Background: an optimization exercise with open tools, aiming at small area. Do not read the settings as production practice.
RTL that was checked went through simulation tests only; none was proved equivalent to the original.
Some runs may be left out. An edit can pass the tests and still lose a function that they never use.
Only the layout flow was run in runs 2 and 3; the RTL was not checked for function there.

--- flow/run.sh ---
#!/bin/bash
# synth_recipe.tcl (not shown) runs the flow's synth.tcl, then flattens the netlist and writes it again
# the make line also repeats each setting of config.mk as NAME=value (left out here)
make -C /OpenROAD-flow-scripts/flow DESIGN_CONFIG=/design/flow/config.mk WORK_HOME=/design/flow/orfs CLKGATE_MAP_FILE= SYNTH_SCRIPT=/design/flow/synth_recipe.tcl finish
--- flow/constraint.sdc ---
create_clock -name core_clock -period 10.0 [get_ports {clk}]
set_input_delay 2.0000 -clock core_clock [delete_from_list [all_inputs] [get_ports {clk}]]
set_output_delay 2.0000 -clock core_clock [all_outputs]
set_load 0.01 [all_outputs]
--- flow/design.v ---
module cordic_0 (
    input         aclk,
    input         aresetn,
    input         s_axis_cartesian_tvalid,
    input  [23:0] s_axis_cartesian_tdata,
    output        m_axis_dout_tvalid,
    output [15:0] m_axis_dout_tdata
);
reg [23:0] x;
reg [11:0] q;
reg [13:0] r;
reg [3:0]  cnt;
reg        busy;
reg        dout_val;
wire [13:0] r_sh  = {r[11:0], x[23:22]};
wire [13:0] trial = {q, 2'b01};
wire        ge    = r_sh >= trial;
always @(posedge aclk) begin
    if (!aresetn) begin
        x        <= 0;
        q        <= 0;
        r        <= 0;
        cnt      <= 0;
        busy     <= 0;
        dout_val <= 0;
    end else begin
        dout_val <= 0;
        if (s_axis_cartesian_tvalid) begin
            x    <= s_axis_cartesian_tdata;
            q    <= 0;
            r    <= 0;
            cnt  <= 0;
            busy <= 1;
        end else if (busy) begin
            x <= {x[21:0], 2'b00};
            if (ge) begin
                r <= r_sh - trial;
                q <= {q[10:0], 1'b1};
            end else begin
                r <= r_sh;
                q <= {q[10:0], 1'b0};
            end
            cnt <= cnt + 1;
            if (cnt == 11) begin
                busy     <= 0;
                dout_val <= 1;
            end
        end
    end
end
assign m_axis_dout_tvalid = dout_val;
assign m_axis_dout_tdata  = {4'b0000, q};
endmodule
module diff_square_calc #(
    parameter DATA_WIDTH = 10
)(
    input                   clk,
    input                   reset_n,
    input[2:0]              mode_i,
    input                   data_val_i,
    input                   enable_i,     
    input[DATA_WIDTH-1:0]   I_data_i,
    input[DATA_WIDTH-1:0]   Q_data_i,
    output                  valid_o,
    output[15:0]            sqrt_R_o      
);
localparam fm4_mode = 3'b001;
localparam fm8_mode = 3'b010;
localparam idealI_qpsk = 180;
localparam idealQ_qpsk = 180;
localparam idealI_8psk = 256;
localparam idealQ_8psk = 98;
reg cordic_in_data_val;
reg [23:0] square_R;	  
cordic_0 sqrt(
	.aclk					 (clk),					 
	.aresetn				 (reset_n),				 
	.s_axis_cartesian_tvalid (cordic_in_data_val),	 
	.s_axis_cartesian_tdata	 (square_R),			 
	.m_axis_dout_tvalid		 (valid_o),	             
	.m_axis_dout_tdata		 (sqrt_R_o)				 
);
reg[DATA_WIDTH-1:0] absI, absQ;
reg start_abs_calc, end_abs_calc;
always @( posedge clk ) begin
    if( !reset_n ) begin
        absI <= 0;
        absQ <= 0;
    end else begin
        if(start_abs_calc) begin
            if( I_data_i[DATA_WIDTH-1] ) absI <= ~I_data_i + 1;
            else                         absI <=  I_data_i;
            if( Q_data_i[DATA_WIDTH-1] ) absQ <= ~Q_data_i + 1;
            else                         absQ <=  Q_data_i;
            end_abs_calc <= 1;
        end else begin
            end_abs_calc <= 0;
        end
    end
end
reg signed [DATA_WIDTH:0] diff_I, diff_Q;  
reg[2*DATA_WIDTH:0] square_I, square_Q;  
reg start_sqar_calc;
reg end_sqar_calc;
always@(posedge clk) begin
    if( !reset_n ) begin
        diff_I <= 0;
        diff_Q <= 0;
        square_I <= 0;
        square_Q <= 0;
        square_R <= 0;
    end else begin
        if( start_sqar_calc ) begin
            if( mode_i == fm4_mode ) begin  
                diff_I   <= $signed({1'b0, absI}) - idealI_qpsk;
                diff_Q   <= $signed({1'b0, absQ}) - idealQ_qpsk;
                square_I <= diff_I * diff_I;
                square_Q <= diff_Q * diff_Q;
                square_R <= square_I + square_Q;
            end else begin
                if( absI < absQ ) begin
                    diff_I   <= $signed({1'b0, absQ}) - idealI_8psk;
					diff_Q   <= $signed({1'b0, absI}) - idealQ_8psk;
					square_I <= diff_I * diff_I;
					square_Q <= diff_Q * diff_Q;
					square_R <= square_I + square_Q;
                end else begin
                    diff_I   <= $signed({1'b0, absI}) - idealI_8psk;
					diff_Q   <= $signed({1'b0, absQ}) - idealQ_8psk;
					square_I <= diff_I * diff_I;
					square_Q <= diff_Q * diff_Q;
					square_R <= square_I + square_Q;
                end
            end
            end_sqar_calc <= 1;
        end else begin
            end_sqar_calc <= 0;
        end
    end        
end
reg[1:0] state, nextstate;
localparam IDLE_ST        = 0;
localparam ABS_CALC_ST    = 1;
localparam SQAR_CALC_ST   = 2;
localparam WAIT_CORDIC_ST = 3;
always@(posedge clk) begin
    if( !reset_n ) state <= IDLE_ST;
    else           state <= nextstate;
end
always@(*) begin
    nextstate          = IDLE_ST;
    start_abs_calc     = 0;
    start_sqar_calc    = 0;
    cordic_in_data_val = 0;
    case(state)
        IDLE_ST: begin
            nextstate = IDLE_ST;
            if( data_val_i && enable_i) begin
                start_abs_calc = 1;
                nextstate      = ABS_CALC_ST;
            end
        end
        ABS_CALC_ST: begin
            nextstate = ABS_CALC_ST;
            if( end_abs_calc ) begin
                start_sqar_calc = 1;
                nextstate       = SQAR_CALC_ST;
            end
        end
        SQAR_CALC_ST: begin
            nextstate = SQAR_CALC_ST;
            if( end_sqar_calc ) begin
                cordic_in_data_val = 1;
                nextstate          = WAIT_CORDIC_ST;
            end
        end
        WAIT_CORDIC_ST: begin
            nextstate = WAIT_CORDIC_ST;
            if( valid_o ) nextstate = IDLE_ST;            
        end
    endcase
end
endmodule
module statistic_accum #(
    parameter DATA_WIDTH      = 16,
    parameter BOUND_WIDTH     = 10,     
    parameter BOUND_NUM       = 32,     
    parameter BOUND_NUM_WIDTH = 5       
)(
    input                            clk,
    input                            reset_n,
    input                            data_val_i,        
    input                            start_search_max,  
    input                            clear_i,           
    input[DATA_WIDTH-1:0]            data_i,
    output                           data_val_o,
    output[BOUND_NUM_WIDTH-1:0]      max_num_o,
    output[DATA_WIDTH*BOUND_NUM-1:0] arr_o
);
reg[DATA_WIDTH-1:0] hit_arr[0:BOUND_NUM-1];
genvar i;
generate            
    for(i = 0; i < BOUND_NUM; i = i + 1) begin
        always@(posedge clk) begin
            if( !reset_n || clear_i ) begin
                hit_arr[i] <= 0;
            end else if( data_val_i ) begin 
                if( (data_i >= i*BOUND_WIDTH) && (data_i < i*BOUND_WIDTH + BOUND_WIDTH) ) begin
                    hit_arr[i] <= hit_arr[i] + 1;
                end
            end
        end        
    end    
endgenerate
generate
    for(i = 0; i < BOUND_NUM; i = i + 1) begin
        assign arr_o[(i*DATA_WIDTH + DATA_WIDTH)-1 : i*DATA_WIDTH] = hit_arr[i];
    end    
endgenerate 
reg data_val;
reg[DATA_WIDTH-1:0]      max_value;
reg[BOUND_NUM_WIDTH:0] max_num, cnt_max;
always@(posedge clk) begin
    if (!reset_n || clear_i ) begin
        cnt_max    <= 0;
        max_num    <= 0;
        max_value  <= 0;
        data_val   <= 0;
    end else if( start_search_max ) begin
        if( cnt_max < BOUND_NUM ) begin
            if( max_value < hit_arr[cnt_max] ) begin
                max_value <= hit_arr[cnt_max];
                max_num   <= cnt_max;
            end
            cnt_max <= cnt_max + 1;
        end else begin
            data_val <= 1;
        end    
    end
end
assign data_val_o = data_val;
assign max_num_o  = max_num;
endmodule
module lock_calc #(
    parameter DATA_WIDTH      = 16,
    parameter BOUND_WIDTH     = 10,     
    parameter BOUND_NUM       = 32,     
    parameter BOUND_NUM_WIDTH = 5       
)(
    input                           clk,
    input                           reset_n,
    input[2:0]                      mode_i,    
    input                           data_val_i,
    input[BOUND_NUM_WIDTH-1:0]      max_num_i,
    input[DATA_WIDTH*BOUND_NUM-1:0] data_i,
    output                          val_o,
    output                          lock_o   
);
localparam fm4_mode = 3'b001;
localparam fm8_mode = 3'b010;
localparam fm4_max_coef = 4;	 
localparam fm4_in_coef  = 3;	 
localparam fm8_max_coef = 2;	 
localparam fm8_in_coef  = 2;	 
localparam out_coef     = 1;	 
reg[DATA_WIDTH-1:0] arr_in[0:BOUND_NUM-1];
genvar i;
generate
    for(i = 0; i < BOUND_NUM; i = i + 1) begin
        always@(posedge clk) begin
            if( !reset_n ) begin
                arr_in[i] <= 0;
            end else if( data_val_i ) begin
                arr_in[i] <= data_i[(i*DATA_WIDTH + DATA_WIDTH)-1 : i*DATA_WIDTH];
            end
        end
    end
endgenerate
wire[DATA_WIDTH:0]   sum_0    [0:BOUND_NUM/2-1];
reg [DATA_WIDTH:0]   sum_0_reg[0:BOUND_NUM/2-1];
wire[DATA_WIDTH+1:0] sum_1    [0:BOUND_NUM/4-1];
reg [DATA_WIDTH+1:0] sum_1_reg[0:BOUND_NUM/4-1];
wire[DATA_WIDTH+2:0] sum_2    [0:BOUND_NUM/8-1];
reg [DATA_WIDTH+2:0] sum_2_reg[0:BOUND_NUM/8-1];
wire[DATA_WIDTH+3:0] sum_3    [0:BOUND_NUM/16-1];
reg [DATA_WIDTH+3:0] sum_3_reg[0:BOUND_NUM/16-1];
wire[DATA_WIDTH+4:0] sum_4;
reg [DATA_WIDTH+4:0] sum_4_reg;
reg lock_sum_0, lock_sum_1, lock_sum_2, lock_sum_3, lock_sum_4;
reg end_sum_0, end_sum_1, end_sum_2, end_sum_3, end_sum_4, end_calc;
generate
    for(i = 0; i < BOUND_NUM/2; i = i + 1) begin                    
        assign sum_0[i] = arr_in[2*i] + arr_in[2*i+1];
    end
endgenerate
generate
    for(i = 0; i < BOUND_NUM/2; i = i + 1) begin
        if( i == 0 ) begin
            always@(posedge clk) begin
                if( !reset_n ) begin
                    sum_0_reg[i] <= 0;
                    end_sum_0    <= 0;
                end else if(lock_sum_0) begin
                    sum_0_reg[i] <= sum_0[i];
                    end_sum_0    <= 1;
                end else begin
                    end_sum_0 <= 0;
                end
            end
        end else begin
            always@(posedge clk) begin
                if( !reset_n ) begin
                    sum_0_reg[i] <= 0;                   
                end else if(lock_sum_0) begin
                    sum_0_reg[i] <= sum_0[i];
                end
            end
        end
    end 
endgenerate
generate
    for(i = 0; i < BOUND_NUM/4; i = i + 1) begin        
        assign sum_1[i] = sum_0_reg[2*i] + sum_0_reg[2*i+1];        
    end
endgenerate
generate
    for(i = 0; i < BOUND_NUM/4; i = i + 1) begin
        if( i == 0 ) begin
            always@(posedge clk) begin
                if( !reset_n ) begin
                    sum_1_reg[i] <= 0;
                    end_sum_1    <= 0;
                end else if(lock_sum_1) begin
                    sum_1_reg[i] <= sum_1[i];
                    end_sum_1    <= 1;
                end else begin
                    end_sum_1 <= 0;
                end
            end
        end else begin
            always@(posedge clk) begin
                if( !reset_n ) begin
                    sum_1_reg[i] <= 0;
                end else if(lock_sum_1) begin
                    sum_1_reg[i] <= sum_1[i];
                end
            end
        end
    end 
endgenerate
generate
    for(i = 0; i < BOUND_NUM/8; i = i + 1) begin        
        assign sum_2[i] = sum_1_reg[2*i] + sum_1_reg[2*i+1];        
    end
endgenerate
generate
    for(i = 0; i < BOUND_NUM/8; i = i + 1) begin
        if( i == 0 ) begin
            always@(posedge clk) begin
                if( !reset_n ) begin
                    sum_2_reg[i] <= 0;
                    end_sum_2    <= 0;
                end else if(lock_sum_2) begin
                    sum_2_reg[i] <= sum_2[i];
                    end_sum_2    <= 1;
                end else begin
                    end_sum_2 <= 0;
                end
            end
        end else begin
            always@(posedge clk) begin
                if( !reset_n ) begin
                    sum_2_reg[i] <= 0;
                end else if(lock_sum_2) begin
                    sum_2_reg[i] <= sum_2[i];
                end
            end
        end 
    end 
endgenerate
generate
    for(i = 0; i < BOUND_NUM/16; i = i + 1) begin       
        assign sum_3[i] = sum_2_reg[2*i] + sum_2_reg[2*i+1];        
    end
endgenerate
generate
    for(i = 0; i < BOUND_NUM/16; i = i + 1) begin
        if ( i == 0 ) begin
            always@(posedge clk) begin
                if( !reset_n ) begin
                    sum_3_reg[i] <= 0;
                    end_sum_3    <= 0;
                end else if(lock_sum_3) begin
                    sum_3_reg[i] <= sum_3[i];
                    end_sum_3    <= 1;
                end else begin
                    end_sum_3 <= 0;
                end
            end
        end else begin
            always@(posedge clk) begin
                if( !reset_n ) begin
                    sum_3_reg[i] <= 0;
                end else if(lock_sum_3) begin
                    sum_3_reg[i] <= sum_3[i];
                end
            end
        end
    end 
endgenerate
assign sum_4 = sum_3_reg[0] + sum_3_reg[1];
always@(posedge clk) begin
    if( !reset_n ) begin
        sum_4_reg <= 0;
        end_sum_4 <= 0;
    end else if( lock_sum_4) begin
        sum_4_reg <= sum_4;
        end_sum_4 <= 1;
    end else begin
        end_sum_4 <= 0;
    end
end
reg[DATA_WIDTH-1:0] max_value;
reg[DATA_WIDTH:0]   closely_sum;
always@(posedge clk) begin
    if( !reset_n ) begin
        max_value   <= 0;
        closely_sum <= 0;
    end else if( lock_sum_1 ) begin
        if( max_num_i == 0 ) begin
            max_value   <= arr_in[0];
            closely_sum <= arr_in[1];
        end else if( max_num_i == 31 ) begin
            max_value   <= arr_in[31];
            closely_sum <= arr_in[30];
        end else begin
            max_value   <= arr_in[max_num_i];
            closely_sum <= arr_in[max_num_i-1] + arr_in[max_num_i+1];
        end
    end
end
reg[DATA_WIDTH+2:0] max_mult, closely_mult;
reg[DATA_WIDTH+1:0] sum_in;
always@(posedge clk) begin
    if( !reset_n ) begin
        max_mult     <= 0;
        closely_mult <= 0;
        sum_in       <= 0;
    end else if( lock_sum_3 ) begin
        if( mode_i == fm4_mode ) begin
            max_mult     <= max_value   * fm4_max_coef;
            closely_mult <= closely_sum * fm4_in_coef;
        end else begin
            max_mult     <= max_value   * fm8_max_coef;
            closely_mult <= closely_sum * fm8_in_coef;
        end
        sum_in <= max_value + closely_sum;
    end
end
reg[DATA_WIDTH+4:0] point_out, point_in;
reg start_last_calc;
always@(posedge clk) begin
    if( !reset_n ) begin
        point_in  <= 0;
        point_out <= 0;
        end_calc  <= 0;
    end else if( start_last_calc ) begin
        point_in  <= max_mult + closely_mult;
        point_out <= sum_4_reg - sum_in ;
        end_calc  <= 1;
    end else begin
        end_calc  <= 0;
    end
end
reg lock_flag, out_val;
reg start_check;    
always@(posedge clk) begin
    if( !reset_n ) begin
        lock_flag <= 0;
        out_val   <= 0;
    end else if ( start_check ) begin
        if( point_in >= point_out ) lock_flag <= 1;
        else                        lock_flag <= 0;
        out_val <= 1;
    end else begin
        out_val <= 0;
    end
end
reg[2:0] state, nextstate;
localparam IDLE_ST      = 0;
localparam SUM_0_ST     = 1;
localparam SUM_1_ST     = 2;
localparam SUM_2_ST     = 3;
localparam SUM_3_ST     = 4;
localparam SUM_4_ST     = 5;
localparam LAST_CALC_ST = 6;
localparam CHECK_ST     = 7;
always@(posedge clk) begin
    if( !reset_n ) state <= IDLE_ST;
    else           state <= nextstate;
end
always@(*) begin
    nextstate       = 'hX;
    lock_sum_0      = 0;
    lock_sum_1      = 0;
    lock_sum_2      = 0;
    lock_sum_3      = 0;
    lock_sum_4      = 0;
    start_last_calc = 0;
    start_check     = 0;
    case( state )
        IDLE_ST: begin
            nextstate = IDLE_ST;
            if( data_val_i ) begin
                nextstate   = SUM_0_ST;
            end
        end
        SUM_0_ST: begin
            lock_sum_0 = 1;
            nextstate  = SUM_1_ST;
        end
        SUM_1_ST: begin
            nextstate = SUM_1_ST;
            if( end_sum_0 ) begin
                lock_sum_1 = 1;
                nextstate  = SUM_2_ST;
            end
        end
        SUM_2_ST: begin
            nextstate = SUM_2_ST;
            if( end_sum_1 ) begin
                lock_sum_2 = 1;
                nextstate  = SUM_3_ST;
            end
        end
        SUM_3_ST: begin
            nextstate = SUM_3_ST;
            if( end_sum_2 ) begin
                lock_sum_3 = 1;
                nextstate  = SUM_4_ST;
            end
        end
        SUM_4_ST: begin
            nextstate = SUM_4_ST;
            if( end_sum_3 ) begin
                lock_sum_4 = 1;
                nextstate  = LAST_CALC_ST;
            end
        end
        LAST_CALC_ST: begin
            nextstate = LAST_CALC_ST;
            if( end_sum_4 ) begin
                start_last_calc = 1;
                nextstate       = CHECK_ST;
            end
        end
        CHECK_ST: begin
            nextstate = CHECK_ST;
            if( end_calc ) begin
                start_check = 1;
                nextstate   = IDLE_ST;
            end
        end 
    endcase
end
assign val_o  = out_val;
assign lock_o = lock_flag;
endmodule
module pcma_detector #(
    parameter DATA_WIDTH_IQ   = 10,   
    parameter DATA_WIDTH_CORD = 16,  
    parameter PERIOD_WIDTH 	  = 16,   
    parameter BOUND_WIDTH     = 10,   
    parameter BOUND_NUM       = 32,   
    parameter BOUND_NUM_WIDTH = 5     
)(							  
    input                     clk, 
    input                     reset_n,
    input [2:0]               mode_i,         
    input [DATA_WIDTH_IQ-1:0] I_data_i,       
    input [DATA_WIDTH_IQ-1:0] Q_data_i,       
    input                     data_val_i, 
    input [PERIOD_WIDTH-1:0]  period_seek_i,  
    input [PERIOD_WIDTH-1:0]  period_lock_i,  
    output                    lock_o
);
wire suare_calc_val;  
wire[15:0] sqrt_R;    
reg        sqare_en;  
wire                           stat_accum_val;   
wire[BOUND_NUM_WIDTH-1:0]      max_num;          
wire[DATA_WIDTH_CORD*BOUND_NUM-1:0] accum_arr;   
reg srart_calc;
wire lock_val;
reg start_search_max;
reg clear;
diff_square_calc #(
    .DATA_WIDTH(DATA_WIDTH_IQ)
)diff_square_calc_inst(
    .clk        (clk),
    .reset_n    (reset_n),
    .mode_i     (mode_i),
    .enable_i   (sqare_en),
    .data_val_i (data_val_i),
    .I_data_i   (I_data_i),
    .Q_data_i   (Q_data_i),
    .valid_o    (suare_calc_val),
    .sqrt_R_o   (sqrt_R)
);
statistic_accum #(
    .DATA_WIDTH      (DATA_WIDTH_CORD),     
    .BOUND_WIDTH     (BOUND_WIDTH),
    .BOUND_NUM       (BOUND_NUM),
    .BOUND_NUM_WIDTH (BOUND_NUM_WIDTH)
)statistic_accum_inst(
    .clk              (clk),
    .reset_n          (reset_n),
    .data_val_i       (suare_calc_val),
    .start_search_max (start_search_max),
    .clear_i          (clear),
    .data_i           (sqrt_R),
    .data_val_o       (stat_accum_val),
    .max_num_o        (max_num),
    .arr_o            (accum_arr)
);
lock_calc #(
    .DATA_WIDTH      (DATA_WIDTH_CORD),     
    .BOUND_WIDTH     (BOUND_WIDTH),
    .BOUND_NUM       (BOUND_NUM),
    .BOUND_NUM_WIDTH (BOUND_NUM_WIDTH)
)lock_calc_inst(
    .clk        (clk),
    .reset_n    (reset_n),
    .mode_i     (mode_i),
    .data_val_i (srart_calc),
    .max_num_i  (max_num),
    .data_i     (accum_arr),
    .val_o      (lock_val),
    .lock_o     (lock_o)
);
reg[PERIOD_WIDTH-1:0] cntr;
reg[PERIOD_WIDTH-1:0] meas_period;
always@(posedge clk) begin
    if( !reset_n ) begin
        cntr <= 0;
    end else begin
        if( cntr != 0 ) begin
            if( suare_calc_val ) begin
                cntr <= cntr - 1;
            end
        end else begin
            cntr <= meas_period;
        end
    end
end
reg[2:0] state, nextstate;
localparam IDLE_ST       = 0;
localparam ACCUM_ST      = 1;
localparam SEARCH_MAX_ST = 2;
localparam CALC_ST       = 3;
always@(posedge clk) begin
    if( !reset_n ) state <= IDLE_ST;
    else           state <= nextstate;
end
always@(*) begin
    nextstate        = 'hX;
    meas_period      = 0;
    start_search_max = 0;
    clear            = 0;
    srart_calc       = 0;
    sqare_en         = 0;
    case(state)
        IDLE_ST: begin
            nextstate = IDLE_ST;
            clear = 1;
            if( data_val_i ) begin
                if( lock_o ) meas_period = period_lock_i;
                else         meas_period = period_seek_i;
                sqare_en  = 1;
                clear     = 1;  
                nextstate = ACCUM_ST;
            end
        end
        ACCUM_ST: begin
            nextstate = ACCUM_ST;
            sqare_en  = 1;
            if( cntr == 0 ) begin
                start_search_max = 1;
                nextstate        = SEARCH_MAX_ST;
            end
        end
        SEARCH_MAX_ST: begin
            nextstate        = SEARCH_MAX_ST;
            start_search_max = 1;
            if( stat_accum_val ) begin
                srart_calc = 1;
                nextstate  = CALC_ST;
            end
        end
        CALC_ST: begin
            nextstate = CALC_ST;
            if( lock_val ) nextstate = IDLE_ST;                
        end
    endcase
end
endmodule
--- flow/config.mk ---
export PLATFORM = sky130hd
export DESIGN_NAME = pcma_detector
export DESIGN_NICKNAME = pcma_detector
export VERILOG_FILES = /design/flow/design.v
export SDC_FILE = /design/flow/constraint.sdc
export NUM_CORES = 4
export LEC_CHECK = 0
export CAP_MARGIN = 20
export CORE_MARGIN = 2
export CORE_UTILIZATION = 30
export PLACE_DENSITY = 0.45
export SLEW_MARGIN = 20
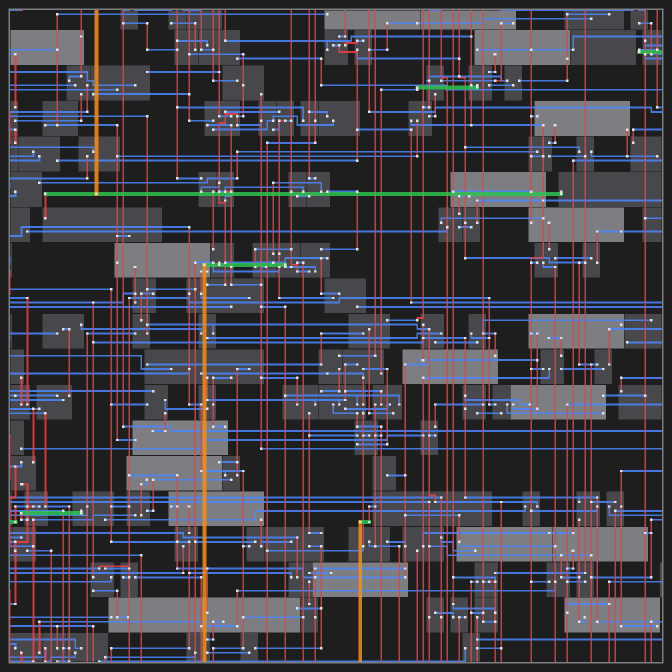
Run 1: zoomed window
Window x 452 to 502, y 452 to 502 um. Cells in gray, sequential cells in the stronger gray; small squares are vias.
legend:
  orange:
    layer: metal 4
  blue:
    layer: metal 1
  green:
    layer: metal 3
  red:
    layer: metal 2
cells with their middle in the window: 125
sequential cells in the window: 20
netlist names of flops here include: `lock_calc_inst.sum_1_reg` (15), `lock_calc_inst.sum_0_reg` (5)
most frequent: nand2_1 (27), dfxtp_1 (20), o21ai_0 (12)

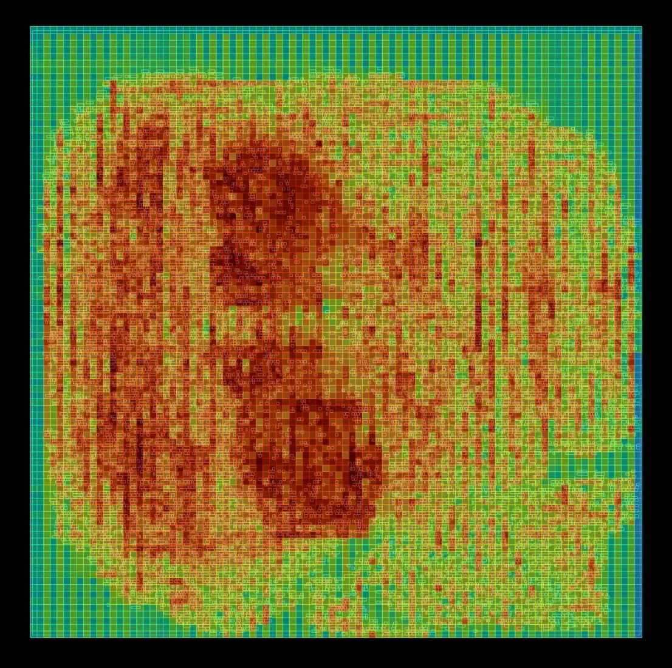
Run 1: track usage over the die
Util after Layout: 34.0%
M2 GR Usage: 45.8%
met3 Usage GRT: 9.11%
GR Util All Layers: 32.2%
met1 Use GR: 43.4%

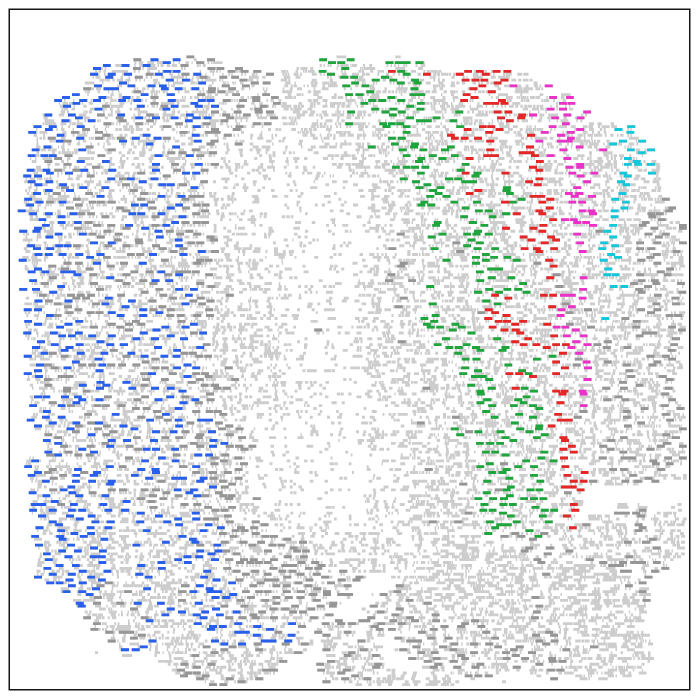
Run 1: sequential cells grouped by signal name
legend:
  red:
    netlist_name: `lock_calc_inst.sum_1_reg`
    sequential_cells: 144
  blue:
    netlist_name: `statistic_accum_inst.hit_arr`
    sequential_cells: 512
    where: a vertical strip on the left
  green:
    netlist_name: `lock_calc_inst.sum_0_reg`
    sequential_cells: 272
  magenta:
    netlist_name: `lock_calc_inst.sum_2_reg`
    sequential_cells: 76
  cyan:
    netlist_name: `lock_calc_inst.sum_3_reg`
    sequential_cells: 40
    where: top right
area occupied by registers: 0.0385 mm2
sequential share of cell area: 28.5%

==> results by group, run 1 <==
Yosys
  • Synth unique cells: 101
  • Syn nets: 16300
  • Yosys warns: 11
  • Seq/Total Area, Yosys: 32.2%
  • EDFF count, synth: 2
  • Syn Inst Count: 15200
  • Most instantiated cells after synthesis: nand2_1, dfxtp_1, a21oi_1
  • Top cells by area, synth: dfxtp_1, ha_1, nand2_1
  • Area leader, netlist: dfxtp_1
  • Post-synth top flop: dfxtp_1
  • FFs w/ async S/R, synth: 0%

Worst setup path
  • Worst Setup Path Type: reg -> reg
  • Max Fanout on Critical Path: 38
  • Crit path launch type: register
  • Crit path cell chain: nand4_1, buf_4, inv_1, ha_2, buf_4, nand2_1, nor2_1, a22oi_1, nand4_1, nor4_1, a21oi_1, ha_1, inv_1, fa_1, nor2b_1, o21ai_0, a21o_1, a211oi_1, o221ai_1, o21ai_1, nand3_1, a221oi_1
  • CP arrival: 8.85 ns
  • WP data required: 10.88 ns

Detailed routing
  • DRT iter0 DRCs: 14900
  • Vias per std cell: 5.80
  • Routed vias: 119000
  • Routed WL: 677000 um
  • Drt pass-1 iters: 11
  • Wire length per cell: 33.1 um
  • Drt drc: 0
  • Met2 wire len: 271000 um

Cells and area
  • Commonest cells after routing, fill and taps aside: nand2_1, dfxtp_1, a21oi_1
  • Syn-to-layout area delta: 12.9%
  • Share of cells above drive strength 1: 6.27%

Timing
  • Final period util: 79.7%
  • Slew @ Worst Pin: 1.32 ns
  • Max_slew headroom: 12.0%
  • Final hold slack: 0.451 ns
  • Hold Fails Final Rpt: 0
  • RSZ-0062 raised after global routing: no
  • Min Tclk post-route: 7.97 ns

Clocking
  • Clk slew on worst S/H paths: 0.06 ns
  • Number of CTS-inserted buffers: 229
  • Post-CTS Setup Inserts: 0
  • TritonCTS clock tree: yes
  • Cts-stage hold buffer count: 0
  • Cts repair resizes: 0
  • Root buf cell: clkbuf_16

Die
  • Die Y: 635 um
  • Core ar.: 0.397 mm2
  • Number of core rows: 231
  • Initial Util: 30.2%

Global route
  • First-pass GRT wire length: 920000 um
  • Largest net degree at the start of global routing: 195
  • Gr ovfl total: 0

Flow run
  • Number of max-cap violations: 0

Placed design
  • Post-DP HPWL: 533000 um
  • Routability Congestion: 1.08

Worst hold path
  • Worst hold path class: reg -> reg

Run status
  • Status: finished clean
==> run 1: metrics by stage <==
stage | std cells | setup slack [ns] | area, um2
finish | 20500 | 2.03 | 135000
global placement | 20100 | 2.31 | 127000
floorplan | 15200 | 4.59 | 120000
global route | 20500 | 1.91 | 135000
detailed placement | 20100 | 2.39 | 127000
CTS | 20500 | 2.36 | 135000
==> run 1: path summary, 6_finish.rpt <==
kind,start,to,slack [ns],cells past startpoint
worst max register to register,statistic_accum_inst.max_num[3],lock_calc_inst.closely_sum[16],2.03,22
worst min-delay path,lock_calc_inst.point_out[13],lock_calc_inst.point_out[13],0.45,2
worst max-delay path,statistic_accum_inst.max_num[3],lock_calc_inst.closely_sum[16],2.03,22
worst min register to register,lock_calc_inst.point_out[13],lock_calc_inst.point_out[13],0.45,2
==> run 1: logic make-up after synthesis <==
group	synth area share, %
AND/OR/NAND/NOR	21.0
buffers and inverters	4.66
XOR/XNOR	6.56
multiplexers	1.54
flip-flops	32.2
adder cells (fa/ha/maj)	12.5
AO/OA/AOI/OAI	21.5
==> run 1: routing by layer <==
| metal | up-vias | track usage [%] |
|---|---|---|
| met5 | - | 0.236 |
| met4 | 39 | 17.9 |
| met3 | 1550 | 9.11 |
| li1 | 53400 | - |
| met2 | 5984 | 45.8 |
| met1 | 58000 | 43.4 |
==> run 1: cell type report <==
type / instances / area [um2]
Antenna cell: 24 / 60.1
Fill cell: 42600 / 262000
Sequential cell: 1924 / 38500
Timing Repair Buffer: 459 / 3700
Clock buffer: 327 / 6620
Multi-Input combinational cell: 11800 / 75900
Inverter: 643 / 2420
Tap cell: 5242 / 6560
Clock inverter: 89 / 1210
==> run 1: worst max-delay path, delay by kind of cell, from the launching register on <==
family,cells,cell delay [ns]
buf+inv,4,1.79
flops,1,1.01
compound gates,8,2.38
fa+ha+maj,3,1.02
simple gates,7,1.62
Run 1, clock tree branches:
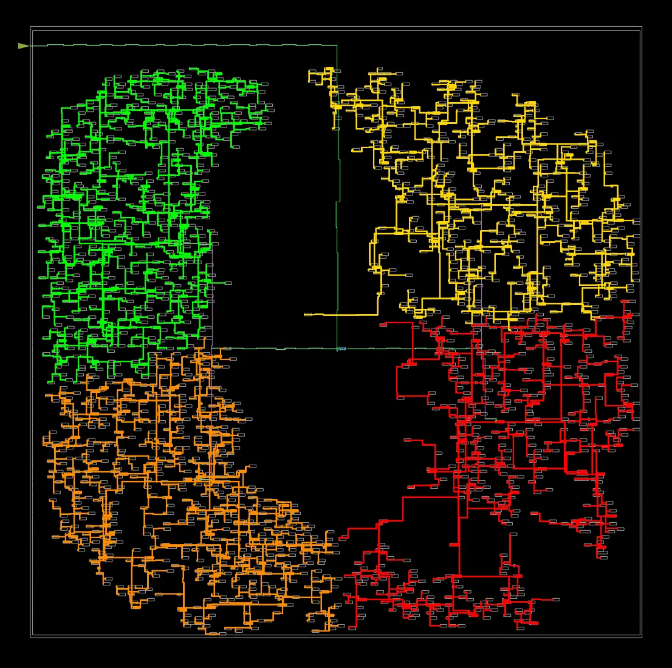

## Run 2: files that changed since run 1, shown whole
==> flow/design.v <==
module pcma_detector #(
    parameter DATA_WIDTH_IQ   = 10,
    parameter DATA_WIDTH_CORD = 16,
    parameter PERIOD_WIDTH    = 16,
    parameter BOUND_WIDTH     = 10,
    parameter BOUND_NUM       = 32,
    parameter BOUND_NUM_WIDTH = 5
)(
    input                     clk,
    input                     reset_n,
    input [2:0]               mode_i,
    input [DATA_WIDTH_IQ-1:0] I_data_i,
    input [DATA_WIDTH_IQ-1:0] Q_data_i,
    input                     data_val_i,
    input [PERIOD_WIDTH-1:0]  period_seek_i,
    input [PERIOD_WIDTH-1:0]  period_lock_i,
    output                    lock_o
);
localparam S_IDLE = 2'd0, S_ACC = 2'd1, S_POST = 2'd2;
reg  [1:0]  st;
reg  [15:0] cntr;      
reg  [3:0]  stm;       
reg         lock_r;
reg         res;
wire        idle_d = (stm == 4'd15);
wire        vld    = (stm == 4'd14);           
wire [15:0] per    = lock_r ? period_lock_i : period_seek_i;
wire        cz     = (cntr == 16'd0);
wire        at_c   = (st == S_ACC) && cz;      
wire        acc    = data_val_i && idle_d && (st != S_POST);   
wire        t37    = (st == S_POST) && (cntr[5:0] == 6'd28);
wire        t40    = (st == S_POST) && (cntr[5:0] == 6'd25);
wire        t41    = (st == S_POST) && (cntr[5:0] == 6'd24);
always @(posedge clk) begin
    if (!reset_n) begin
        st     <= S_IDLE;
        stm    <= 4'd15;
        lock_r <= 1'b0;
    end else begin
        case (st)
            S_IDLE: if (data_val_i) st <= S_ACC;
            S_ACC:  if (cz)         st <= S_POST;
            default: if (t41)       st <= S_IDLE;
        endcase
        if (acc)          stm <= 4'd0;
        else if (!idle_d) stm <= stm + 4'd1;
        if (t40) lock_r <= res;
    end
end
always @(posedge clk) begin
    if (st == S_IDLE)                      cntr <= per;
    else if ((st == S_POST) || (vld && !cz)) cntr <= cntr - 16'd1;
end
reg  [9:0] U, V;       
reg  [8:0] H;          
reg        have;       
reg  [5:0] W;          
wire [9:0] aI = U[9] ? (~U + 10'd1) : U;
wire [9:0] aQ = V[9] ? (~V + 10'd1) : V;
wire       qp = (mode_i == 3'b001);
wire       swp = !qp && (aI < aQ);
wire [9:0] cI = qp ? 10'd180 : (swp ? 10'd98  : 10'd256);
wire [9:0] cQ = qp ? 10'd180 : (swp ? 10'd256 : 10'd98);
wire [10:0] dI = {1'b0, aI} - {1'b0, cI};
wire [10:0] dQ = {1'b0, aQ} - {1'b0, cQ};
wire [9:0] uI = dI[10] ? (~dI[9:0] + 10'd1) : dI[9:0];
wire [9:0] uQ = dQ[10] ? (~dQ[9:0] + 10'd1) : dQ[9:0];
wire [3:0] sj   = stm - 4'd1;                  
wire [7:0] mask = 8'hff >> sj;
wire [7:0] up   = U[8:1] & mask;
wire [7:0] vp   = V[8:1] & mask;
wire [10:0] sq  = {2'b00, H} + (U[0] ? {1'b0, up, 2'b01} : 11'd0)
                             + (V[0] ? {1'b0, vp, 2'b01} : 11'd0);
wire [17:0] xs = {V[8], U[8], V[7], U[7], V[6], U[6], V[5], U[5], V[4], U[4],
                  V[3], U[3], V[2], U[2], V[1], U[1], V[0], U[0]};
reg  [5:0] binw;
integer t;
always @(*) begin
    binw = 6'd32;
    for (t = 31; t >= 0; t = t - 1)
        if (xs < 100 * (t + 1) * (t + 1)) binw = t;
    if (H != 9'd0) binw = 6'd32;    
    binw[5] = !binw[5];    
end
always @(posedge clk) begin
    if (!reset_n) begin
        have <= 1'b0;
    end else if (acc) begin
        have <= 1'b1;
    end
end
always @(posedge clk) begin
    if (acc) begin
        U <= I_data_i;
        V <= Q_data_i;
        W <= have ? binw : 6'b100000;
    end else if (stm == 4'd0) begin
        U[8:0] <= uI[8:0];
        V[8:0] <= uQ[8:0];
        H      <= 9'd0;
    end else if (stm <= 4'd9) begin
        U[8:0] <= {sq[0], U[8:1]};
        V[8:0] <= {sq[1], V[8:1]};
        H      <= sq[10:2];
    end
end
reg  [3:0]  ph;        
reg         pend;      
reg         dpend;     
reg         inp;       
reg         isdec;     
reg         ia;        
reg         clr;       
reg         fresh;     
reg  [5:0]  IDX;       
reg  [5:0]  LIDX;      
reg  [4:0]  m;         
reg         cy, cT;    
reg         Tov;       
reg  [15:0] hr [0:31];
reg  [15:0] tr;
wire        ph0  = (ph == 4'd0);
wire        ph15 = (ph == 4'd15);
wire [31:0] tap;
genvar g;
generate
    for (g = 0; g < 32; g = g + 1) begin : g_tap
        assign tap[g] = hr[g][0];
    end
endgenerate
wire        cin  = ph0 ? ia : cy;
wire [31:0] dIDX = 32'd1 << IDX[4:0];
wire [31:0] pre  = tap & {32{!clr}};
wire [31:0] inj  = dIDX & {32{cin}};
wire [31:0] post = pre ^ inj;
wire [4:0]  mm1   = m - 5'd1;
wire [4:0]  mp1   = m + 5'd1;
wire        preb  = pre[IDX[4:0]];
wire        postb = preb ^ cin;
wire        pm    = post[m];
wire        pl    = (m != 5'd0)  && post[mm1];
wire        pr    = (m != 5'd31) && post[mp1];
wire        pL    = post[LIDX[4:0]];
wire        tpre  = tr[0] & !clr;
wire        tcin  = ph0 ? ia : cT;
wire        tpost = tpre ^ tcin;
integer k;
always @(posedge clk) begin
    for (k = 0; k < 32; k = k + 1)
        hr[k] <= {post[k], hr[k][15:1]};
    tr <= {tpost, tr[15:1]};
    cy <= cin & preb;
    cT <= tcin & tpre;
end
reg  e0, e1, e0m, e1m, e0b, e1b, cL;
wire cLin = ph0 ? 1'b1 : cL;
wire lp1  = pL ^ cLin;                          
wire e0n  = (ph0 ? 1'b1 : e0)  & (preb  == pm);
wire e1n  = (ph0 ? 1'b1 : e1)  & (postb == pm);
wire e0mn = (ph0 ? 1'b1 : e0m) & (pL    == pm);
wire e1mn = (ph0 ? 1'b1 : e1m) & (lp1   == pm);
wire e0bn = (ph0 ? 1'b1 : e0b) & (pL    == postb);
wire e1bn = (ph0 ? 1'b1 : e1b) & (lp1   == postb);
always @(posedge clk) begin
    e0  <= e0n;  e1  <= e1n;
    e0m <= e0mn; e1m <= e1mn;
    e0b <= e0bn; e1b <= e1bn;
    cL  <= cLin & pL;
end
wire sw    = inp && ia && (e0n || (e1n && (IDX[4:0] < m)));
wire [4:0] mown = sw ? IDX[4:0] : m;
wire lsw   = LIDX[4] && (sw ? (e0bn || (e1bn && (LIDX[4:0] < IDX[4:0])))
                            : (e0mn || (e1mn && (LIDX[4:0] < m))));
wire late  = pend && LIDX[5];
always @(posedge clk) begin
    if (!reset_n) begin
        ph    <= 4'd0;
        pend  <= 1'b0;
        dpend <= 1'b0;
        inp   <= 1'b0;
        ia    <= 1'b0;
        isdec <= 1'b0;
        clr   <= 1'b0;
        fresh <= 1'b1;
        LIDX  <= 6'b100000;
    end else begin
        ph    <= ph + 4'd1;
        pend  <= acc || (pend && !ph15);
        dpend <= (st == S_IDLE && data_val_i && per == 16'd0) || (at_c && idle_d)
                 || (dpend && !ph15);
        if (st == S_IDLE)    fresh <= 1'b1;
        else if (ph15 && (pend || dpend)) fresh <= 1'b0;
        if (ph15) begin
            inp   <= pend || dpend;
            isdec <= dpend;
            ia    <= pend && LIDX[5];
            clr   <= fresh && (pend || dpend);
            if (pend) begin
                IDX  <= LIDX;
                LIDX <= W;
            end
        end
    end
end
always @(posedge clk) begin
    if (st == S_IDLE)
        m <= 5'd0;
    else if (ph15) begin
        if (dpend) begin
            if (fresh)    
                m <= (late && (LIDX[4] || LIDX[3:0] == 4'd15)) ? LIDX[4:0] : 5'd0;
            else
                m <= (late && lsw) ? LIDX[4:0] : mown;
        end else
            m <= mown;
    end
end
wire bco = cin & preb;
wire tco = tcin & tpre;
always @(posedge clk) begin
    if (ph15 && inp)
        Tov <= (Tov && !clr) || (tco && !bco);
end
reg  [1:0] cs;
reg        cq, c8, sd1, sd2, gq, g8, dpd;
wire       dact = inp && isdec;
wire       mi = dact & pm;
wire       li = dact & pl;
wire       ri = dact & pr;
wire       ti = dact ? tpost : (dpd && ph0 && Tov);
wire [2:0] s3 = mi + li + ri + cs;
wire       sb = s3[0];
wire [1:0] xq = mi + sd2 + cq;
wire [1:0] x8 = sb + sd1 + c8;
always @(posedge clk) begin
    if (ph15) dpd <= dact;
    if (ph15 && dpend) begin
        cs <= 2'd0; cq <= 1'b0; c8 <= 1'b0; sd1 <= 1'b0; sd2 <= 1'b0;
        gq <= 1'b1; g8 <= 1'b1;
    end else begin
        cs  <= s3[2:1];
        cq  <= xq[1];
        c8  <= x8[1];
        sd1 <= sb;
        sd2 <= sd1;
        if (xq[0] != ti) gq <= xq[0];
        if (x8[0] != ti) g8 <= x8[0];
    end
    if (t37) res <= qp ? gq : g8;
end
assign lock_o = lock_r;
endmodule
==> flow/config.mk <==
export PLATFORM = sky130hd
export DESIGN_NAME = pcma_detector
export DESIGN_NICKNAME = pcma_detector
export VERILOG_FILES = /design/flow/design.v
export SDC_FILE = /design/flow/constraint.sdc
export NUM_CORES = 4
export LEC_CHECK = 0
export ABC_AREA = 1
export CAP_MARGIN = 20
export CORE_MARGIN = 2
export CORE_UTILIZATION = 60
export CTS_BUF_LIST = sky130_fd_sc_hd__clkbuf_4 sky130_fd_sc_hd__clkbuf_8
export CTS_CLUSTER_DIAMETER = 50
export CTS_CLUSTER_SIZE = 12
export PLACE_DENSITY = 0.75
export SLEW_MARGIN = 20
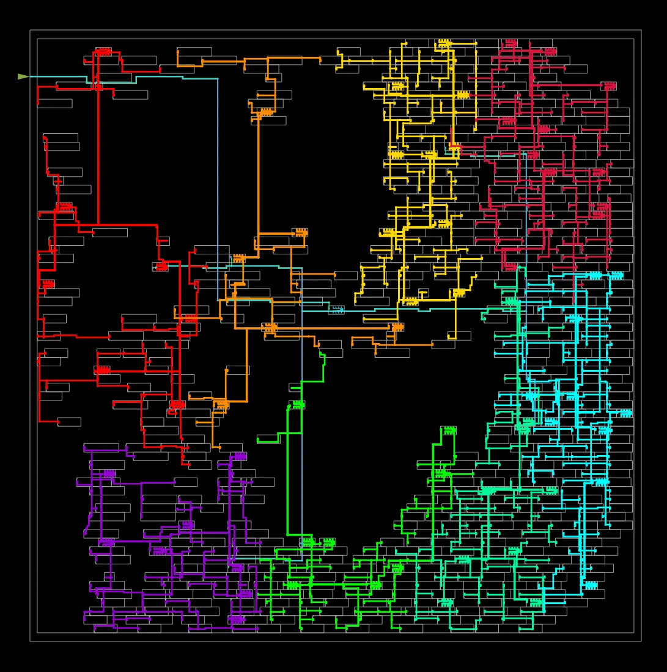
Run 2: clock tree branches
H-Tree Depth: 3
clock tree sinks: 634

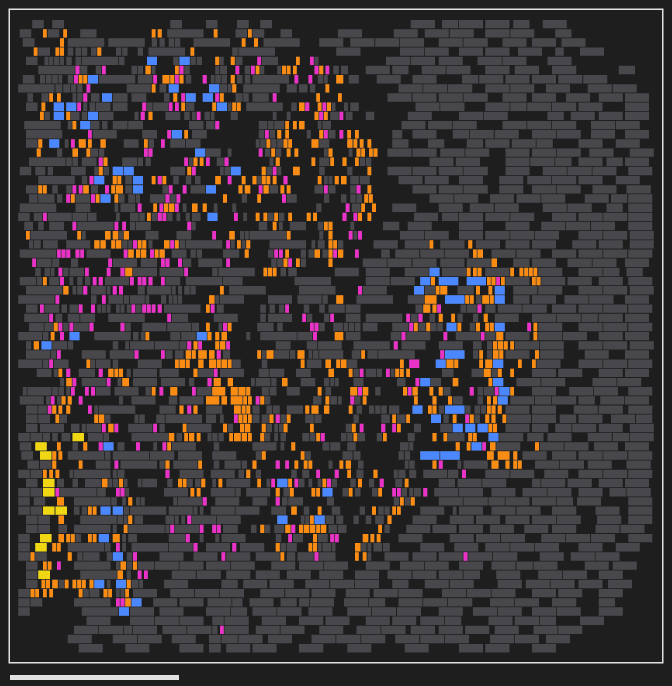
Run 2: selected gate families
Bar = 50 um.
legend:
  blue:
    family: XOR/XNOR gates
    cells: 69
    most_used: xor2_1
    where: widely spread
  orange:
    family: NAND gates
    cells: 516
    most_used: nand2_1
    where: widely spread
  magenta:
    family: inverters
    cells: 247
    most_used: inv_1
  yellow:
    family: multiplexers
    cells: 10
    most_used: mux2i_1
    where: bottom left

==> results by group, run 2 <==
Run status
  • Status: finished clean

Worst setup path
  • Crit path launch type: input port
  • Worst Setup Path Type: in -> reg
  • Max Fanout on Critical Path: 10
  • Worst r2r src: V[0]
  • CP arrival: 5.65 ns
  • Crit path from: mode_i[0]
  • WP data required: 10.37 ns
  • FF-to-FF setup slack: 4.81 ns

Cells and area
  • Syn-to-layout area delta: 10.3%
  • Fin cells: 2747
  • ANT cells: 0
  • Area occupied by registers: 0.0133 mm2
  • Multi-input gate area: 0.00709 mm2
  • Biggest register: hr
  • Design area: 0.0237 mm2
  • Commonest cells after routing, fill and taps aside: dfxtp_1, nand2_1, inv_1
  • Most common cell after layout, fill and taps aside: dfxtp_1
  • Util after Layout: 66.9%
  • Share of cells above drive strength 1: 6.91%
  • Fillers: 2794

Placed design
  • Routability Congestion: 0.987
  • Area after DPL: 0.0225 mm2
  • Dpl cells: 2650
  • Post-Place Setup Slack: 4.00 ns
  • Post-DP HPWL: 32500 um

Timing
  • Final hold slack: 0.314 ns
  • Post-Route Skew: 0.0435 ns
  • Final WS setup: 4.72 ns
  • Max_slew headroom: 32.7%
  • Min Tclk post-route: 5.28 ns
  • Hold Fails Final Rpt: 0
  • Max Transition Viols Final: 0
  • Slew @ Worst Pin: 1.01 ns
  • Final period util: 52.8%
  • RSZ-0062 raised after global routing: no

Detailed routing
  • Wire length per cell: 16.6 um
  • Vias per std cell: 5.39
  • Routed vias: 14800
  • Drt drc: 0
  • DRT iter0 DRCs: 1238
  • Drt pass-1 iters: 6
  • Routed WL: 45500 um

Yosys
  • Top cells by area, synth: dfxtp_1, edfxtp_1, nand2_1
  • EDFF count, synth: 59
  • Syn Inst Count: 2173
  • Area leader, netlist: dfxtp_1
  • Yosys warns: 2
  • Seq/Total Area, Yosys: 61.8%
  • FFs w/ async S/R, synth: 0%
  • Most instantiated cells after synthesis: dfxtp_1, nand2_1, inv_1
  • #FFs+latches synth: 634
  • Synth unique cells: 58
  • Syn avg cell area: 9.89 um2
  • Post-synth top flop: dfxtp_1
  • Syn nets: 2314

Clocking
  • Cts repair resizes: 0
  • Clk slew on worst S/H paths: 0.08 ns
  • Cts-stage hold buffer count: 0
  • Root buf cell: clkbuf_8
  • Post-CTS Setup Inserts: 0
  • TritonCTS clock tree: yes
  • Number of CTS-inserted buffers: 70

Die
  • Number of core rows: 69
  • Die Y: 193 um
  • DIE AREA: 0.0373 mm2
  • Num ports: 59
  • Core ar.: 0.0354 mm2
  • Initial Util: 60.7%

Global route
  • Gr ovfl total: 0
  • GR Util All Layers: 24.6%
  • Largest net degree at the start of global routing: 34
  • First-pass GRT wire length: 74000 um

Flow run
  • Number of max-cap violations: 0

Worst hold path
  • Worst hold start: tr[11]
  • Worst hold path class: reg -> reg
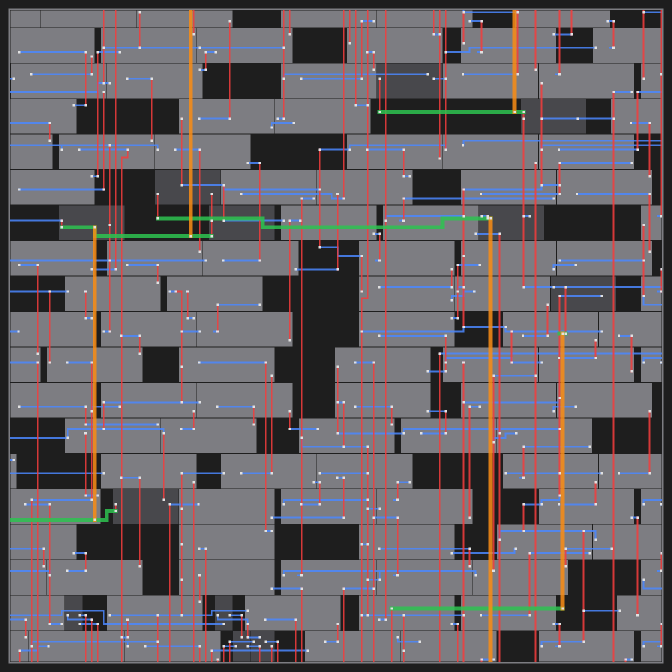
Run 2: zoomed window
Window x 120 to 170, y 120 to 170 um. Cells in gray, sequential cells in the stronger gray; small squares are vias.

==> run 2: layout make-up <==
type / count / area share, %
multi-input cells: 1247 / 29.9
clock inverters: 19 / 0.702
flip-flops and latches: 634 / 56.1
well taps: 461 / 2.43
clock buffers: 78 / 4.40
inverters: 247 / 3.93
repair buffers: 61 / 2.55
==> run 2: logic make-up (layout without fill, tap and decap cells) <==
logic type / Yosys count / count (layout) / synth area share (%)
AO/OA/AOI/OAI: 340 / 340 / 9.30
XOR/XNOR: 69 / 69 / 3.06
adder cells (fa/ha/maj): 83 / 83 / 5.32
buffers and inverters: 292 / 405 / 5.21
flip-flops: 634 / 634 / 61.8
multiplexers: 10 / 10 / 0.466
AND/OR/NAND/NOR: 745 / 745 / 14.8
==> run 2: layer usage <==
| layer | vias up | wire length (um) | share of wire [%] | GRT usage (%) |
|---|---|---|---|---|
| met5 | - | 0 | 0 | 0 |
| li1 | 7240 | - | - | - |
| met3 | 127 | 2910 | 6.4 | 4.29 |
| met1 | 6882 | 20200 | 44 | 33.1 |
| met2 | 561 | 20600 | 45 | 39.2 |
| met4 | 0 | 1760 | 3.9 | 11.1 |
==> run 2: critical path, stage by stage <==
cell and delay [ns]:
clkdlybuf4s50_1 0.45, inv_1 0.03, nor3_1 0.63, inv_1 0.42, nand2_1 0.24, inv_1 0.08, ha_1 0.18, inv_1 0.08
a21oi_1 0.06, nand2_1 0.10, a21oi_1 0.08, o21bai_1 0.20, a21oi_1 0.10, o21bai_1 0.20, nand2_1 0.08, nand2_1 0.21
nor2_1 0.08, a21oi_1 0.12, o21ai_0 0.10, o21ai_0 0.08, o21ai_0 0.11
==> run 2: path summary, 6_finish.rpt <==
kind,to,cells past startpoint
worst min register to register,tr[10],0
worst max-delay path,V[6],21
worst min-delay path,tr[10],0
worst max register to register,U[8],27
Run 2, cells by drive strength:
Bar = 50 um.
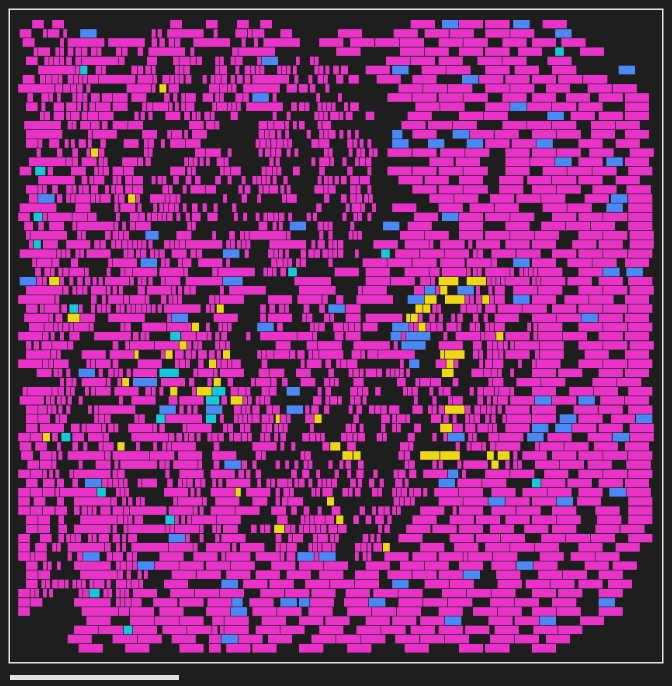

==> run 2 -> run 3 <==
--- a/flow/config.mk
+++ b/flow/config.mk
@@ -9,8 +9,8 @@
 export CAP_MARGIN = 20
 export CORE_MARGIN = 2
 export CORE_UTILIZATION = 60
-export CTS_BUF_LIST = sky130_fd_sc_hd__clkbuf_4 sky130_fd_sc_hd__clkbuf_8
-export CTS_CLUSTER_DIAMETER = 50
-export CTS_CLUSTER_SIZE = 12
+export CTS_BUF_LIST = sky130_fd_sc_hd__clkbuf_8
+export CTS_CLUSTER_DIAMETER = 60
+export CTS_CLUSTER_SIZE = 20
 export PLACE_DENSITY = 0.75
 export SLEW_MARGIN = 20
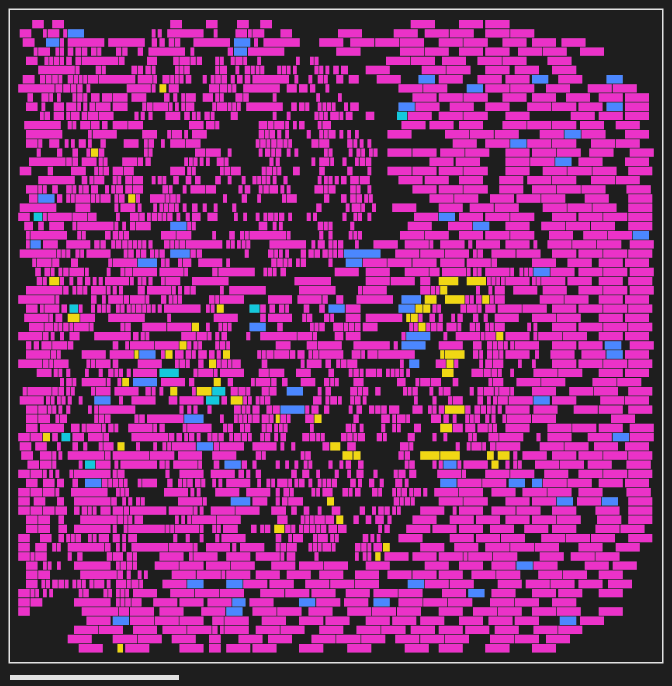
Run 3: cells by drive strength
Bar = 50 um.
legend:
  yellow:
    size: _2 cells
    cells: 53
    share: 2.4%
  magenta:
    size: _0 and _1 cells
    cells: 2129
    share: 94%
  blue:
    size: _6 and larger
    cells: 62
    share: 2.8%
  cyan:
    size: _3 and _4 cells
    cells: 9
    share: 0.40%

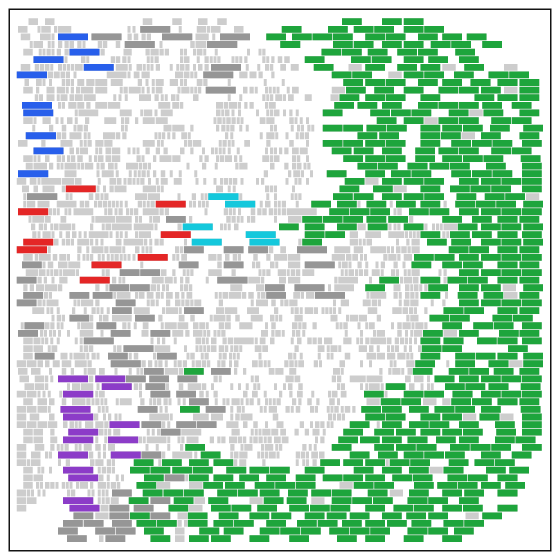
Run 3: sequential cells grouped by signal name
area occupied by registers: 0.0133 mm2
Util after Layout: 65.9%
sequential share of cell area: 56.9%

==> results by group, run 3 <==
Detailed routing
  • DRT iter0 DRCs: 1218
  • Routed vias: 14500

Worst setup path
  • Crit path launch type: input port
  • Worst Setup Path Type: in -> reg
  • CP bufs+invs: 5
  • WP data required: 10.42 ns
  • Slowest cell on the critical path: nor3_1
  • Max Fanout on Critical Path: 10
  • Crit path max-delay family: simple AND/OR/NAND/NOR gates
  • Critical Path Max Stage Delay: 0.63 ns
  • CP arrival: 5.64 ns
  • Crit path cell chain: clkdlybuf4s50_1, inv_1, nor3_1, inv_1, nand2_1, inv_1, ha_1, inv_1, a21oi_1, nand2_1, a21oi_1, o21bai_1, a21oi_1, o21bai_1, nand2_1, nand2_1, nor2_1, a21oi_1, o21ai_0, o21ai_0, o21ai_0

Die
  • DIE AREA: 0.0373 mm2
  • Initial Util: 60.7%
  • Number of core rows: 69
  • Num ports: 59

Yosys
  • EDFF count, synth: 59
  • FFs w/ async S/R, synth: 0%
  • Syn nets: 2314
  • Synth unique cells: 58
  • Seq/Total Area, Yosys: 61.8%
  • Area leader, netlist: dfxtp_1
  • Post-synth top flop: dfxtp_1
  • Yosys warns: 2

Global route
  • M2 GR Usage: 38.4%
  • Gr ovfl total: 0
  • First-pass GRT wire length: 72500 um

Timing
  • Max_slew headroom: 32.2%
  • Final period util: 52.1%
  • Hold Fails Final Rpt: 0
  • Max Transition Viols Final: 0

Clocking
  • Cts repair resizes: 0
  • Post-CTS Setup Inserts: 0
  • Clock tree sinks: 634
  • Cts-stage hold buffer count: 0

Cells and area
  • Syn-to-layout area delta: 8.62%
  • Commonest cells after routing, fill and taps aside: dfxtp_1, nand2_1, inv_1
  • Share of cells above drive strength 1: 5.50%

Run status
  • Status: finished clean

Worst hold path
  • Worst hold path class: reg -> reg

Placed design
  • Dpl cells: 2650
  • Post-DP HPWL: 32500 um
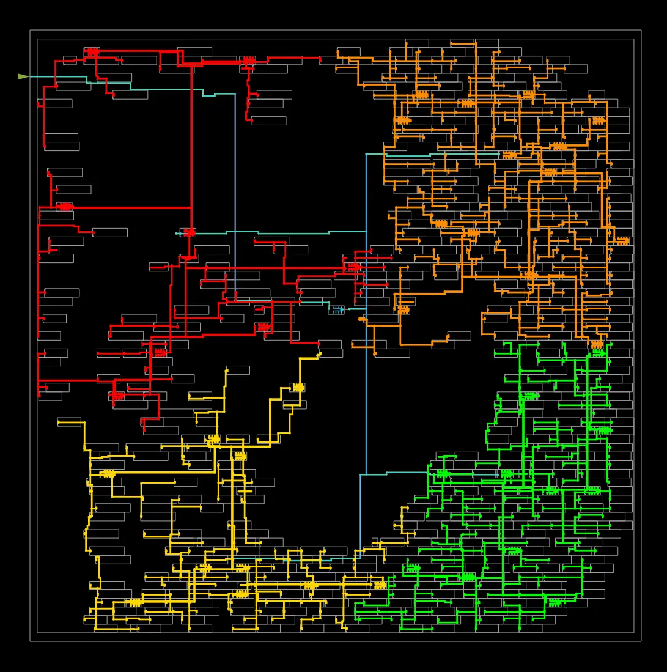
Run 3: clock tree branches
number of CTS-inserted buffers: 44
root buf cell: clkbuf_8
H-Tree Depth: 2
FFs & Latches: 634

-- run 3: cell counts after synthesis --
Identical to the previous run, type by type.
-- run 3: cells by family (layout without fill, tap and decap cells) --
family | Yosys count | count (layout) | share of synthesized area (%)
simple gates | 745 | 745 | 14.8
flops | 634 | 634 | 61.8
compound gates | 340 | 340 | 9.30
buf+inv | 292 | 372 | 5.21
fa+ha+maj | 83 | 83 | 5.32
xor+xnor | 69 | 69 | 3.06
mux | 10 | 10 | 0.466
-- run 3: cell type report --
type / instances / share of cell area [%]
clock buffers: 45 / 2.65
clock inverters: 19 / 1.00
inverters: 247 / 3.99
multi-input cells: 1247 / 30.4
flip-flops and latches: 634 / 56.9
well taps: 461 / 2.47
repair buffers: 61 / 2.58
-- run 3: final timing paths --
path / cells past startpoint / endpoint / startpoint / slack, ns
hold reg to reg: 0 / hr[13][7] / hr[13][8] / 0.31
hold / removal: 0 / hr[13][7] / hr[13][8] / 0.31
setup / recovery: 21 / V[6] / mode_i[0] / 4.79
setup reg to reg: 27 / U[8] / V[0] / 4.79
-- run 3: per-stage QoR --
stage	cell area (um2)	util, %
after global routing	23300	65.9
after detailed placement	22500	63.5
after global placement	22500	63.5
after CTS	23300	65.9
after floorplan	21500	-
final	23300	65.9
-- run 3: per-layer routing --
layer | wire length [um] | part of all wire, %
met5 | 0 | 0
met4 | 1390 | 3.1
met3 | 3090 | 6.9
met2 | 20100 | 45
met1 | 19900 | 45
Run 3, selected gate families:
Bar = 50 um.
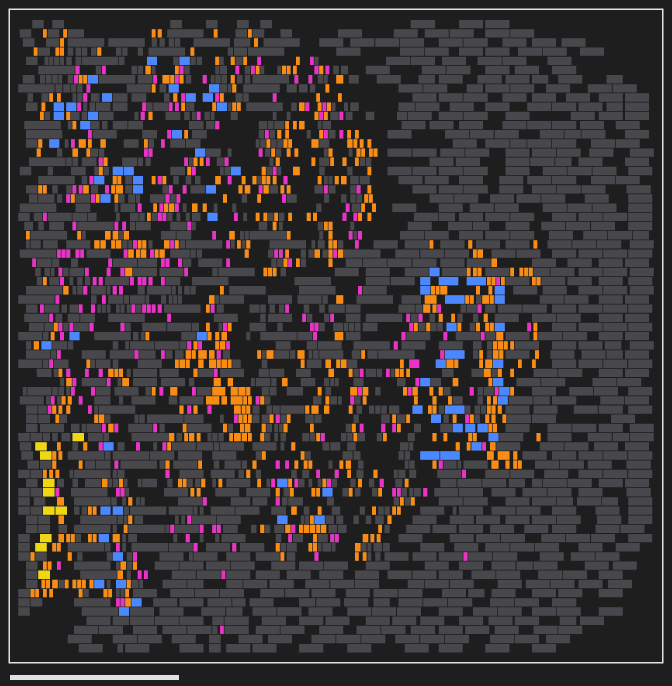

==> run 3 -> run 4 <==
--- a/flow/design.v
+++ b/flow/design.v
@@ -53,6 +53,7 @@
 end
 reg  [9:0] U, V;       
 reg  [8:0] H;          
+reg        oor;        
 reg        have;       
 reg  [5:0] W;          
 wire [9:0] aI = U[9] ? (~U + 10'd1) : U;
@@ -79,7 +80,7 @@
     binw = 6'd32;
     for (t = 31; t >= 0; t = t - 1)
         if (xs < 100 * (t + 1) * (t + 1)) binw = t;
-    if (H != 9'd0) binw = 6'd32;    
+    if (oor) binw = 6'd32;
     binw[5] = !binw[5];    
 end
 always @(posedge clk) begin
@@ -97,6 +98,7 @@
     end else if (stm == 4'd0) begin
         U[8:0] <= uI[8:0];
         V[8:0] <= uQ[8:0];
+        oor    <= (uI >= 10'd320) || (uQ >= 10'd320);
         H      <= 9'd0;
     end else if (stm <= 4'd9) begin
         U[8:0] <= {sq[0], U[8:1]};
@@ -130,17 +132,17 @@
 endgenerate
 wire        cin  = ph0 ? ia : cy;
 wire [31:0] dIDX = 32'd1 << IDX[4:0];
+wire [31:0] dm   = 32'd1 << m;
+wire [31:0] dL   = 32'd1 << LIDX[4:0];
 wire [31:0] pre  = tap & {32{!clr}};
 wire [31:0] inj  = dIDX & {32{cin}};
 wire [31:0] post = pre ^ inj;
-wire [4:0]  mm1   = m - 5'd1;
-wire [4:0]  mp1   = m + 5'd1;
-wire        preb  = pre[IDX[4:0]];
+wire        preb  = |(pre & dIDX);
 wire        postb = preb ^ cin;
-wire        pm    = post[m];
-wire        pl    = (m != 5'd0)  && post[mm1];
-wire        pr    = (m != 5'd31) && post[mp1];
-wire        pL    = post[LIDX[4:0]];
+wire        pm    = |(post & dm);
+wire        pl    = |(post & (dm >> 1));
+wire        pr    = |(post & (dm << 1));
+wire        pL    = |(post & dL);
 wire        tpre  = tr[0] & !clr;
 wire        tcin  = ph0 ? ia : cT;
 wire        tpost = tpre ^ tcin;
==> flow/config.mk (replaced) <==
export PLATFORM = sky130hd
export DESIGN_NAME = pcma_detector
export DESIGN_NICKNAME = pcma_detector
export VERILOG_FILES = /design/flow/design.v
export SDC_FILE = /design/flow/constraint.sdc
export NUM_CORES = 4
export LEC_CHECK = 0
export CAP_MARGIN = 20
export CORE_MARGIN = 2
export CORE_UTILIZATION = 30
export PLACE_DENSITY = 0.45
export SLEW_MARGIN = 20
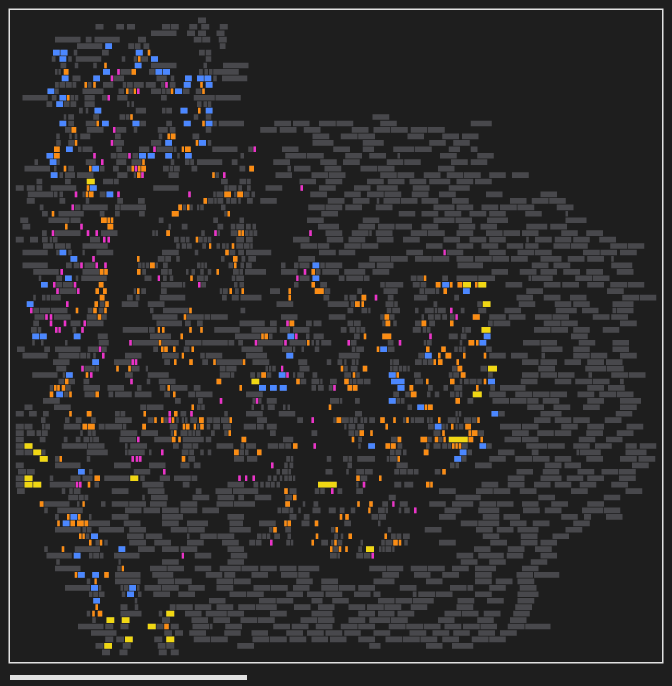
Run 4: selected gate families
Bar = 100 um.
fraction of area in multi-input gates: 30.7%
most common cell after layout, fill and taps aside: dfxtp_1
fin cells: 3095

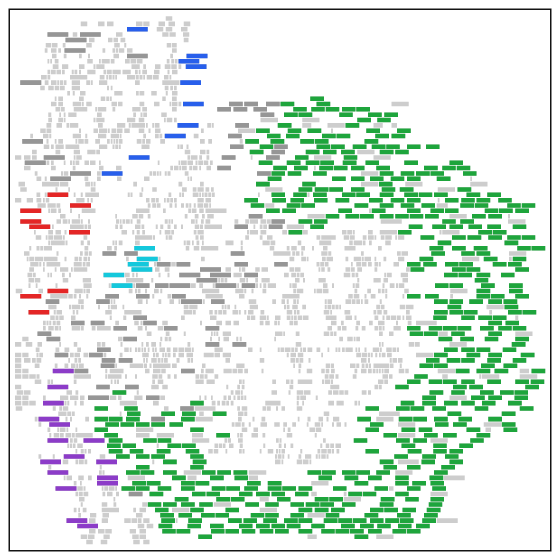
Run 4: sequential cells grouped by signal name
legend:
  red:
    netlist_name: `H`
    sequential_cells: 9
    where: left middle
  purple:
    netlist_name: `cntr`
    sequential_cells: 16
    where: bottom left
  blue:
    netlist_name: `U`
    sequential_cells: 10
  cyan:
    netlist_name: `W`
    sequential_cells: 6
    where: left middle
  green:
    netlist_name: `hr`
    sequential_cells: 512
Util after Layout: 35.8%
sequential share of cell area: 51.1%
area occupied by registers: 0.0133 mm2

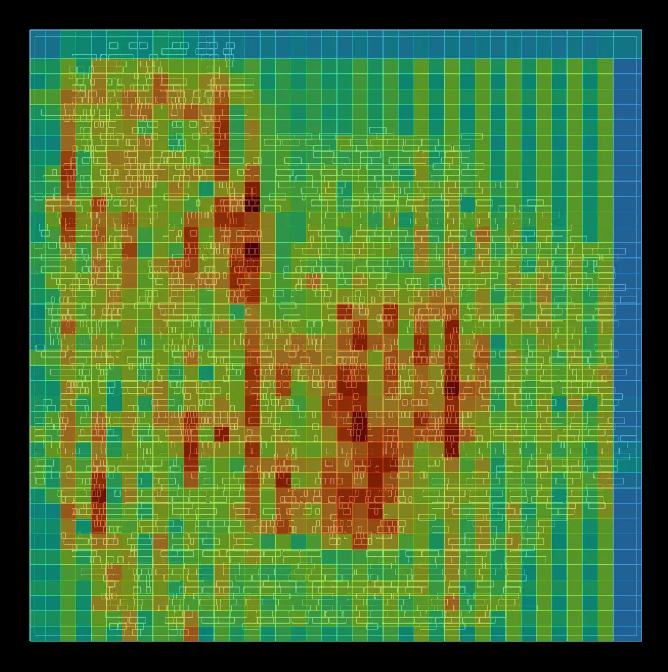
Run 4: track usage over the die
met1 Use GR: 19.8%
GR Util All Layers: 14.7%
M2 GR Usage: 23.5%
gr busiest metal: met2

==> results by group, run 4 <==
Run status
  • Status: finished clean

Detailed routing
  • DRT antenna net count: 0
  • Vias per std cell: 4.77
  • DRT iter0 DRCs: 1219
  • Routed WL: 55100 um
  • Drt pass-1 iters: 5
  • Drt drc: 0
  • Routed vias: 14800
  • Wire length per cell: 17.8 um

Clocking
  • Clk slew on worst S/H paths: 0.06 ns
  • Root buf cell: clkbuf_16
  • Post-CTS Setup Inserts: 0
  • Number of CTS-inserted buffers: 67
  • TritonCTS clock tree: yes
  • Clock tree sinks: 635
  • Cts repair resizes: 0
  • H-Tree Depth: 3
  • Cts-stage hold buffer count: 0

Yosys
  • Most instantiated cells after synthesis: dfxtp_1, nand2_1, nor2_1
  • Area leader, netlist: dfxtp_1
  • #FFs+latches synth: 635
  • Syn nets: 2152
  • EDFF count, synth: 60
  • Syn Inst Count: 2015
  • Yosys warns: 2
  • Synth unique cells: 94
  • Post-synth top flop: dfxtp_1
  • Post-synthesis xor/xnor area fraction: 3.65%
  • Synth Area in Simple Gates: 13.4%
  • Seq/Total Area, Yosys: 60.4%
  • Compound-Gate Fraction of Synth Area: 12.8%
  • Adder-cell share of the synthesized area: 5.05%
  • Post-synthesis mux area share: 1.27%
  • Top cells by area, synth: dfxtp_1, edfxtp_1, ha_1

Timing
  • Min Tclk post-route: 6.22 ns
  • Final hold slack: 0.314 ns
  • Post-Route Skew: 0.0351 ns
  • Max_slew headroom: 27.0%
  • Hold Fails Final Rpt: 0
  • Slew @ Worst Pin: 1.09 ns
  • Max Transition Viols Final: 0
  • Final period util: 62.2%
  • RSZ-0062 raised after global routing: no

Global route
  • First-pass GRT wire length: 85900 um
  • Gr ovfl total: 0
  • Largest net degree at the start of global routing: 35

Die
  • Initial Util: 30.2%
  • Core ar.: 0.0728 mm2
  • Num ports: 59
  • DIE AREA: 0.0756 mm2
  • Number of core rows: 99
  • Die Y: 275 um

Placed design
  • Routability Congestion: 0.890
  • Post-DP HPWL: 38500 um

Worst setup path
  • Max Fanout on Critical Path: 6
  • FF-to-FF setup slack: 3.78 ns
  • Worst Setup Path Type: reg -> reg
  • Crit path launch type: register
  • Crit path max-delay family: simple AND/OR/NAND/NOR gates
  • CP bufs+invs: 3
  • Slowest cell on the critical path: or3b_2
  • WP data required: 10.37 ns
  • Critical Path Max Stage Delay: 0.49 ns
  • Critical path's most frequent cell: o21a_1

Flow run
  • Number of max-cap violations: 0

Cells and area
  • Biggest register: hr
  • Commonest cells after routing, fill and taps aside: dfxtp_1, nand2_1, nor2_1
  • Share of cells above drive strength 1: 8.30%

Worst hold path
  • Worst hold path class: reg -> reg
==> run 4: cell count changes in the layout (fill, tap and decap cells not counted), sizes merged, moves of 28 or more <==
cell	delta
nor2	-36
clkbuf	+48
o21ai	-55
inv	-150
xor2	-29
nand3	-28
nand2b	+37
buf	+29
nor2b	+38
xnor2	+51
nand2	-263
==> run 4: final timing paths <==
kind              startpoint         end  cells after the start
setup / recovery        V[0]         oor                     25
hold / removal    hr[18][12]  hr[18][11]                      0
setup reg to reg        V[0]         oor                     25
hold reg to reg   hr[18][12]  hr[18][11]                      0
==> run 4: stage by stage <==
step / std cells / instance area, um2 / utilization (%) / setup slack (ns)
after floorplan: 2015 / 22000 / - / 4.33
after global placement: 2969 / 23700 / 32.5 / 3.08
after detailed placement: 2969 / 23700 / 32.5 / 2.97
after CTS: 3091 / 26000 / 35.7 / 3.38
after global routing: 3092 / 26000 / 35.7 / 3.26
final: 3095 / 26000 / 35.8 / 3.78
==> run 4: layer usage <==
metal | track usage, % | vias to the layer above | part of all wire [%]
li1 | - | 7178 | -
met1 | 19.8 | 7042 | 47
met2 | 23.5 | 446 | 46
met3 | 2.80 | 96 | 5.0
met4 | 5.15 | 0 | 2.6
met5 | 0 | - | 0
==> run 4: cell type report <==
| class | count | area (um2) |
|---|---|---|
| Multi-Input combinational cell | 1186 | 7990 |
| Antenna cell | 3 | 7.51 |
| Clock buffer | 92 | 1900 |
| Clock inverter | 30 | 432 |
| Timing Repair Buffer | 91 | 826 |
| Inverter | 99 | 372 |
| Sequential cell | 635 | 13300 |
| Tap cell | 959 | 1200 |
| Fill cell | 7261 | 46800 |
==> run 4: cells by family (layout without fill, tap and decap cells) <==
group                    count (synthesis)  count (layout)
buffers and inverters                  194             312
other                                    0               3
AND/OR/NAND/NOR                        584             584
XOR/XNOR                                91              91
multiplexers                            25              25
flip-flops                             635             635
AO/OA/AOI/OAI                          405             405
adder cells (fa/ha/maj)                 81              81
Run 4, zoomed window:
Window x 181 to 231, y 181 to 231 um. Cells in gray, sequential cells in the stronger gray; small squares are vias.
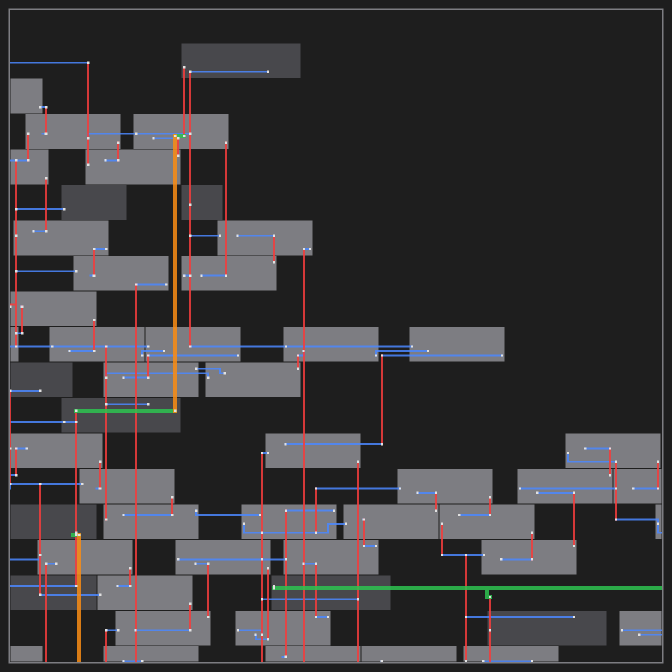

## Run 5: files that changed since run 4, shown whole
removed: flow/run.sh
==> flow/design.v <==
module pcma_detector #(
    parameter DATA_WIDTH_IQ   = 10,
    parameter DATA_WIDTH_CORD = 16,
    parameter PERIOD_WIDTH    = 16,
    parameter BOUND_WIDTH     = 10,
    parameter BOUND_NUM       = 32,
    parameter BOUND_NUM_WIDTH = 5
)(
    input                     clk,
    input                     reset_n,
    input [2:0]               mode_i,
    input [DATA_WIDTH_IQ-1:0] I_data_i,
    input [DATA_WIDTH_IQ-1:0] Q_data_i,
    input                     data_val_i,
    input [PERIOD_WIDTH-1:0]  period_seek_i,
    input [PERIOD_WIDTH-1:0]  period_lock_i,
    output                    lock_o
);
function [15:0] dec16;             
    input [15:0] x;
    integer i; reg b;
    begin b = 1'b1;
        for (i = 0; i < 16; i = i + 1) begin dec16[i] = x[i] ^ b; b = b & ~x[i]; end
    end
endfunction
function [3:0] inc4;               
    input [3:0] x;
    integer i; reg c;
    begin c = 1'b1;
        for (i = 0; i < 4; i = i + 1) begin inc4[i] = x[i] ^ c; c = c & x[i]; end
    end
endfunction
function [9:0] cneg10;             
    input [9:0] x; input s;
    integer i; reg seen;
    begin seen = 1'b0;
        for (i = 0; i < 10; i = i + 1) begin cneg10[i] = x[i] ^ (s & seen); seen = seen | x[i]; end
    end
endfunction
function lt10;                     
    input [9:0] a; input [9:0] b;
    integer i;
    begin lt10 = 1'b0;
        for (i = 0; i < 10; i = i + 1) lt10 = (~a[i] & b[i]) | (~(a[i] ^ b[i]) & lt10);
    end
endfunction
function lt4;                      
    input [3:0] a; input [3:0] b;
    integer i;
    begin lt4 = 1'b0;
        for (i = 0; i < 4; i = i + 1) lt4 = (~a[i] & b[i]) | (~(a[i] ^ b[i]) & lt4);
    end
endfunction
function lt5;                      
    input [4:0] a; input [4:0] b;
    integer i;
    begin lt5 = 1'b0;
        for (i = 0; i < 5; i = i + 1) lt5 = (~a[i] & b[i]) | (~(a[i] ^ b[i]) & lt5);
    end
endfunction
function lt18;                     
    input [17:0] a; input [17:0] b;
    integer i;
    begin lt18 = 1'b0;
        for (i = 0; i < 18; i = i + 1) lt18 = (~a[i] & b[i]) | (~(a[i] ^ b[i]) & lt18);
    end
endfunction
function [10:0] sub10;             
    input [9:0] a; input [9:0] b;
    integer i; reg c;
    begin c = 1'b1;
        for (i = 0; i < 10; i = i + 1) begin
            sub10[i] = a[i] ^ ~b[i] ^ c;
            c = (a[i] & ~b[i]) | (a[i] & c) | (~b[i] & c);
        end
        sub10[10] = ~c;
    end
endfunction
function [10:0] add3;              
    input [10:0] a; input [10:0] b; input [10:0] c;
    integer i; reg [10:0] ps, pc; reg cr;
    begin
        ps = a ^ b ^ c;
        pc = ((a & b) | (a & c) | (b & c)) << 1;
        cr = 1'b0;
        for (i = 0; i < 11; i = i + 1) begin
            add3[i] = ps[i] ^ pc[i] ^ cr;
            cr = (ps[i] & pc[i]) | (ps[i] & cr) | (pc[i] & cr);
        end
    end
endfunction
localparam S_IDLE = 2'd0, S_ACC = 2'd1, S_POST = 2'd2;
reg  [1:0]  st;
reg  [15:0] cntr;      
reg  [3:0]  stm;       
reg         lock_r;
reg         res;
wire        idle_d = (stm == 4'd15);
wire        vld    = (stm == 4'd14);           
wire [15:0] per    = lock_r ? period_lock_i : period_seek_i;
wire        cz     = (cntr == 16'd0);
wire        at_c   = (st == S_ACC) && cz;      
wire        acc    = data_val_i && idle_d && (st != S_POST);   
wire        t37    = (st == S_POST) && (cntr[5:0] == 6'd28);
wire        t40    = (st == S_POST) && (cntr[5:0] == 6'd25);
wire        t41    = (st == S_POST) && (cntr[5:0] == 6'd24);
always @(posedge clk) begin
    if (!reset_n) begin
        st     <= S_IDLE;
        stm    <= 4'd15;
        lock_r <= 1'b0;
    end else begin
        case (st)
            S_IDLE: if (data_val_i) st <= S_ACC;
            S_ACC:  if (cz)         st <= S_POST;
            default: if (t41)       st <= S_IDLE;
        endcase
        if (acc)          stm <= 4'd0;
        else if (!idle_d) stm <= inc4(stm);
        if (t40) lock_r <= res;
    end
end
always @(posedge clk) begin
    if (st == S_IDLE)                      cntr <= per;
    else if ((st == S_POST) || (vld && !cz)) cntr <= dec16(cntr);
end
reg  [9:0] U, V;       
reg  [8:0] H;          
reg        have;       
reg  [5:0] W;          
genvar g;
wire [9:0] aI = cneg10(U, U[9]);
wire [9:0] aQ = cneg10(V, V[9]);
wire       qp = (mode_i == 3'b001);
wire       swp = !qp && lt10(aI, aQ);
wire [9:0] cI = qp ? 10'd180 : (swp ? 10'd98  : 10'd256);
wire [9:0] cQ = qp ? 10'd180 : (swp ? 10'd256 : 10'd98);
wire [10:0] dI = sub10(aI, cI);
wire [10:0] dQ = sub10(aQ, cQ);
wire [9:0] uI = cneg10(dI[9:0], dI[10]);
wire [9:0] uQ = cneg10(dQ[9:0], dQ[10]);
wire [7:0] mask;
generate
    for (g = 0; g < 8; g = g + 1) begin : g_mask
        assign mask[g] = lt4(stm, 4'd9 - g);
    end
endgenerate
wire [7:0] up   = U[8:1] & mask;
wire [7:0] vp   = V[8:1] & mask;
wire [10:0] sq  = add3({2'b00, H}, U[0] ? {1'b0, up, 2'b01} : 11'd0,
                                   V[0] ? {1'b0, vp, 2'b01} : 11'd0);
wire [17:0] xs = {V[8], U[8], V[7], U[7], V[6], U[6], V[5], U[5], V[4], U[4],
                  V[3], U[3], V[2], U[2], V[1], U[1], V[0], U[0]};
reg  [5:0] binw;
integer t;
always @(*) begin
    binw = 6'd32;
    for (t = 31; t >= 0; t = t - 1)
        if (lt18(xs, 100 * (t + 1) * (t + 1))) binw = t;
    if (H != 9'd0) binw = 6'd32;    
    binw[5] = !binw[5];    
end
always @(posedge clk) begin
    if (!reset_n) begin
        have <= 1'b0;
    end else if (acc) begin
        have <= 1'b1;
    end
end
always @(posedge clk) begin
    if (acc) begin
        U <= I_data_i;
        V <= Q_data_i;
        W <= have ? binw : 6'b100000;
    end else if (stm == 4'd0) begin
        U[8:0] <= uI[8:0];
        V[8:0] <= uQ[8:0];
        H      <= 9'd0;
    end else if (stm <= 4'd9) begin
        U[8:0] <= {sq[0], U[8:1]};
        V[8:0] <= {sq[1], V[8:1]};
        H      <= sq[10:2];
    end
end
reg  [3:0]  ph;        
reg         pend;      
reg         dpend;     
reg         inp;       
reg         isdec;     
reg         ia;        
reg         clr;       
reg         fresh;     
reg  [5:0]  IDX;       
reg  [5:0]  LIDX;      
reg  [4:0]  m;         
reg         cy, cT;    
reg         Tov;       
reg  [15:0] hr [0:31];
reg  [15:0] tr;
wire        ph0  = (ph == 4'd0);
wire        ph15 = (ph == 4'd15);
wire [31:0] tap;
generate
    for (g = 0; g < 32; g = g + 1) begin : g_tap
        assign tap[g] = hr[g][0];
    end
endgenerate
wire        cin  = ph0 ? ia : cy;
wire [31:0] dIDX;
generate
    for (g = 0; g < 32; g = g + 1) begin : g_dec
        assign dIDX[g] = (IDX[4:0] == g);
    end
endgenerate
wire [31:0] pre  = tap & {32{!clr}};
wire [31:0] inj  = dIDX & {32{cin}};
wire [31:0] post = pre ^ inj;
wire        preb  = pre[IDX[4:0]];
wire        postb = preb ^ cin;
wire        pL    = post[LIDX[4:0]];
wire [33:0] pad   = {1'b0, post, 1'b0};
wire [17:0] wn4   = m[4] ? pad[33:16] : pad[17:0];
wire [9:0]  wn3   = m[3] ? wn4[17:8]  : wn4[9:0];
wire [5:0]  wn2   = m[2] ? wn3[9:4]   : wn3[5:0];
wire [3:0]  wn1   = m[1] ? wn2[5:2]   : wn2[3:0];
wire [2:0]  wn0   = m[0] ? wn1[3:1]   : wn1[2:0];
wire        pl    = wn0[0];
wire        pm    = wn0[1];
wire        pr    = wn0[2];
wire        tpre  = tr[0] & !clr;
wire        tcin  = ph0 ? ia : cT;
wire        tpost = tpre ^ tcin;
integer k;
always @(posedge clk) begin
    for (k = 0; k < 32; k = k + 1)
        hr[k] <= {post[k], hr[k][15:1]};
    tr <= {tpost, tr[15:1]};
    cy <= cin & preb;
    cT <= tcin & tpre;
end
reg  e0, e1, e0m, e1m, e0b, e1b, cL;
wire cLin = ph0 ? 1'b1 : cL;
wire lp1  = pL ^ cLin;                          
wire e0n  = (ph0 ? 1'b1 : e0)  & (preb  == pm);
wire e1n  = (ph0 ? 1'b1 : e1)  & (postb == pm);
wire e0mn = (ph0 ? 1'b1 : e0m) & (pL    == pm);
wire e1mn = (ph0 ? 1'b1 : e1m) & (lp1   == pm);
wire e0bn = (ph0 ? 1'b1 : e0b) & (pL    == postb);
wire e1bn = (ph0 ? 1'b1 : e1b) & (lp1   == postb);
always @(posedge clk) begin
    e0  <= e0n;  e1  <= e1n;
    e0m <= e0mn; e1m <= e1mn;
    e0b <= e0bn; e1b <= e1bn;
    cL  <= cLin & pL;
end
wire sw    = inp && ia && (e0n || (e1n && lt5(IDX[4:0], m)));
wire [4:0] mown = sw ? IDX[4:0] : m;
wire lsw   = LIDX[4] && (sw ? (e0bn || (e1bn && lt5(LIDX[4:0], IDX[4:0])))
                            : (e0mn || (e1mn && lt5(LIDX[4:0], m))));
wire late  = pend && LIDX[5];
always @(posedge clk) begin
    if (!reset_n) begin
        ph    <= 4'd0;
        pend  <= 1'b0;
        dpend <= 1'b0;
        inp   <= 1'b0;
        ia    <= 1'b0;
        isdec <= 1'b0;
        clr   <= 1'b0;
        fresh <= 1'b1;
        LIDX  <= 6'b100000;
    end else begin
        ph    <= inc4(ph);
        pend  <= acc || (pend && !ph15);
        dpend <= (st == S_IDLE && data_val_i && per == 16'd0) || (at_c && idle_d)
                 || (dpend && !ph15);
        if (st == S_IDLE)    fresh <= 1'b1;
        else if (ph15 && (pend || dpend)) fresh <= 1'b0;
        if (ph15) begin
            inp   <= pend || dpend;
            isdec <= dpend;
            ia    <= pend && LIDX[5];
            clr   <= fresh && (pend || dpend);
            if (pend) begin
                IDX  <= LIDX;
                LIDX <= W;
            end
        end
    end
end
always @(posedge clk) begin
    if (st == S_IDLE)
        m <= 5'd0;
    else if (ph15) begin
        if (dpend) begin
            if (fresh)    
                m <= (late && (LIDX[4] || LIDX[3:0] == 4'd15)) ? LIDX[4:0] : 5'd0;
            else
                m <= (late && lsw) ? LIDX[4:0] : mown;
        end else
            m <= mown;
    end
end
wire bco = cin & preb;
wire tco = tcin & tpre;
always @(posedge clk) begin
    if (ph15 && inp)
        Tov <= (Tov && !clr) || (tco && !bco);
end
reg  [1:0] cs;
reg        cq, c8, sd1, sd2, gq, g8, dpd;
wire       dact = inp && isdec;
wire       mi = dact & pm;
wire       li = dact & pl;
wire       ri = dact & pr;
wire       ti = dact ? tpost : (dpd && ph0 && Tov);
wire       sa = mi ^ li ^ ri;                           
wire       sm = (mi & li) | (mi & ri) | (li & ri);      
wire       sb = sa ^ cs[0];
wire       sk = sa & cs[0];                             
wire [2:0] s3 = {(sm & cs[1]) | (sm & sk) | (cs[1] & sk), sm ^ cs[1] ^ sk, sb};
wire [1:0] xq = {(mi & sd2) | (mi & cq) | (sd2 & cq), mi ^ sd2 ^ cq};
wire [1:0] x8 = {(sb & sd1) | (sb & c8) | (sd1 & c8), sb ^ sd1 ^ c8};
always @(posedge clk) begin
    if (ph15) dpd <= dact;
    if (ph15 && dpend) begin
        cs <= 2'd0; cq <= 1'b0; c8 <= 1'b0; sd1 <= 1'b0; sd2 <= 1'b0;
        gq <= 1'b1; g8 <= 1'b1;
    end else begin
        cs  <= s3[2:1];
        cq  <= xq[1];
        c8  <= x8[1];
        sd1 <= sb;
        sd2 <= sd1;
        if (xq[0] != ti) gq <= xq[0];
        if (x8[0] != ti) g8 <= x8[0];
    end
    if (t37) res <= qp ? gq : g8;
end
assign lock_o = lock_r;
endmodule
==> flow/flow/run.sh <==
#!/bin/bash
set -euo pipefail
export BUFFER_PORTS_ARGS="-buffer_cell sky130_fd_sc_hd__buf_1"
export CTS_ARGS="-sink_clustering_enable -repair_clock_nets -dont_use_dummy_load -sink_clustering_size 20 -sink_clustering_max_diameter 60 -buf_list sky130_fd_sc_hd__clkbuf_8"
bash standard.sh > standard.log 2>&1
==> flow/standard.sh <==
#!/bin/bash
# synth_recipe.tcl (not shown) runs the flow's synth.tcl, then flattens the netlist and writes it again
# the make line also repeats each setting of config.mk as NAME=value (left out here)
make -C /OpenROAD-flow-scripts/flow DESIGN_CONFIG=/design/flow/config.mk WORK_HOME=/design/flow/orfs CLKGATE_MAP_FILE= SYNTH_SCRIPT=/design/flow/synth_recipe.tcl "${@:-finish}"
==> flow/config.mk <==
export PLATFORM = sky130hd
export DESIGN_NAME = pcma_detector
export DESIGN_NICKNAME = pcma_detector
export VERILOG_FILES = /design/flow/design.v
export SDC_FILE = /design/flow/constraint.sdc
export NUM_CORES = 4
export LEC_CHECK = 0
export ABC_AREA = 1
export CAP_MARGIN = 20
export CORE_MARGIN = 2
export CORE_UTILIZATION = 60
export CTS_BUF_LIST = sky130_fd_sc_hd__clkbuf_8
export CTS_CLUSTER_DIAMETER = 60
export CTS_CLUSTER_SIZE = 20
export PLACE_DENSITY = 0.75
export SLEW_MARGIN = 20
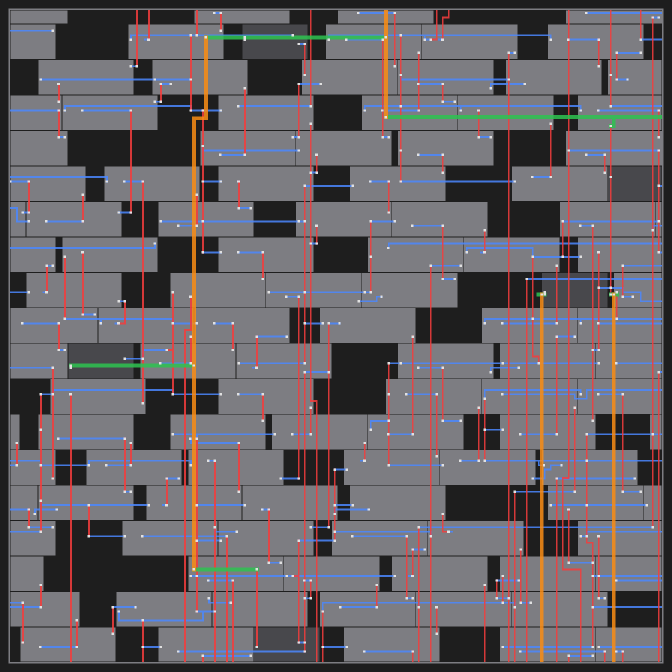
Run 5: zoomed window
Window x 117 to 167, y 117 to 167 um. Cells in gray, sequential cells in the stronger gray; small squares are vias.
legend:
  orange:
    layer: metal 4
  green:
    layer: metal 3
  red:
    layer: metal 2
  blue:
    layer: metal 1
sequential cells in the window: 94
most frequent: dfxtp_1 (94), clkbuf_8 (5)
netlist names of flops here include: `hr` (94)
cells with their middle in the window: 99

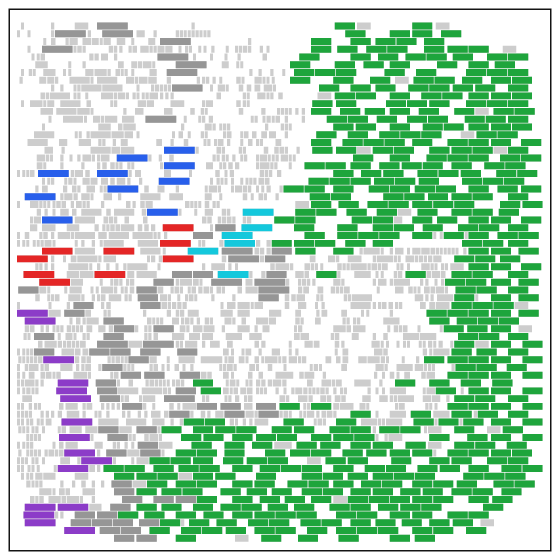
Run 5: sequential cells grouped by signal name
area occupied by registers: 0.0133 mm2
sequential share of cell area: 61.0%
Util after Layout: 64.8%

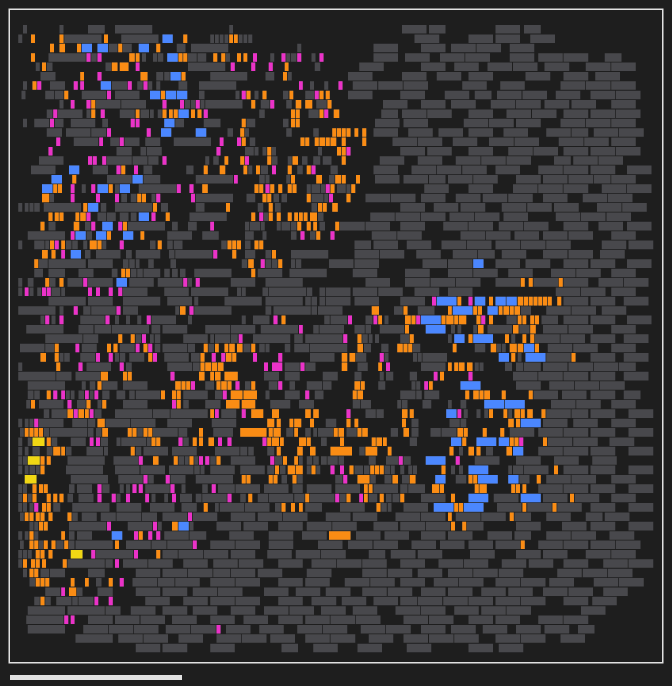
Run 5: selected gate families
Bar = 50 um.
fraction of area in multi-input gates: 29.2%
fin cells: 2429

==> results by group, run 5 <==
Timing
  • Post-Route Skew: 0.0708 ns
  • Slew @ Worst Pin: 1.03 ns
  • Max_slew headroom: 31.6%
  • Min Tclk post-route: 6.38 ns
  • RSZ-0062 raised after global routing: no

Cells and area
  • Commonest cells after routing, fill and taps aside: dfxtp_1, nand2_1, inv_1
  • ANT cells: 0

Detailed routing
  • Vias per std cell: 5.27
  • DRT iter0 DRCs: 1011
  • Routed WL: 41200 um
  • DRT antenna net count: 0
  • Routed vias: 12800

Die
  • DIE AREA: 0.0358 mm2
  • Initial Util: 61.2%
  • Core ar.: 0.0336 mm2
  • Number of core rows: 67

Clocking
  • Clk slew on worst S/H paths: 0.10 ns
  • TritonCTS clock tree: yes
  • Root buf cell: clkbuf_8
  • H-Tree Depth: 2

Yosys
  • Synth unique cells: 65
  • Seq/Total Area, Yosys: 64.5%
  • #FFs+latches synth: 634
  • Syn nets: 2065
  • Post-synth top flop: dfxtp_1
  • Syn Inst Count: 1919

Worst setup path
  • Crit path max-delay family: adder cells
  • Critical path's most frequent cell: inv_1
  • Worst r2r src: U[0]
  • Max Fanout on Critical Path: 14
  • WP data required: 10.31 ns
  • Slowest cell on the critical path: fa_1
  • Reg2reg end: V[8]
  • Worst Setup Path Type: reg -> reg
  • R2R depth: 34

Worst hold path
  • Hold EP: hr[11][11]
  • Worst hold path class: reg -> reg

Placed design
  • Routability Congestion: 0.926
  • Post-DP HPWL: 29700 um

Global route
  • GR Util All Layers: 23.6%

Run status
  • Status: finished clean
==> run 5: area by class of cell <==
class,count,area (um2)
timing repair buffer,62,248
fill,2646,11800
clock buffer,43,592
tap,448,561
sequential,634,13300
multi-input combinational,1046,6360
inverter,196,741
==> run 5: per-layer routing <==
metal  global-route usage [%]  vias to the layer above  routed length [um]
met5                        0                        -                   0
met4                     10.4                        0                1580
met3                     3.52                      110                2510
met2                     38.4                      467               19100
met1                     31.4                     5951               18000
li1                         -                     6276                   -
==> run 5: cells by family (layout without fill, tap and decap cells) <==
kind of cell	count (synthesis)	in the layout	synth area share [%]
mux	4	4	0.195
compound gates	223	223	6.77
flops	634	634	64.5
fa+ha+maj	88	88	6.48
simple gates	669	669	14.1
buf+inv	239	301	4.60
xor+xnor	62	62	3.30
==> run 5: worst max-delay path by stage <==
stage	cells past startpoint	endpoint	from
2_1_floorplan	26	U[8]	mode_i[1]
3_3_place_gp	28	U[8]	mode_i[1]
3_5_place_dp	28	U[8]	mode_i[1]
4_1_cts	34	V[8]	U[0]
5_1_grt	39	U[8]	U[0]
6_report	34	V[8]	U[0]
==> run 5: metrics by stage <==
step	setup WS [ns]	cell area [um2]	hold slack, ns	util [%]
detailed placement	3.59	21200	0.312	63.0
CTS	3.65	21800	0.283	64.8
global route	3.05	21800	0.281	64.8
finish	3.62	21800	0.284	64.8
floorplan	3.43	20600	0.310	-
global placement	3.69	21200	0.310	63.0
Run 5, clock tree branches:
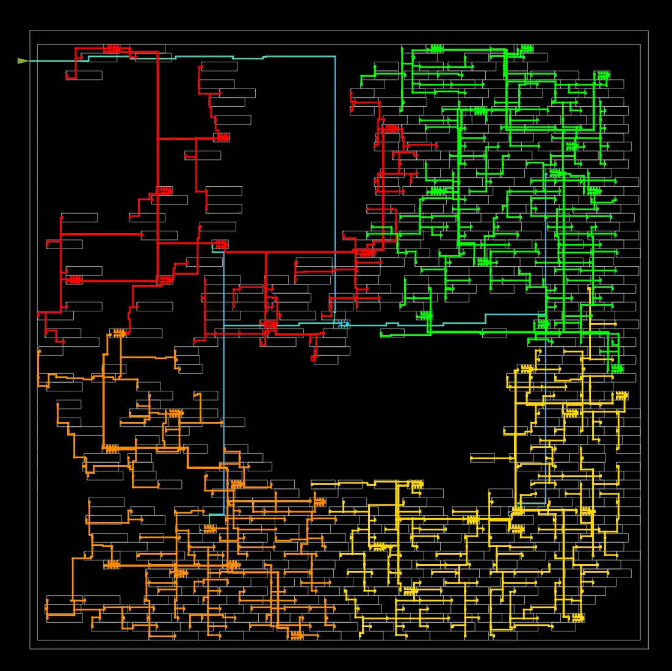

==> run 5 -> run 6 <==
==> flow/run.sh (new file) <==
#!/bin/bash
# synth_recipe.tcl (not shown) runs the flow's synth.tcl, then flattens the netlist and writes it again
# the make line also repeats each setting of config.mk as NAME=value (left out here)
make -C /OpenROAD-flow-scripts/flow DESIGN_CONFIG=/design/flow/config.mk WORK_HOME=/design/flow/orfs CLKGATE_MAP_FILE= SYNTH_SCRIPT=/design/flow/synth_recipe.tcl finish
removed: flow/flow/run.sh
removed: flow/standard.sh
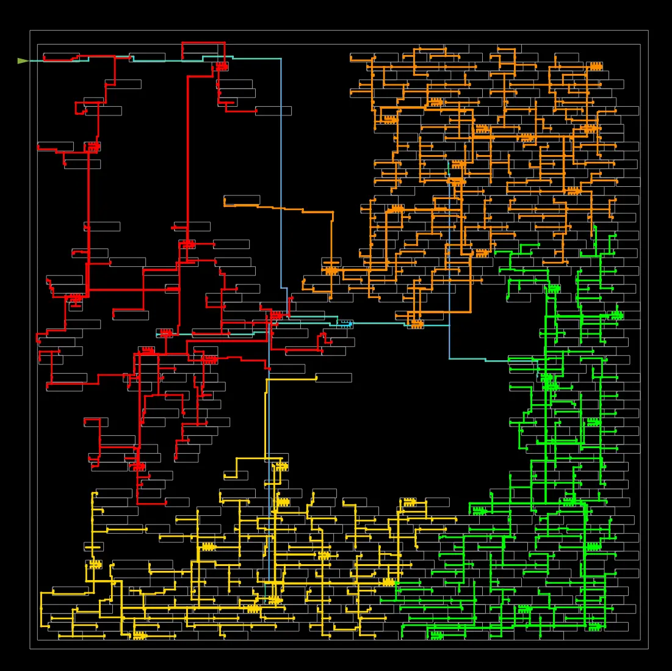
Run 6: clock tree branches

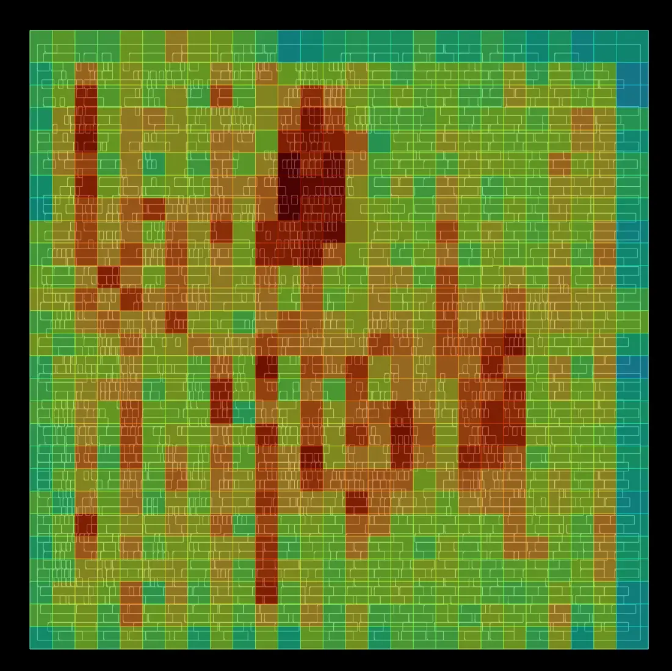
Run 6: track usage over the die
wire length per cell: 16.8 um
GR Util All Layers: 23.5%
met1 Use GR: 30.6%
met3 Usage GRT: 3.99%
Util after Layout: 66.5%

==> results by group, run 6 <==
Run status
  • Status: finished clean

Timing
  • Max_slew headroom: 32.4%
  • Hold Fails Final Rpt: 0
  • Final period util: 64.8%
  • Min Tclk post-route: 6.48 ns
  • Max Transition Viols Final: 0
  • Post-Route Skew: 0.0226 ns

Die
  • Num ports: 59

Detailed routing
  • DRT iter0 DRCs: 847
  • Drt pass-1 iters: 7
  • Vias per std cell: 5.22
  • Drt drc: 0
  • Routed WL: 41000 um
  • Routed vias: 12800
  • DRT antenna net count: 0

Yosys
  • Seq/Total Area, Yosys: 64.5%
  • Post-synth top flop: dfxtp_1
  • Syn avg cell area: 10.7 um2
  • #FFs+latches synth: 634
  • Most instantiated cells after synthesis: dfxtp_1, nand2_1, inv_1
  • Syn nets: 2065
  • Synth unique cells: 65
  • EDFF count, synth: 59
  • Area leader, netlist: dfxtp_1
  • Syn Inst Count: 1919
  • FFs w/ async S/R, synth: 0%

Cells and area
  • Syn-to-layout area delta: 8.58%
  • Most common cell after layout, fill and taps aside: dfxtp_1
  • ANT cells: 0
  • Share of cells above drive strength 1: 6.26%
  • Fillers: 2636

Worst hold path
  • Hold EP: hr[9][13]
  • Worst hold start: hr[9][14]
  • Hold Crit Depth: 0
  • Worst hold path class: reg -> reg

Global route
  • Largest net degree at the start of global routing: 34
  • First-pass GRT wire length: 65400 um

Worst setup path
  • Critical path's most frequent cell: inv_1
  • Worst r2r src: U[0]
  • R2R depth: 37
  • WP data required: 10.37 ns
  • Critical Path Max Stage Delay: 0.43 ns
  • Slowest cell on the critical path: edfxtp_1
  • FF-to-FF setup slack: 3.52 ns
  • Worst Setup Path Type: reg -> reg

Clocking
  • Cts repair resizes: 0
  • Root buf cell: clkbuf_8
  • Clock tree sinks: 634
  • Number of CTS-inserted buffers: 44
  • Clk slew on worst S/H paths: 0.10 ns

Placed design
  • Routability Congestion: 0.899
  • Post-DP HPWL: 30200 um
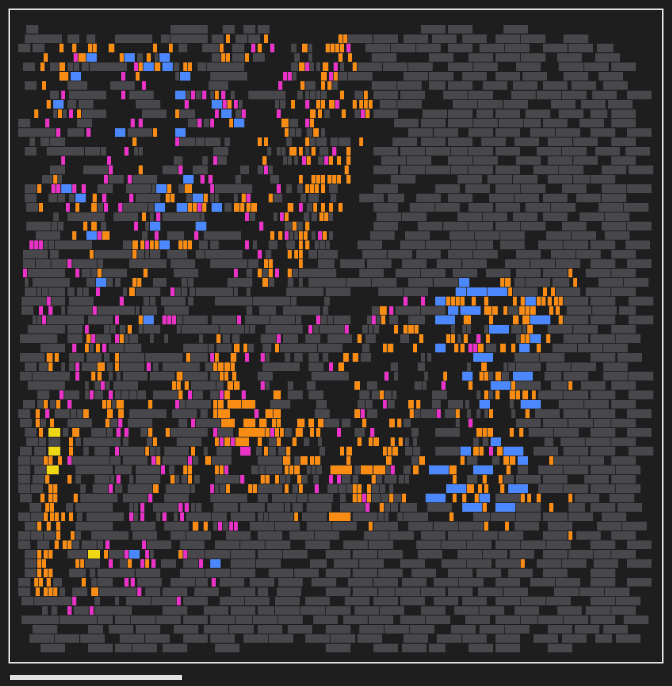
Run 6: selected gate families
Bar = 50 um.
legend:
  magenta:
    family: inverters
    cells: 196
    most_used: inv_1
  blue:
    family: XOR/XNOR gates
    cells: 62
    most_used: xor2_1
    where: widely spread
  orange:
    family: NAND gates
    cells: 483
    most_used: nand2_1
    where: widely spread
  yellow:
    family: multiplexers
    cells: 4
    most_used: mux2i_1
fin cells: 2446
fraction of area in multi-input gates: 28.5%

run 6: routing by layer:
| metal | track usage, % | routed length (um) |
|---|---|---|
| met3 | 3.99 | 2310 |
| met2 | 38.6 | 19300 |
| met1 | 30.6 | 18000 |
| met5 | 0 | 0 |
| met4 | 10.5 | 1440 |
run 6: critical path: cells and delay by family (launching register included):
family,cells,cell delay (ns)
xor+xnor,1,0.33
compound gates,6,0.85
fa+ha+maj,9,2.26
simple gates,11,1.28
flops,1,0.43
buf+inv,10,1.05
run 6: worst max path at each step:
| stage | startpoint | to | cells past startpoint |
|---|---|---|---|
| floorplan | mode_i[1] | U[8] | 26 |
| global placement | mode_i[0] | U[8] | 29 |
| detailed placement | mode_i[0] | U[8] | 29 |
| CTS | U[0] | U[8] | 37 |
| global route | U[0] | U[8] | 37 |
| finish | U[0] | U[8] | 37 |
run 6: logic make-up (layout without fill, tap and decap cells):
logic type | after synthesis | in the layout | synth area share (%)
XOR/XNOR | 62 | 62 | 3.30
AO/OA/AOI/OAI | 223 | 223 | 6.77
flip-flops | 634 | 634 | 64.5
AND/OR/NAND/NOR | 669 | 669 | 14.1
adder cells (fa/ha/maj) | 88 | 88 | 6.48
multiplexers | 4 | 4 | 0.195
buffers and inverters | 239 | 318 | 4.60
run 6: layout make-up:
type / count / area share [%]
sequential: 634 / 59.4
multi-input combinational: 1046 / 28.5
inverter: 196 / 3.31
clock buffer: 44 / 2.71
timing repair buffer: 61 / 2.70
tap: 448 / 2.51
clock inverter: 17 / 0.868
run 6: per-stage QoR:
| step | setup WS [ns] | utilization [%] | hold slack [ns] | area, um2 | instances |
|---|---|---|---|---|---|
| floorplan | 3.43 | - | 0.310 | 20600 | 1919 |
| global placement | 3.33 | 64.1 | 0.310 | 21500 | 2385 |
| detailed placement | 3.20 | 64.1 | 0.312 | 21500 | 2385 |
| CTS | 3.56 | 66.5 | 0.323 | 22300 | 2446 |
| global route | 2.92 | 66.5 | 0.321 | 22300 | 2446 |
| finish | 3.52 | 66.5 | 0.323 | 22300 | 2446 |
Run 6, sequential cells grouped by signal name:
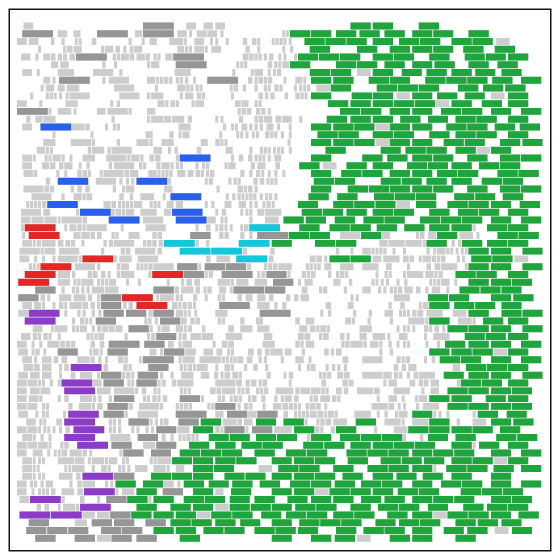

==> run 6 -> run 7 <==
--- a/flow/design.v
+++ b/flow/design.v
@@ -194,11 +194,12 @@
 reg  [5:0]  LIDX;      
 reg  [4:0]  m;         
 reg         cy, cT;    
-reg         Tov;       
-reg  [15:0] hr [0:31];
-reg  [15:0] tr;
+reg  [1:0]  Tx;        
+reg         sat;       
+reg  [14:0] hr [0:31];
+reg  [14:0] tr;
 wire        ph0  = (ph == 4'd0);
-wire        ph15 = (ph == 4'd15);
+wire        ph15 = (ph == 4'd14);    
 wire [31:0] tap;
 generate
     for (g = 0; g < 32; g = g + 1) begin : g_tap
@@ -233,30 +234,30 @@
 integer k;
 always @(posedge clk) begin
     for (k = 0; k < 32; k = k + 1)
-        hr[k] <= {post[k], hr[k][15:1]};
-    tr <= {tpost, tr[15:1]};
+        hr[k] <= {post[k], hr[k][14:1]};
+    tr <= {tpost, tr[14:1]};
     cy <= cin & preb;
     cT <= tcin & tpre;
 end
-reg  e0, e1, e0m, e1m, e0b, e1b, cL;
+function gtstep;
+    input x; input y; input prev;
+    gtstep = (x & ~y) | (~(x ^ y) & prev);
+endfunction
+reg  gb, gLm, gLb, cL;
 wire cLin = ph0 ? 1'b1 : cL;
 wire lp1  = pL ^ cLin;                          
-wire e0n  = (ph0 ? 1'b1 : e0)  & (preb  == pm);
-wire e1n  = (ph0 ? 1'b1 : e1)  & (postb == pm);
-wire e0mn = (ph0 ? 1'b1 : e0m) & (pL    == pm);
-wire e1mn = (ph0 ? 1'b1 : e1m) & (lp1   == pm);
-wire e0bn = (ph0 ? 1'b1 : e0b) & (pL    == postb);
-wire e1bn = (ph0 ? 1'b1 : e1b) & (lp1   == postb);
-always @(posedge clk) begin
-    e0  <= e0n;  e1  <= e1n;
-    e0m <= e0mn; e1m <= e1mn;
-    e0b <= e0bn; e1b <= e1bn;
+wire gbn  = gtstep(postb, pm, ph0 ? lt5(IDX[4:0], m) : gb);
+wire gLmn = gtstep(lp1, pm,    ph0 ? lt5(LIDX[4:0], m)        : gLm);
+wire gLbn = gtstep(lp1, postb, ph0 ? lt5(LIDX[4:0], IDX[4:0]) : gLb);
+always @(posedge clk) begin
+    gb  <= gbn;
+    gLm <= gLmn;
+    gLb <= gLbn;
     cL  <= cLin & pL;
 end
-wire sw    = inp && ia && (e0n || (e1n && lt5(IDX[4:0], m)));
+wire sw    = inp && ia && gbn;
 wire [4:0] mown = sw ? IDX[4:0] : m;
-wire lsw   = LIDX[4] && (sw ? (e0bn || (e1bn && lt5(LIDX[4:0], IDX[4:0])))
-                            : (e0mn || (e1mn && lt5(LIDX[4:0], m))));
+wire lsw   = LIDX[4] && (sw ? gLbn : gLmn);
 wire late  = pend && LIDX[5];
 always @(posedge clk) begin
     if (!reset_n) begin
@@ -270,7 +271,7 @@
         fresh <= 1'b1;
         LIDX  <= 6'b100000;
     end else begin
-        ph    <= inc4(ph);
+        ph    <= ph15 ? 4'd0 : inc4(ph);
         pend  <= acc || (pend && !ph15);
         dpend <= (st == S_IDLE && data_val_i && per == 16'd0) || (at_c && idle_d)
                  || (dpend && !ph15);
@@ -304,8 +305,10 @@
 wire bco = cin & preb;
 wire tco = tcin & tpre;
 always @(posedge clk) begin
-    if (ph15 && inp)
-        Tov <= (Tov && !clr) || (tco && !bco);
+    if (ph15 && inp) begin
+        sat <= (sat && !clr) || bco;
+        Tx  <= (clr ? 2'd0 : Tx) + {1'b0, tco};
+    end
 end
 reg  [1:0] cs;
 reg        cq, c8, sd1, sd2, gq, g8, dpd;
@@ -313,7 +316,7 @@
 wire       mi = dact & pm;
 wire       li = dact & pl;
 wire       ri = dact & pr;
-wire       ti = dact ? tpost : (dpd && ph0 && Tov);
+wire       ti = dact ? tpost : (dpd && (ph0 ? Tx[0] : (ph == 4'd1) && Tx[1]));
 wire       sa = mi ^ li ^ ri;                           
 wire       sm = (mi & li) | (mi & ri) | (li & ri);      
 wire       sb = sa ^ cs[0];
@@ -335,7 +338,7 @@
         if (xq[0] != ti) gq <= xq[0];
         if (x8[0] != ti) g8 <= x8[0];
     end
-    if (t37) res <= qp ? gq : g8;
+    if (t37) res <= sat || (qp ? gq : g8);
 end
 assign lock_o = lock_r;
 endmodule
==> flow/flow/run.sh (new file) <==
#!/bin/bash
set -euo pipefail
export BUFFER_PORTS_ARGS="-buffer_cell sky130_fd_sc_hd__buf_1"
export CTS_ARGS="-sink_clustering_enable -repair_clock_nets -dont_use_dummy_load -sink_clustering_size 24 -sink_clustering_max_diameter 40 -buf_list sky130_fd_sc_hd__clkbuf_8"
bash standard.sh > standard.log 2>&1
==> flow/standard.sh (new file) <==
#!/bin/bash
# synth_recipe.tcl (not shown) runs the flow's synth.tcl, then flattens the netlist and writes it again
# the make line also repeats each setting of config.mk as NAME=value (left out here)
make -C /OpenROAD-flow-scripts/flow DESIGN_CONFIG=/design/flow/config.mk WORK_HOME=/design/flow/orfs CLKGATE_MAP_FILE= SYNTH_SCRIPT=/design/flow/synth_recipe.tcl "${@:-finish}"
removed: flow/run.sh
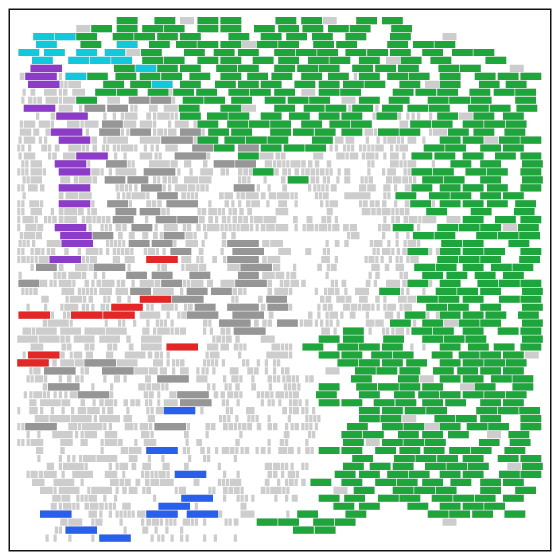
Run 7: sequential cells grouped by signal name
legend:
  purple:
    netlist_name: `cntr`
    sequential_cells: 16
  cyan:
    netlist_name: `tr`
    sequential_cells: 15
    where: top left
  green:
    netlist_name: `hr`
    sequential_cells: 480
  blue:
    netlist_name: `U`
    sequential_cells: 10
  red:
    netlist_name: `H`
    sequential_cells: 9
    where: left middle
not colored: 70
Util after Layout: 64.8%
area occupied by registers: 0.0126 mm2
sequential share of cell area: 60.3%

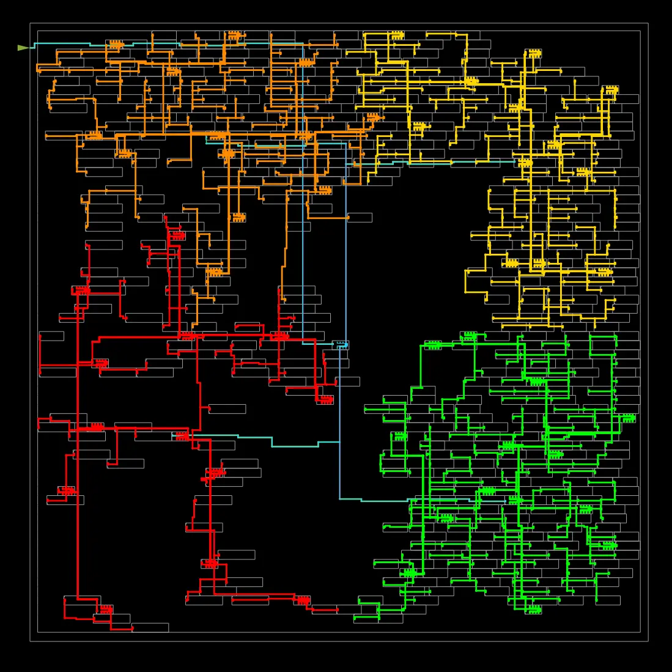
Run 7: clock tree branches
number of CTS-inserted buffers: 53
clock tree sinks: 600

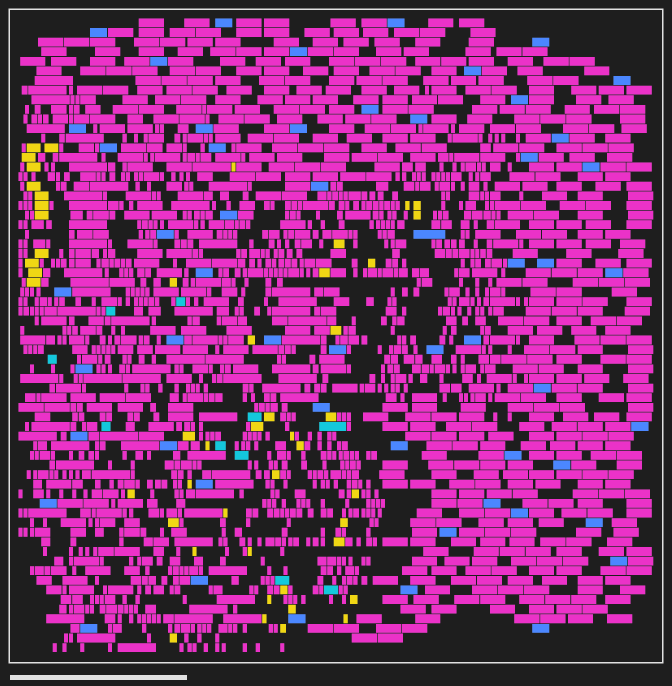
Run 7: cells by drive strength
Bar = 50 um.
legend:
  yellow:
    size: _2 cells
    cells: 47
    share: 2.5%
  cyan:
    size: _3 and _4 cells
    cells: 10
    share: 0.53%
  magenta:
    size: _0 and _1 cells
    cells: 1783
    share: 94%
  blue:
    size: _6 and larger
    cells: 54
    share: 2.9%
Final WS setup: 3.67 ns
design area: 0.0209 mm2
Plain + repair buffers: 63

==> results by group, run 7 <==
Timing
  • Post-Route Skew: 0.0793 ns
  • Final period util: 63.3%
  • Final hold slack: 0.257 ns
  • Max Transition Viols Final: 0

Worst setup path
  • Critical path's most frequent cell: inv_1
  • R2R depth: 37
  • Slowest cell on the critical path: edfxtp_1
  • Worst Setup Path Type: reg -> reg
  • Max Fanout on Critical Path: 13
  • Setup crit end: U[8]
  • Worst r2r src: U[0]
  • Crit path launch type: register
  • Critical Path Max Stage Delay: 0.46 ns
  • Crit path from: U[0]
  • Reg2reg end: U[8]
  • WP data required: 10.37 ns

Placed design
  • Dpl cells: 2282
  • Routability Congestion: 0.920

Yosys
  • FFs w/ async S/R, synth: 0%
  • Area leader, netlist: dfxtp_1
  • Synth unique cells: 62
  • EDFF count, synth: 61
  • Yosys warns: 2
  • Compound-Gate Fraction of Synth Area: 7.04%
  • Adder-cell share of the synthesized area: 7.21%
  • Largest family of logic cells by synthesized area: simple AND/OR/NAND/NOR gates
  • Post-synthesis mux area share: 0.947%

Clocking
  • TritonCTS clock tree: yes
  • Root buf cell: clkbuf_8
  • Clk slew on worst S/H paths: 0.11 ns
  • Cts repair resizes: 0
  • H-Tree Depth: 2
  • Cts-stage hold buffer count: 0

Cells and area
  • Share of cells above drive strength 1: 5.86%
  • Commonest cells after routing, fill and taps aside: dfxtp_1, nand2_1, inv_1
  • Fin cells: 2336
  • Fillers: 2522
  • Most common cell after layout, fill and taps aside: dfxtp_1

Detailed routing
  • Routed WL: 38200 um
  • Wire length per cell: 16.4 um
  • Drt drc: 0
  • DRT iter0 DRCs: 999

Flow run
  • Number of max-cap violations: 0

Worst hold path
  • Worst hold path class: reg -> reg

Die
  • Core ar.: 0.0323 mm2
  • Initial Util: 60.6%

Global route
  • Gr ovfl total: 0
  • GR Util All Layers: 23.1%

Run status
  • Status: finished clean
==> run 7: cell count changes after synthesis, sizes merged, moves of 9 or more <==
cell,before,now
a21oi,60,51
dfxtp,575,539
inv,190,175
mux2,0,12
nand2,385,328
nand3,78,69
nor2,130,144
o21ai,66,80
or2,17,6
==> run 7: layer usage <==
metal  wire, um  track usage [%]  part of all wire, %
met5          0                0                    0
met4       1300             8.90                  3.4
met3       2170             4.15                  5.7
met2      17600             38.1                   46
met1      17100             30.5                   45
==> run 7: final cells by class <==
type	instances	area [um2]	share of cell area [%]
inverter	180	682	3.26
clock buffer	53	729	3.49
tap	442	553	2.64
timing repair buffer	63	273	1.30
sequential	600	12600	60.3
multi-input combinational	998	6060	29.0
==> run 7: critical path: cells and delay by family, from the launching register on <==
| kind | cells | cell delay (ns) |
|---|---|---|
| compound gates | 12 | 1.58 |
| xor+xnor | 1 | 0.26 |
| fa+ha+maj | 9 | 2.23 |
| buf+inv | 9 | 0.95 |
| flops | 1 | 0.46 |
| simple gates | 6 | 0.58 |
==> run 7: per-stage QoR <==
stage | setup WS, ns | util, %
2_1_floorplan | 3.43 | -
3_5_place_dp | 3.62 | 62.4
6_report | 3.67 | 64.8
4_1_cts | 3.70 | 64.7
5_1_grt | 3.05 | 64.8
3_3_place_gp | 3.67 | 62.4
==> run 7: how the worst min path moves through the flow <==
stage	startpoint	to	slack, ns	depth (start not counted)
floorplan	hr[0][1]	hr[0][0]	0.31	0
global placement	hr[15][6]	hr[15][5]	0.31	0
detailed placement	hr[6][3]	hr[6][2]	0.31	0
CTS	hr[6][14]	hr[6][13]	0.26	0
global route	hr[6][14]	hr[6][13]	0.24	0
finish	hr[6][14]	hr[6][13]	0.26	0
==> run 7: cells by family after synthesis <==
group | count (synthesis)
compound gates | 221
xor+xnor | 63
fa+ha+maj | 94
buf+inv | 222
flops | 600
mux | 17
simple gates | 603
Run 7, zoomed window:
Window x 113 to 163, y 113 to 163 um. Cells in gray, sequential cells in the stronger gray; small squares are vias.
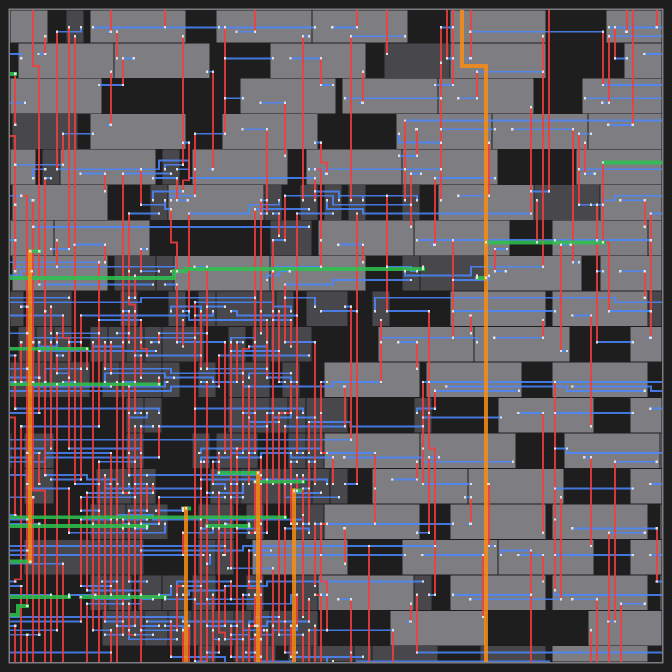

==> run 7 -> run 8 <==
==> flow/flow/run.sh (replaced) <==
#!/bin/bash
set -euo pipefail
export BUFFER_PORTS_ARGS="-buffer_cell sky130_fd_sc_hd__buf_1"
export CTS_ARGS="-sink_clustering_enable -repair_clock_nets -dont_use_dummy_load -sink_clustering_size 20 -sink_clustering_max_diameter 60 -buf_list sky130_fd_sc_hd__clkbuf_8"
bash standard.sh > standard.log 2>&1
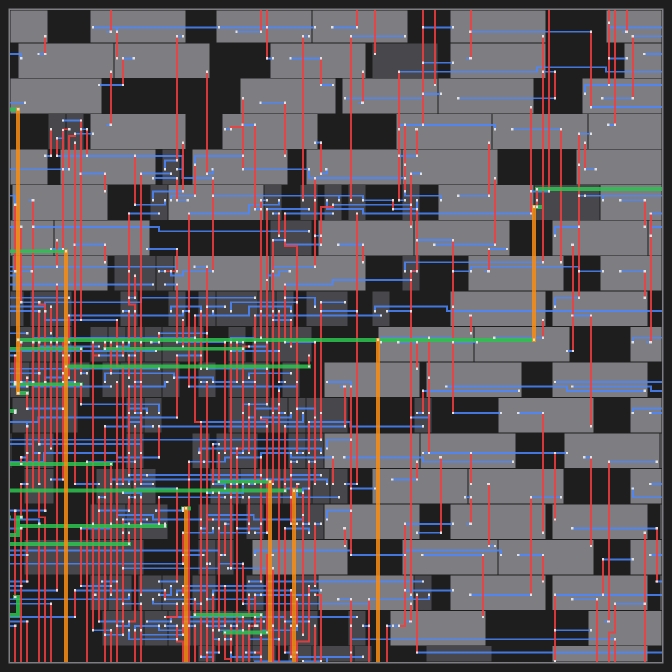
Run 8: zoomed window
Window x 113 to 163, y 113 to 163 um. Cells in gray, sequential cells in the stronger gray; small squares are vias.

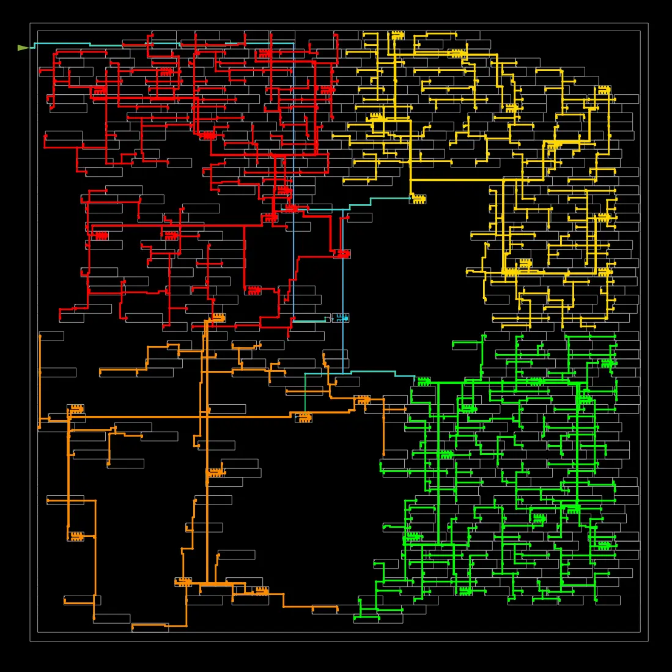
Run 8: clock tree branches
FFs & Latches: 600
number of CTS-inserted buffers: 43

==> results by group, run 8 <==
Worst setup path
  • Critical Path Max Stage Delay: 0.46 ns
  • FF-to-FF setup slack: 3.65 ns
  • CP arrival: 6.59 ns
  • Crit path from: U[0]
  • Critical path depth: 37
  • Crit path launch type: register
  • Reg2reg end: U[8]
  • Slowest cell on the critical path: edfxtp_1
  • CP bufs+invs: 9
  • Max Fanout on Critical Path: 13
  • Crit path max-delay family: adder cells

Clocking
  • Clk slew on worst S/H paths: 0.11 ns
  • Post-CTS Setup Inserts: 0
  • Cts-stage hold buffer count: 0
  • Root buf cell: clkbuf_8
  • H-Tree Depth: 2
  • Clock tree sinks: 600
  • TritonCTS clock tree: yes

Cells and area
  • Biggest register: hr
  • Share of cells above drive strength 1: 5.36%
  • Syn-to-layout area delta: 6.26%
  • ANT cells: 0
  • Commonest cells after routing, fill and taps aside: dfxtp_1, nand2_1, inv_1
  • Most common cell after layout, fill and taps aside: dfxtp_1

Yosys
  • Syn nets: 1972
  • Most instantiated cells after synthesis: dfxtp_1, nand2_1, inv_1
  • Yosys warns: 2
  • Post-synth top flop: dfxtp_1
  • Top cells by area, synth: dfxtp_1, edfxtp_1, nand2_1
  • Area leader, netlist: dfxtp_1
  • FFs w/ async S/R, synth: 0%
  • #FFs+latches synth: 600

Timing
  • Hold Fails Final Rpt: 0
  • Max_slew headroom: 35.0%
  • Final hold slack: 0.255 ns
  • Slew @ Worst Pin: 0.974 ns
  • Post-Route Skew: 0.0825 ns
  • Min Tclk post-route: 6.35 ns
  • Final period util: 63.5%
  • Max Transition Viols Final: 0

Placed design
  • Routability Congestion: 0.920
  • Post-Place Setup Slack: 3.62 ns

Run status
  • Status: finished clean

Global route
  • Largest net degree at the start of global routing: 36
  • Gr ovfl total: 0
  • GR Util All Layers: 22.8%

Die
  • Initial Util: 60.6%
  • DIE AREA: 0.0340 mm2
  • Num ports: 59
  • Core ar.: 0.0323 mm2

Detailed routing
  • DRT iter0 DRCs: 965
  • Drt drc: 0

Worst hold path
  • Worst hold start: hr[25][14]

Flow run
  • Number of max-cap violations: 0
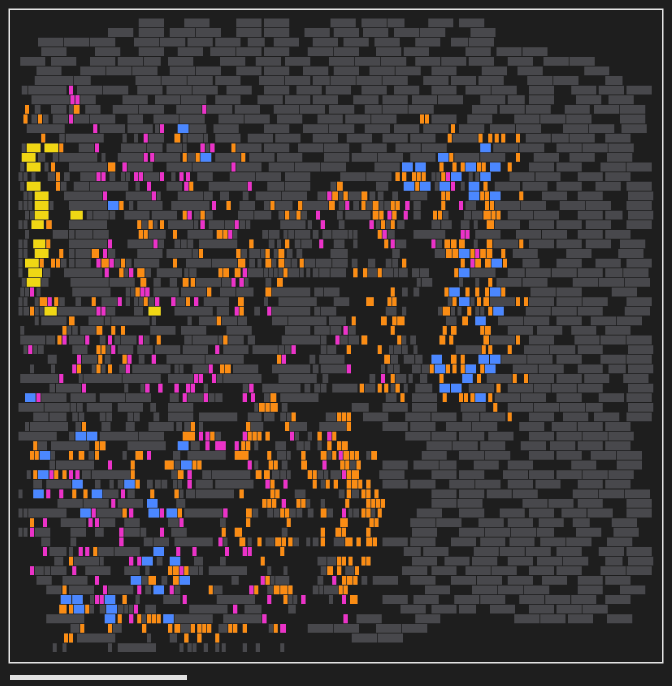
Run 8: selected gate families
Bar = 50 um.
legend:
  yellow:
    family: multiplexers
    cells: 17
    most_used: mux2_2
  magenta:
    family: inverters
    cells: 180
    most_used: inv_1
  blue:
    family: XOR/XNOR gates
    cells: 63
    most_used: xor2_1
    where: widely spread
  orange:
    family: NAND gates
    cells: 416
    most_used: nand2_1
fin cells: 2326
fraction of area in multi-input gates: 29.1%

run 8: changes by cell type in the layout (fill, tap and decap cells not counted):
cell / delta
clkbuf_8: -10
run 8: metrics by stage:
stage | area, um2 | utilization (%) | instances
2_1_floorplan | 19600 | - | 1820
3_3_place_gp | 20200 | 62.4 | 2282
3_5_place_dp | 20200 | 62.4 | 2282
4_1_cts | 20800 | 64.3 | 2325
5_1_grt | 20800 | 64.3 | 2326
6_report | 20800 | 64.3 | 2326
run 8: final cells by class:
type                    count  share of cell area (%)
well taps                 442                    2.66
flip-flops and latches    600                    60.7
clock buffers              43                    2.85
multi-input cells         998                    29.1
repair buffers             63                    1.31
inverters                 180                    3.28
run 8: how the worst min path moves through the flow:
stage / end / slack (ns) / depth (start not counted)
detailed placement: hr[6][2] / 0.31 / 0
finish: hr[25][13] / 0.25 / 0
floorplan: hr[0][0] / 0.31 / 0
global placement: hr[15][5] / 0.31 / 0
CTS: hr[25][13] / 0.25 / 0
global route: hr[5][13] / 0.26 / 0
run 8: logic make-up (layout without fill, tap and decap cells):
group,Yosys count,in the layout,synth area share (%)
flip-flops,600,600,64.6
XOR/XNOR,63,63,2.82
buffers and inverters,222,286,4.49
multiplexers,17,17,0.947
AO/OA/AOI/OAI,221,221,7.04
adder cells (fa/ha/maj),94,94,7.21
AND/OR/NAND/NOR,603,603,12.9
run 8: layer usage:
metal | up-vias | share of wire [%] | GRT usage, %
met3 | 92 | 5.8 | 3.36
met1 | 5632 | 45 | 30.6
met2 | 369 | 46 | 37.7
met4 | 0 | 3.2 | 8.38
li1 | 6010 | - | -
met5 | - | 0 | 0

==> what the ideal ports hide <==
How much do the figures lean on ideal ports? The routed layouts below were timed once more, with nothing changed but the port constraints.
Step 1 sets driving cells, clkbuf_16 on the clock port and buf_2 on the other inputs (assumed; they add their load-dependent delay and slew).
Step 2 also shifts input and output timing later by t, the mid clock arrival at the registers, as if the neighbouring blocks saw the same clock.
Three values: ideal, step 1, step 2; two values: the first two.
run	t, ns	setup slack, ns	cell pins on the clock port's net
run 1	1.085	2.030 / 2.030 / 2.030	1
run 2	0.680	4.723 / 4.753 / 4.073	1
run 3	0.698	4.789 / 4.791 / 4.119	1
run 4	0.666	3.779 / 3.779 / 3.491	1
run 5	0.656	3.616 / 3.616 / 3.573	1
run 6	0.676	3.521 / 3.521 / 3.174	1
run 7	0.668	3.669 / 3.669 / 3.611	1
run 8	0.595	3.653 / 3.653 / 3.531	1
After both steps setup and hold are still met in every run listed. For run 3, which loses most, drivers alone change the setup slack by +0.002 ns; drivers and shift together by -0.670 ns.
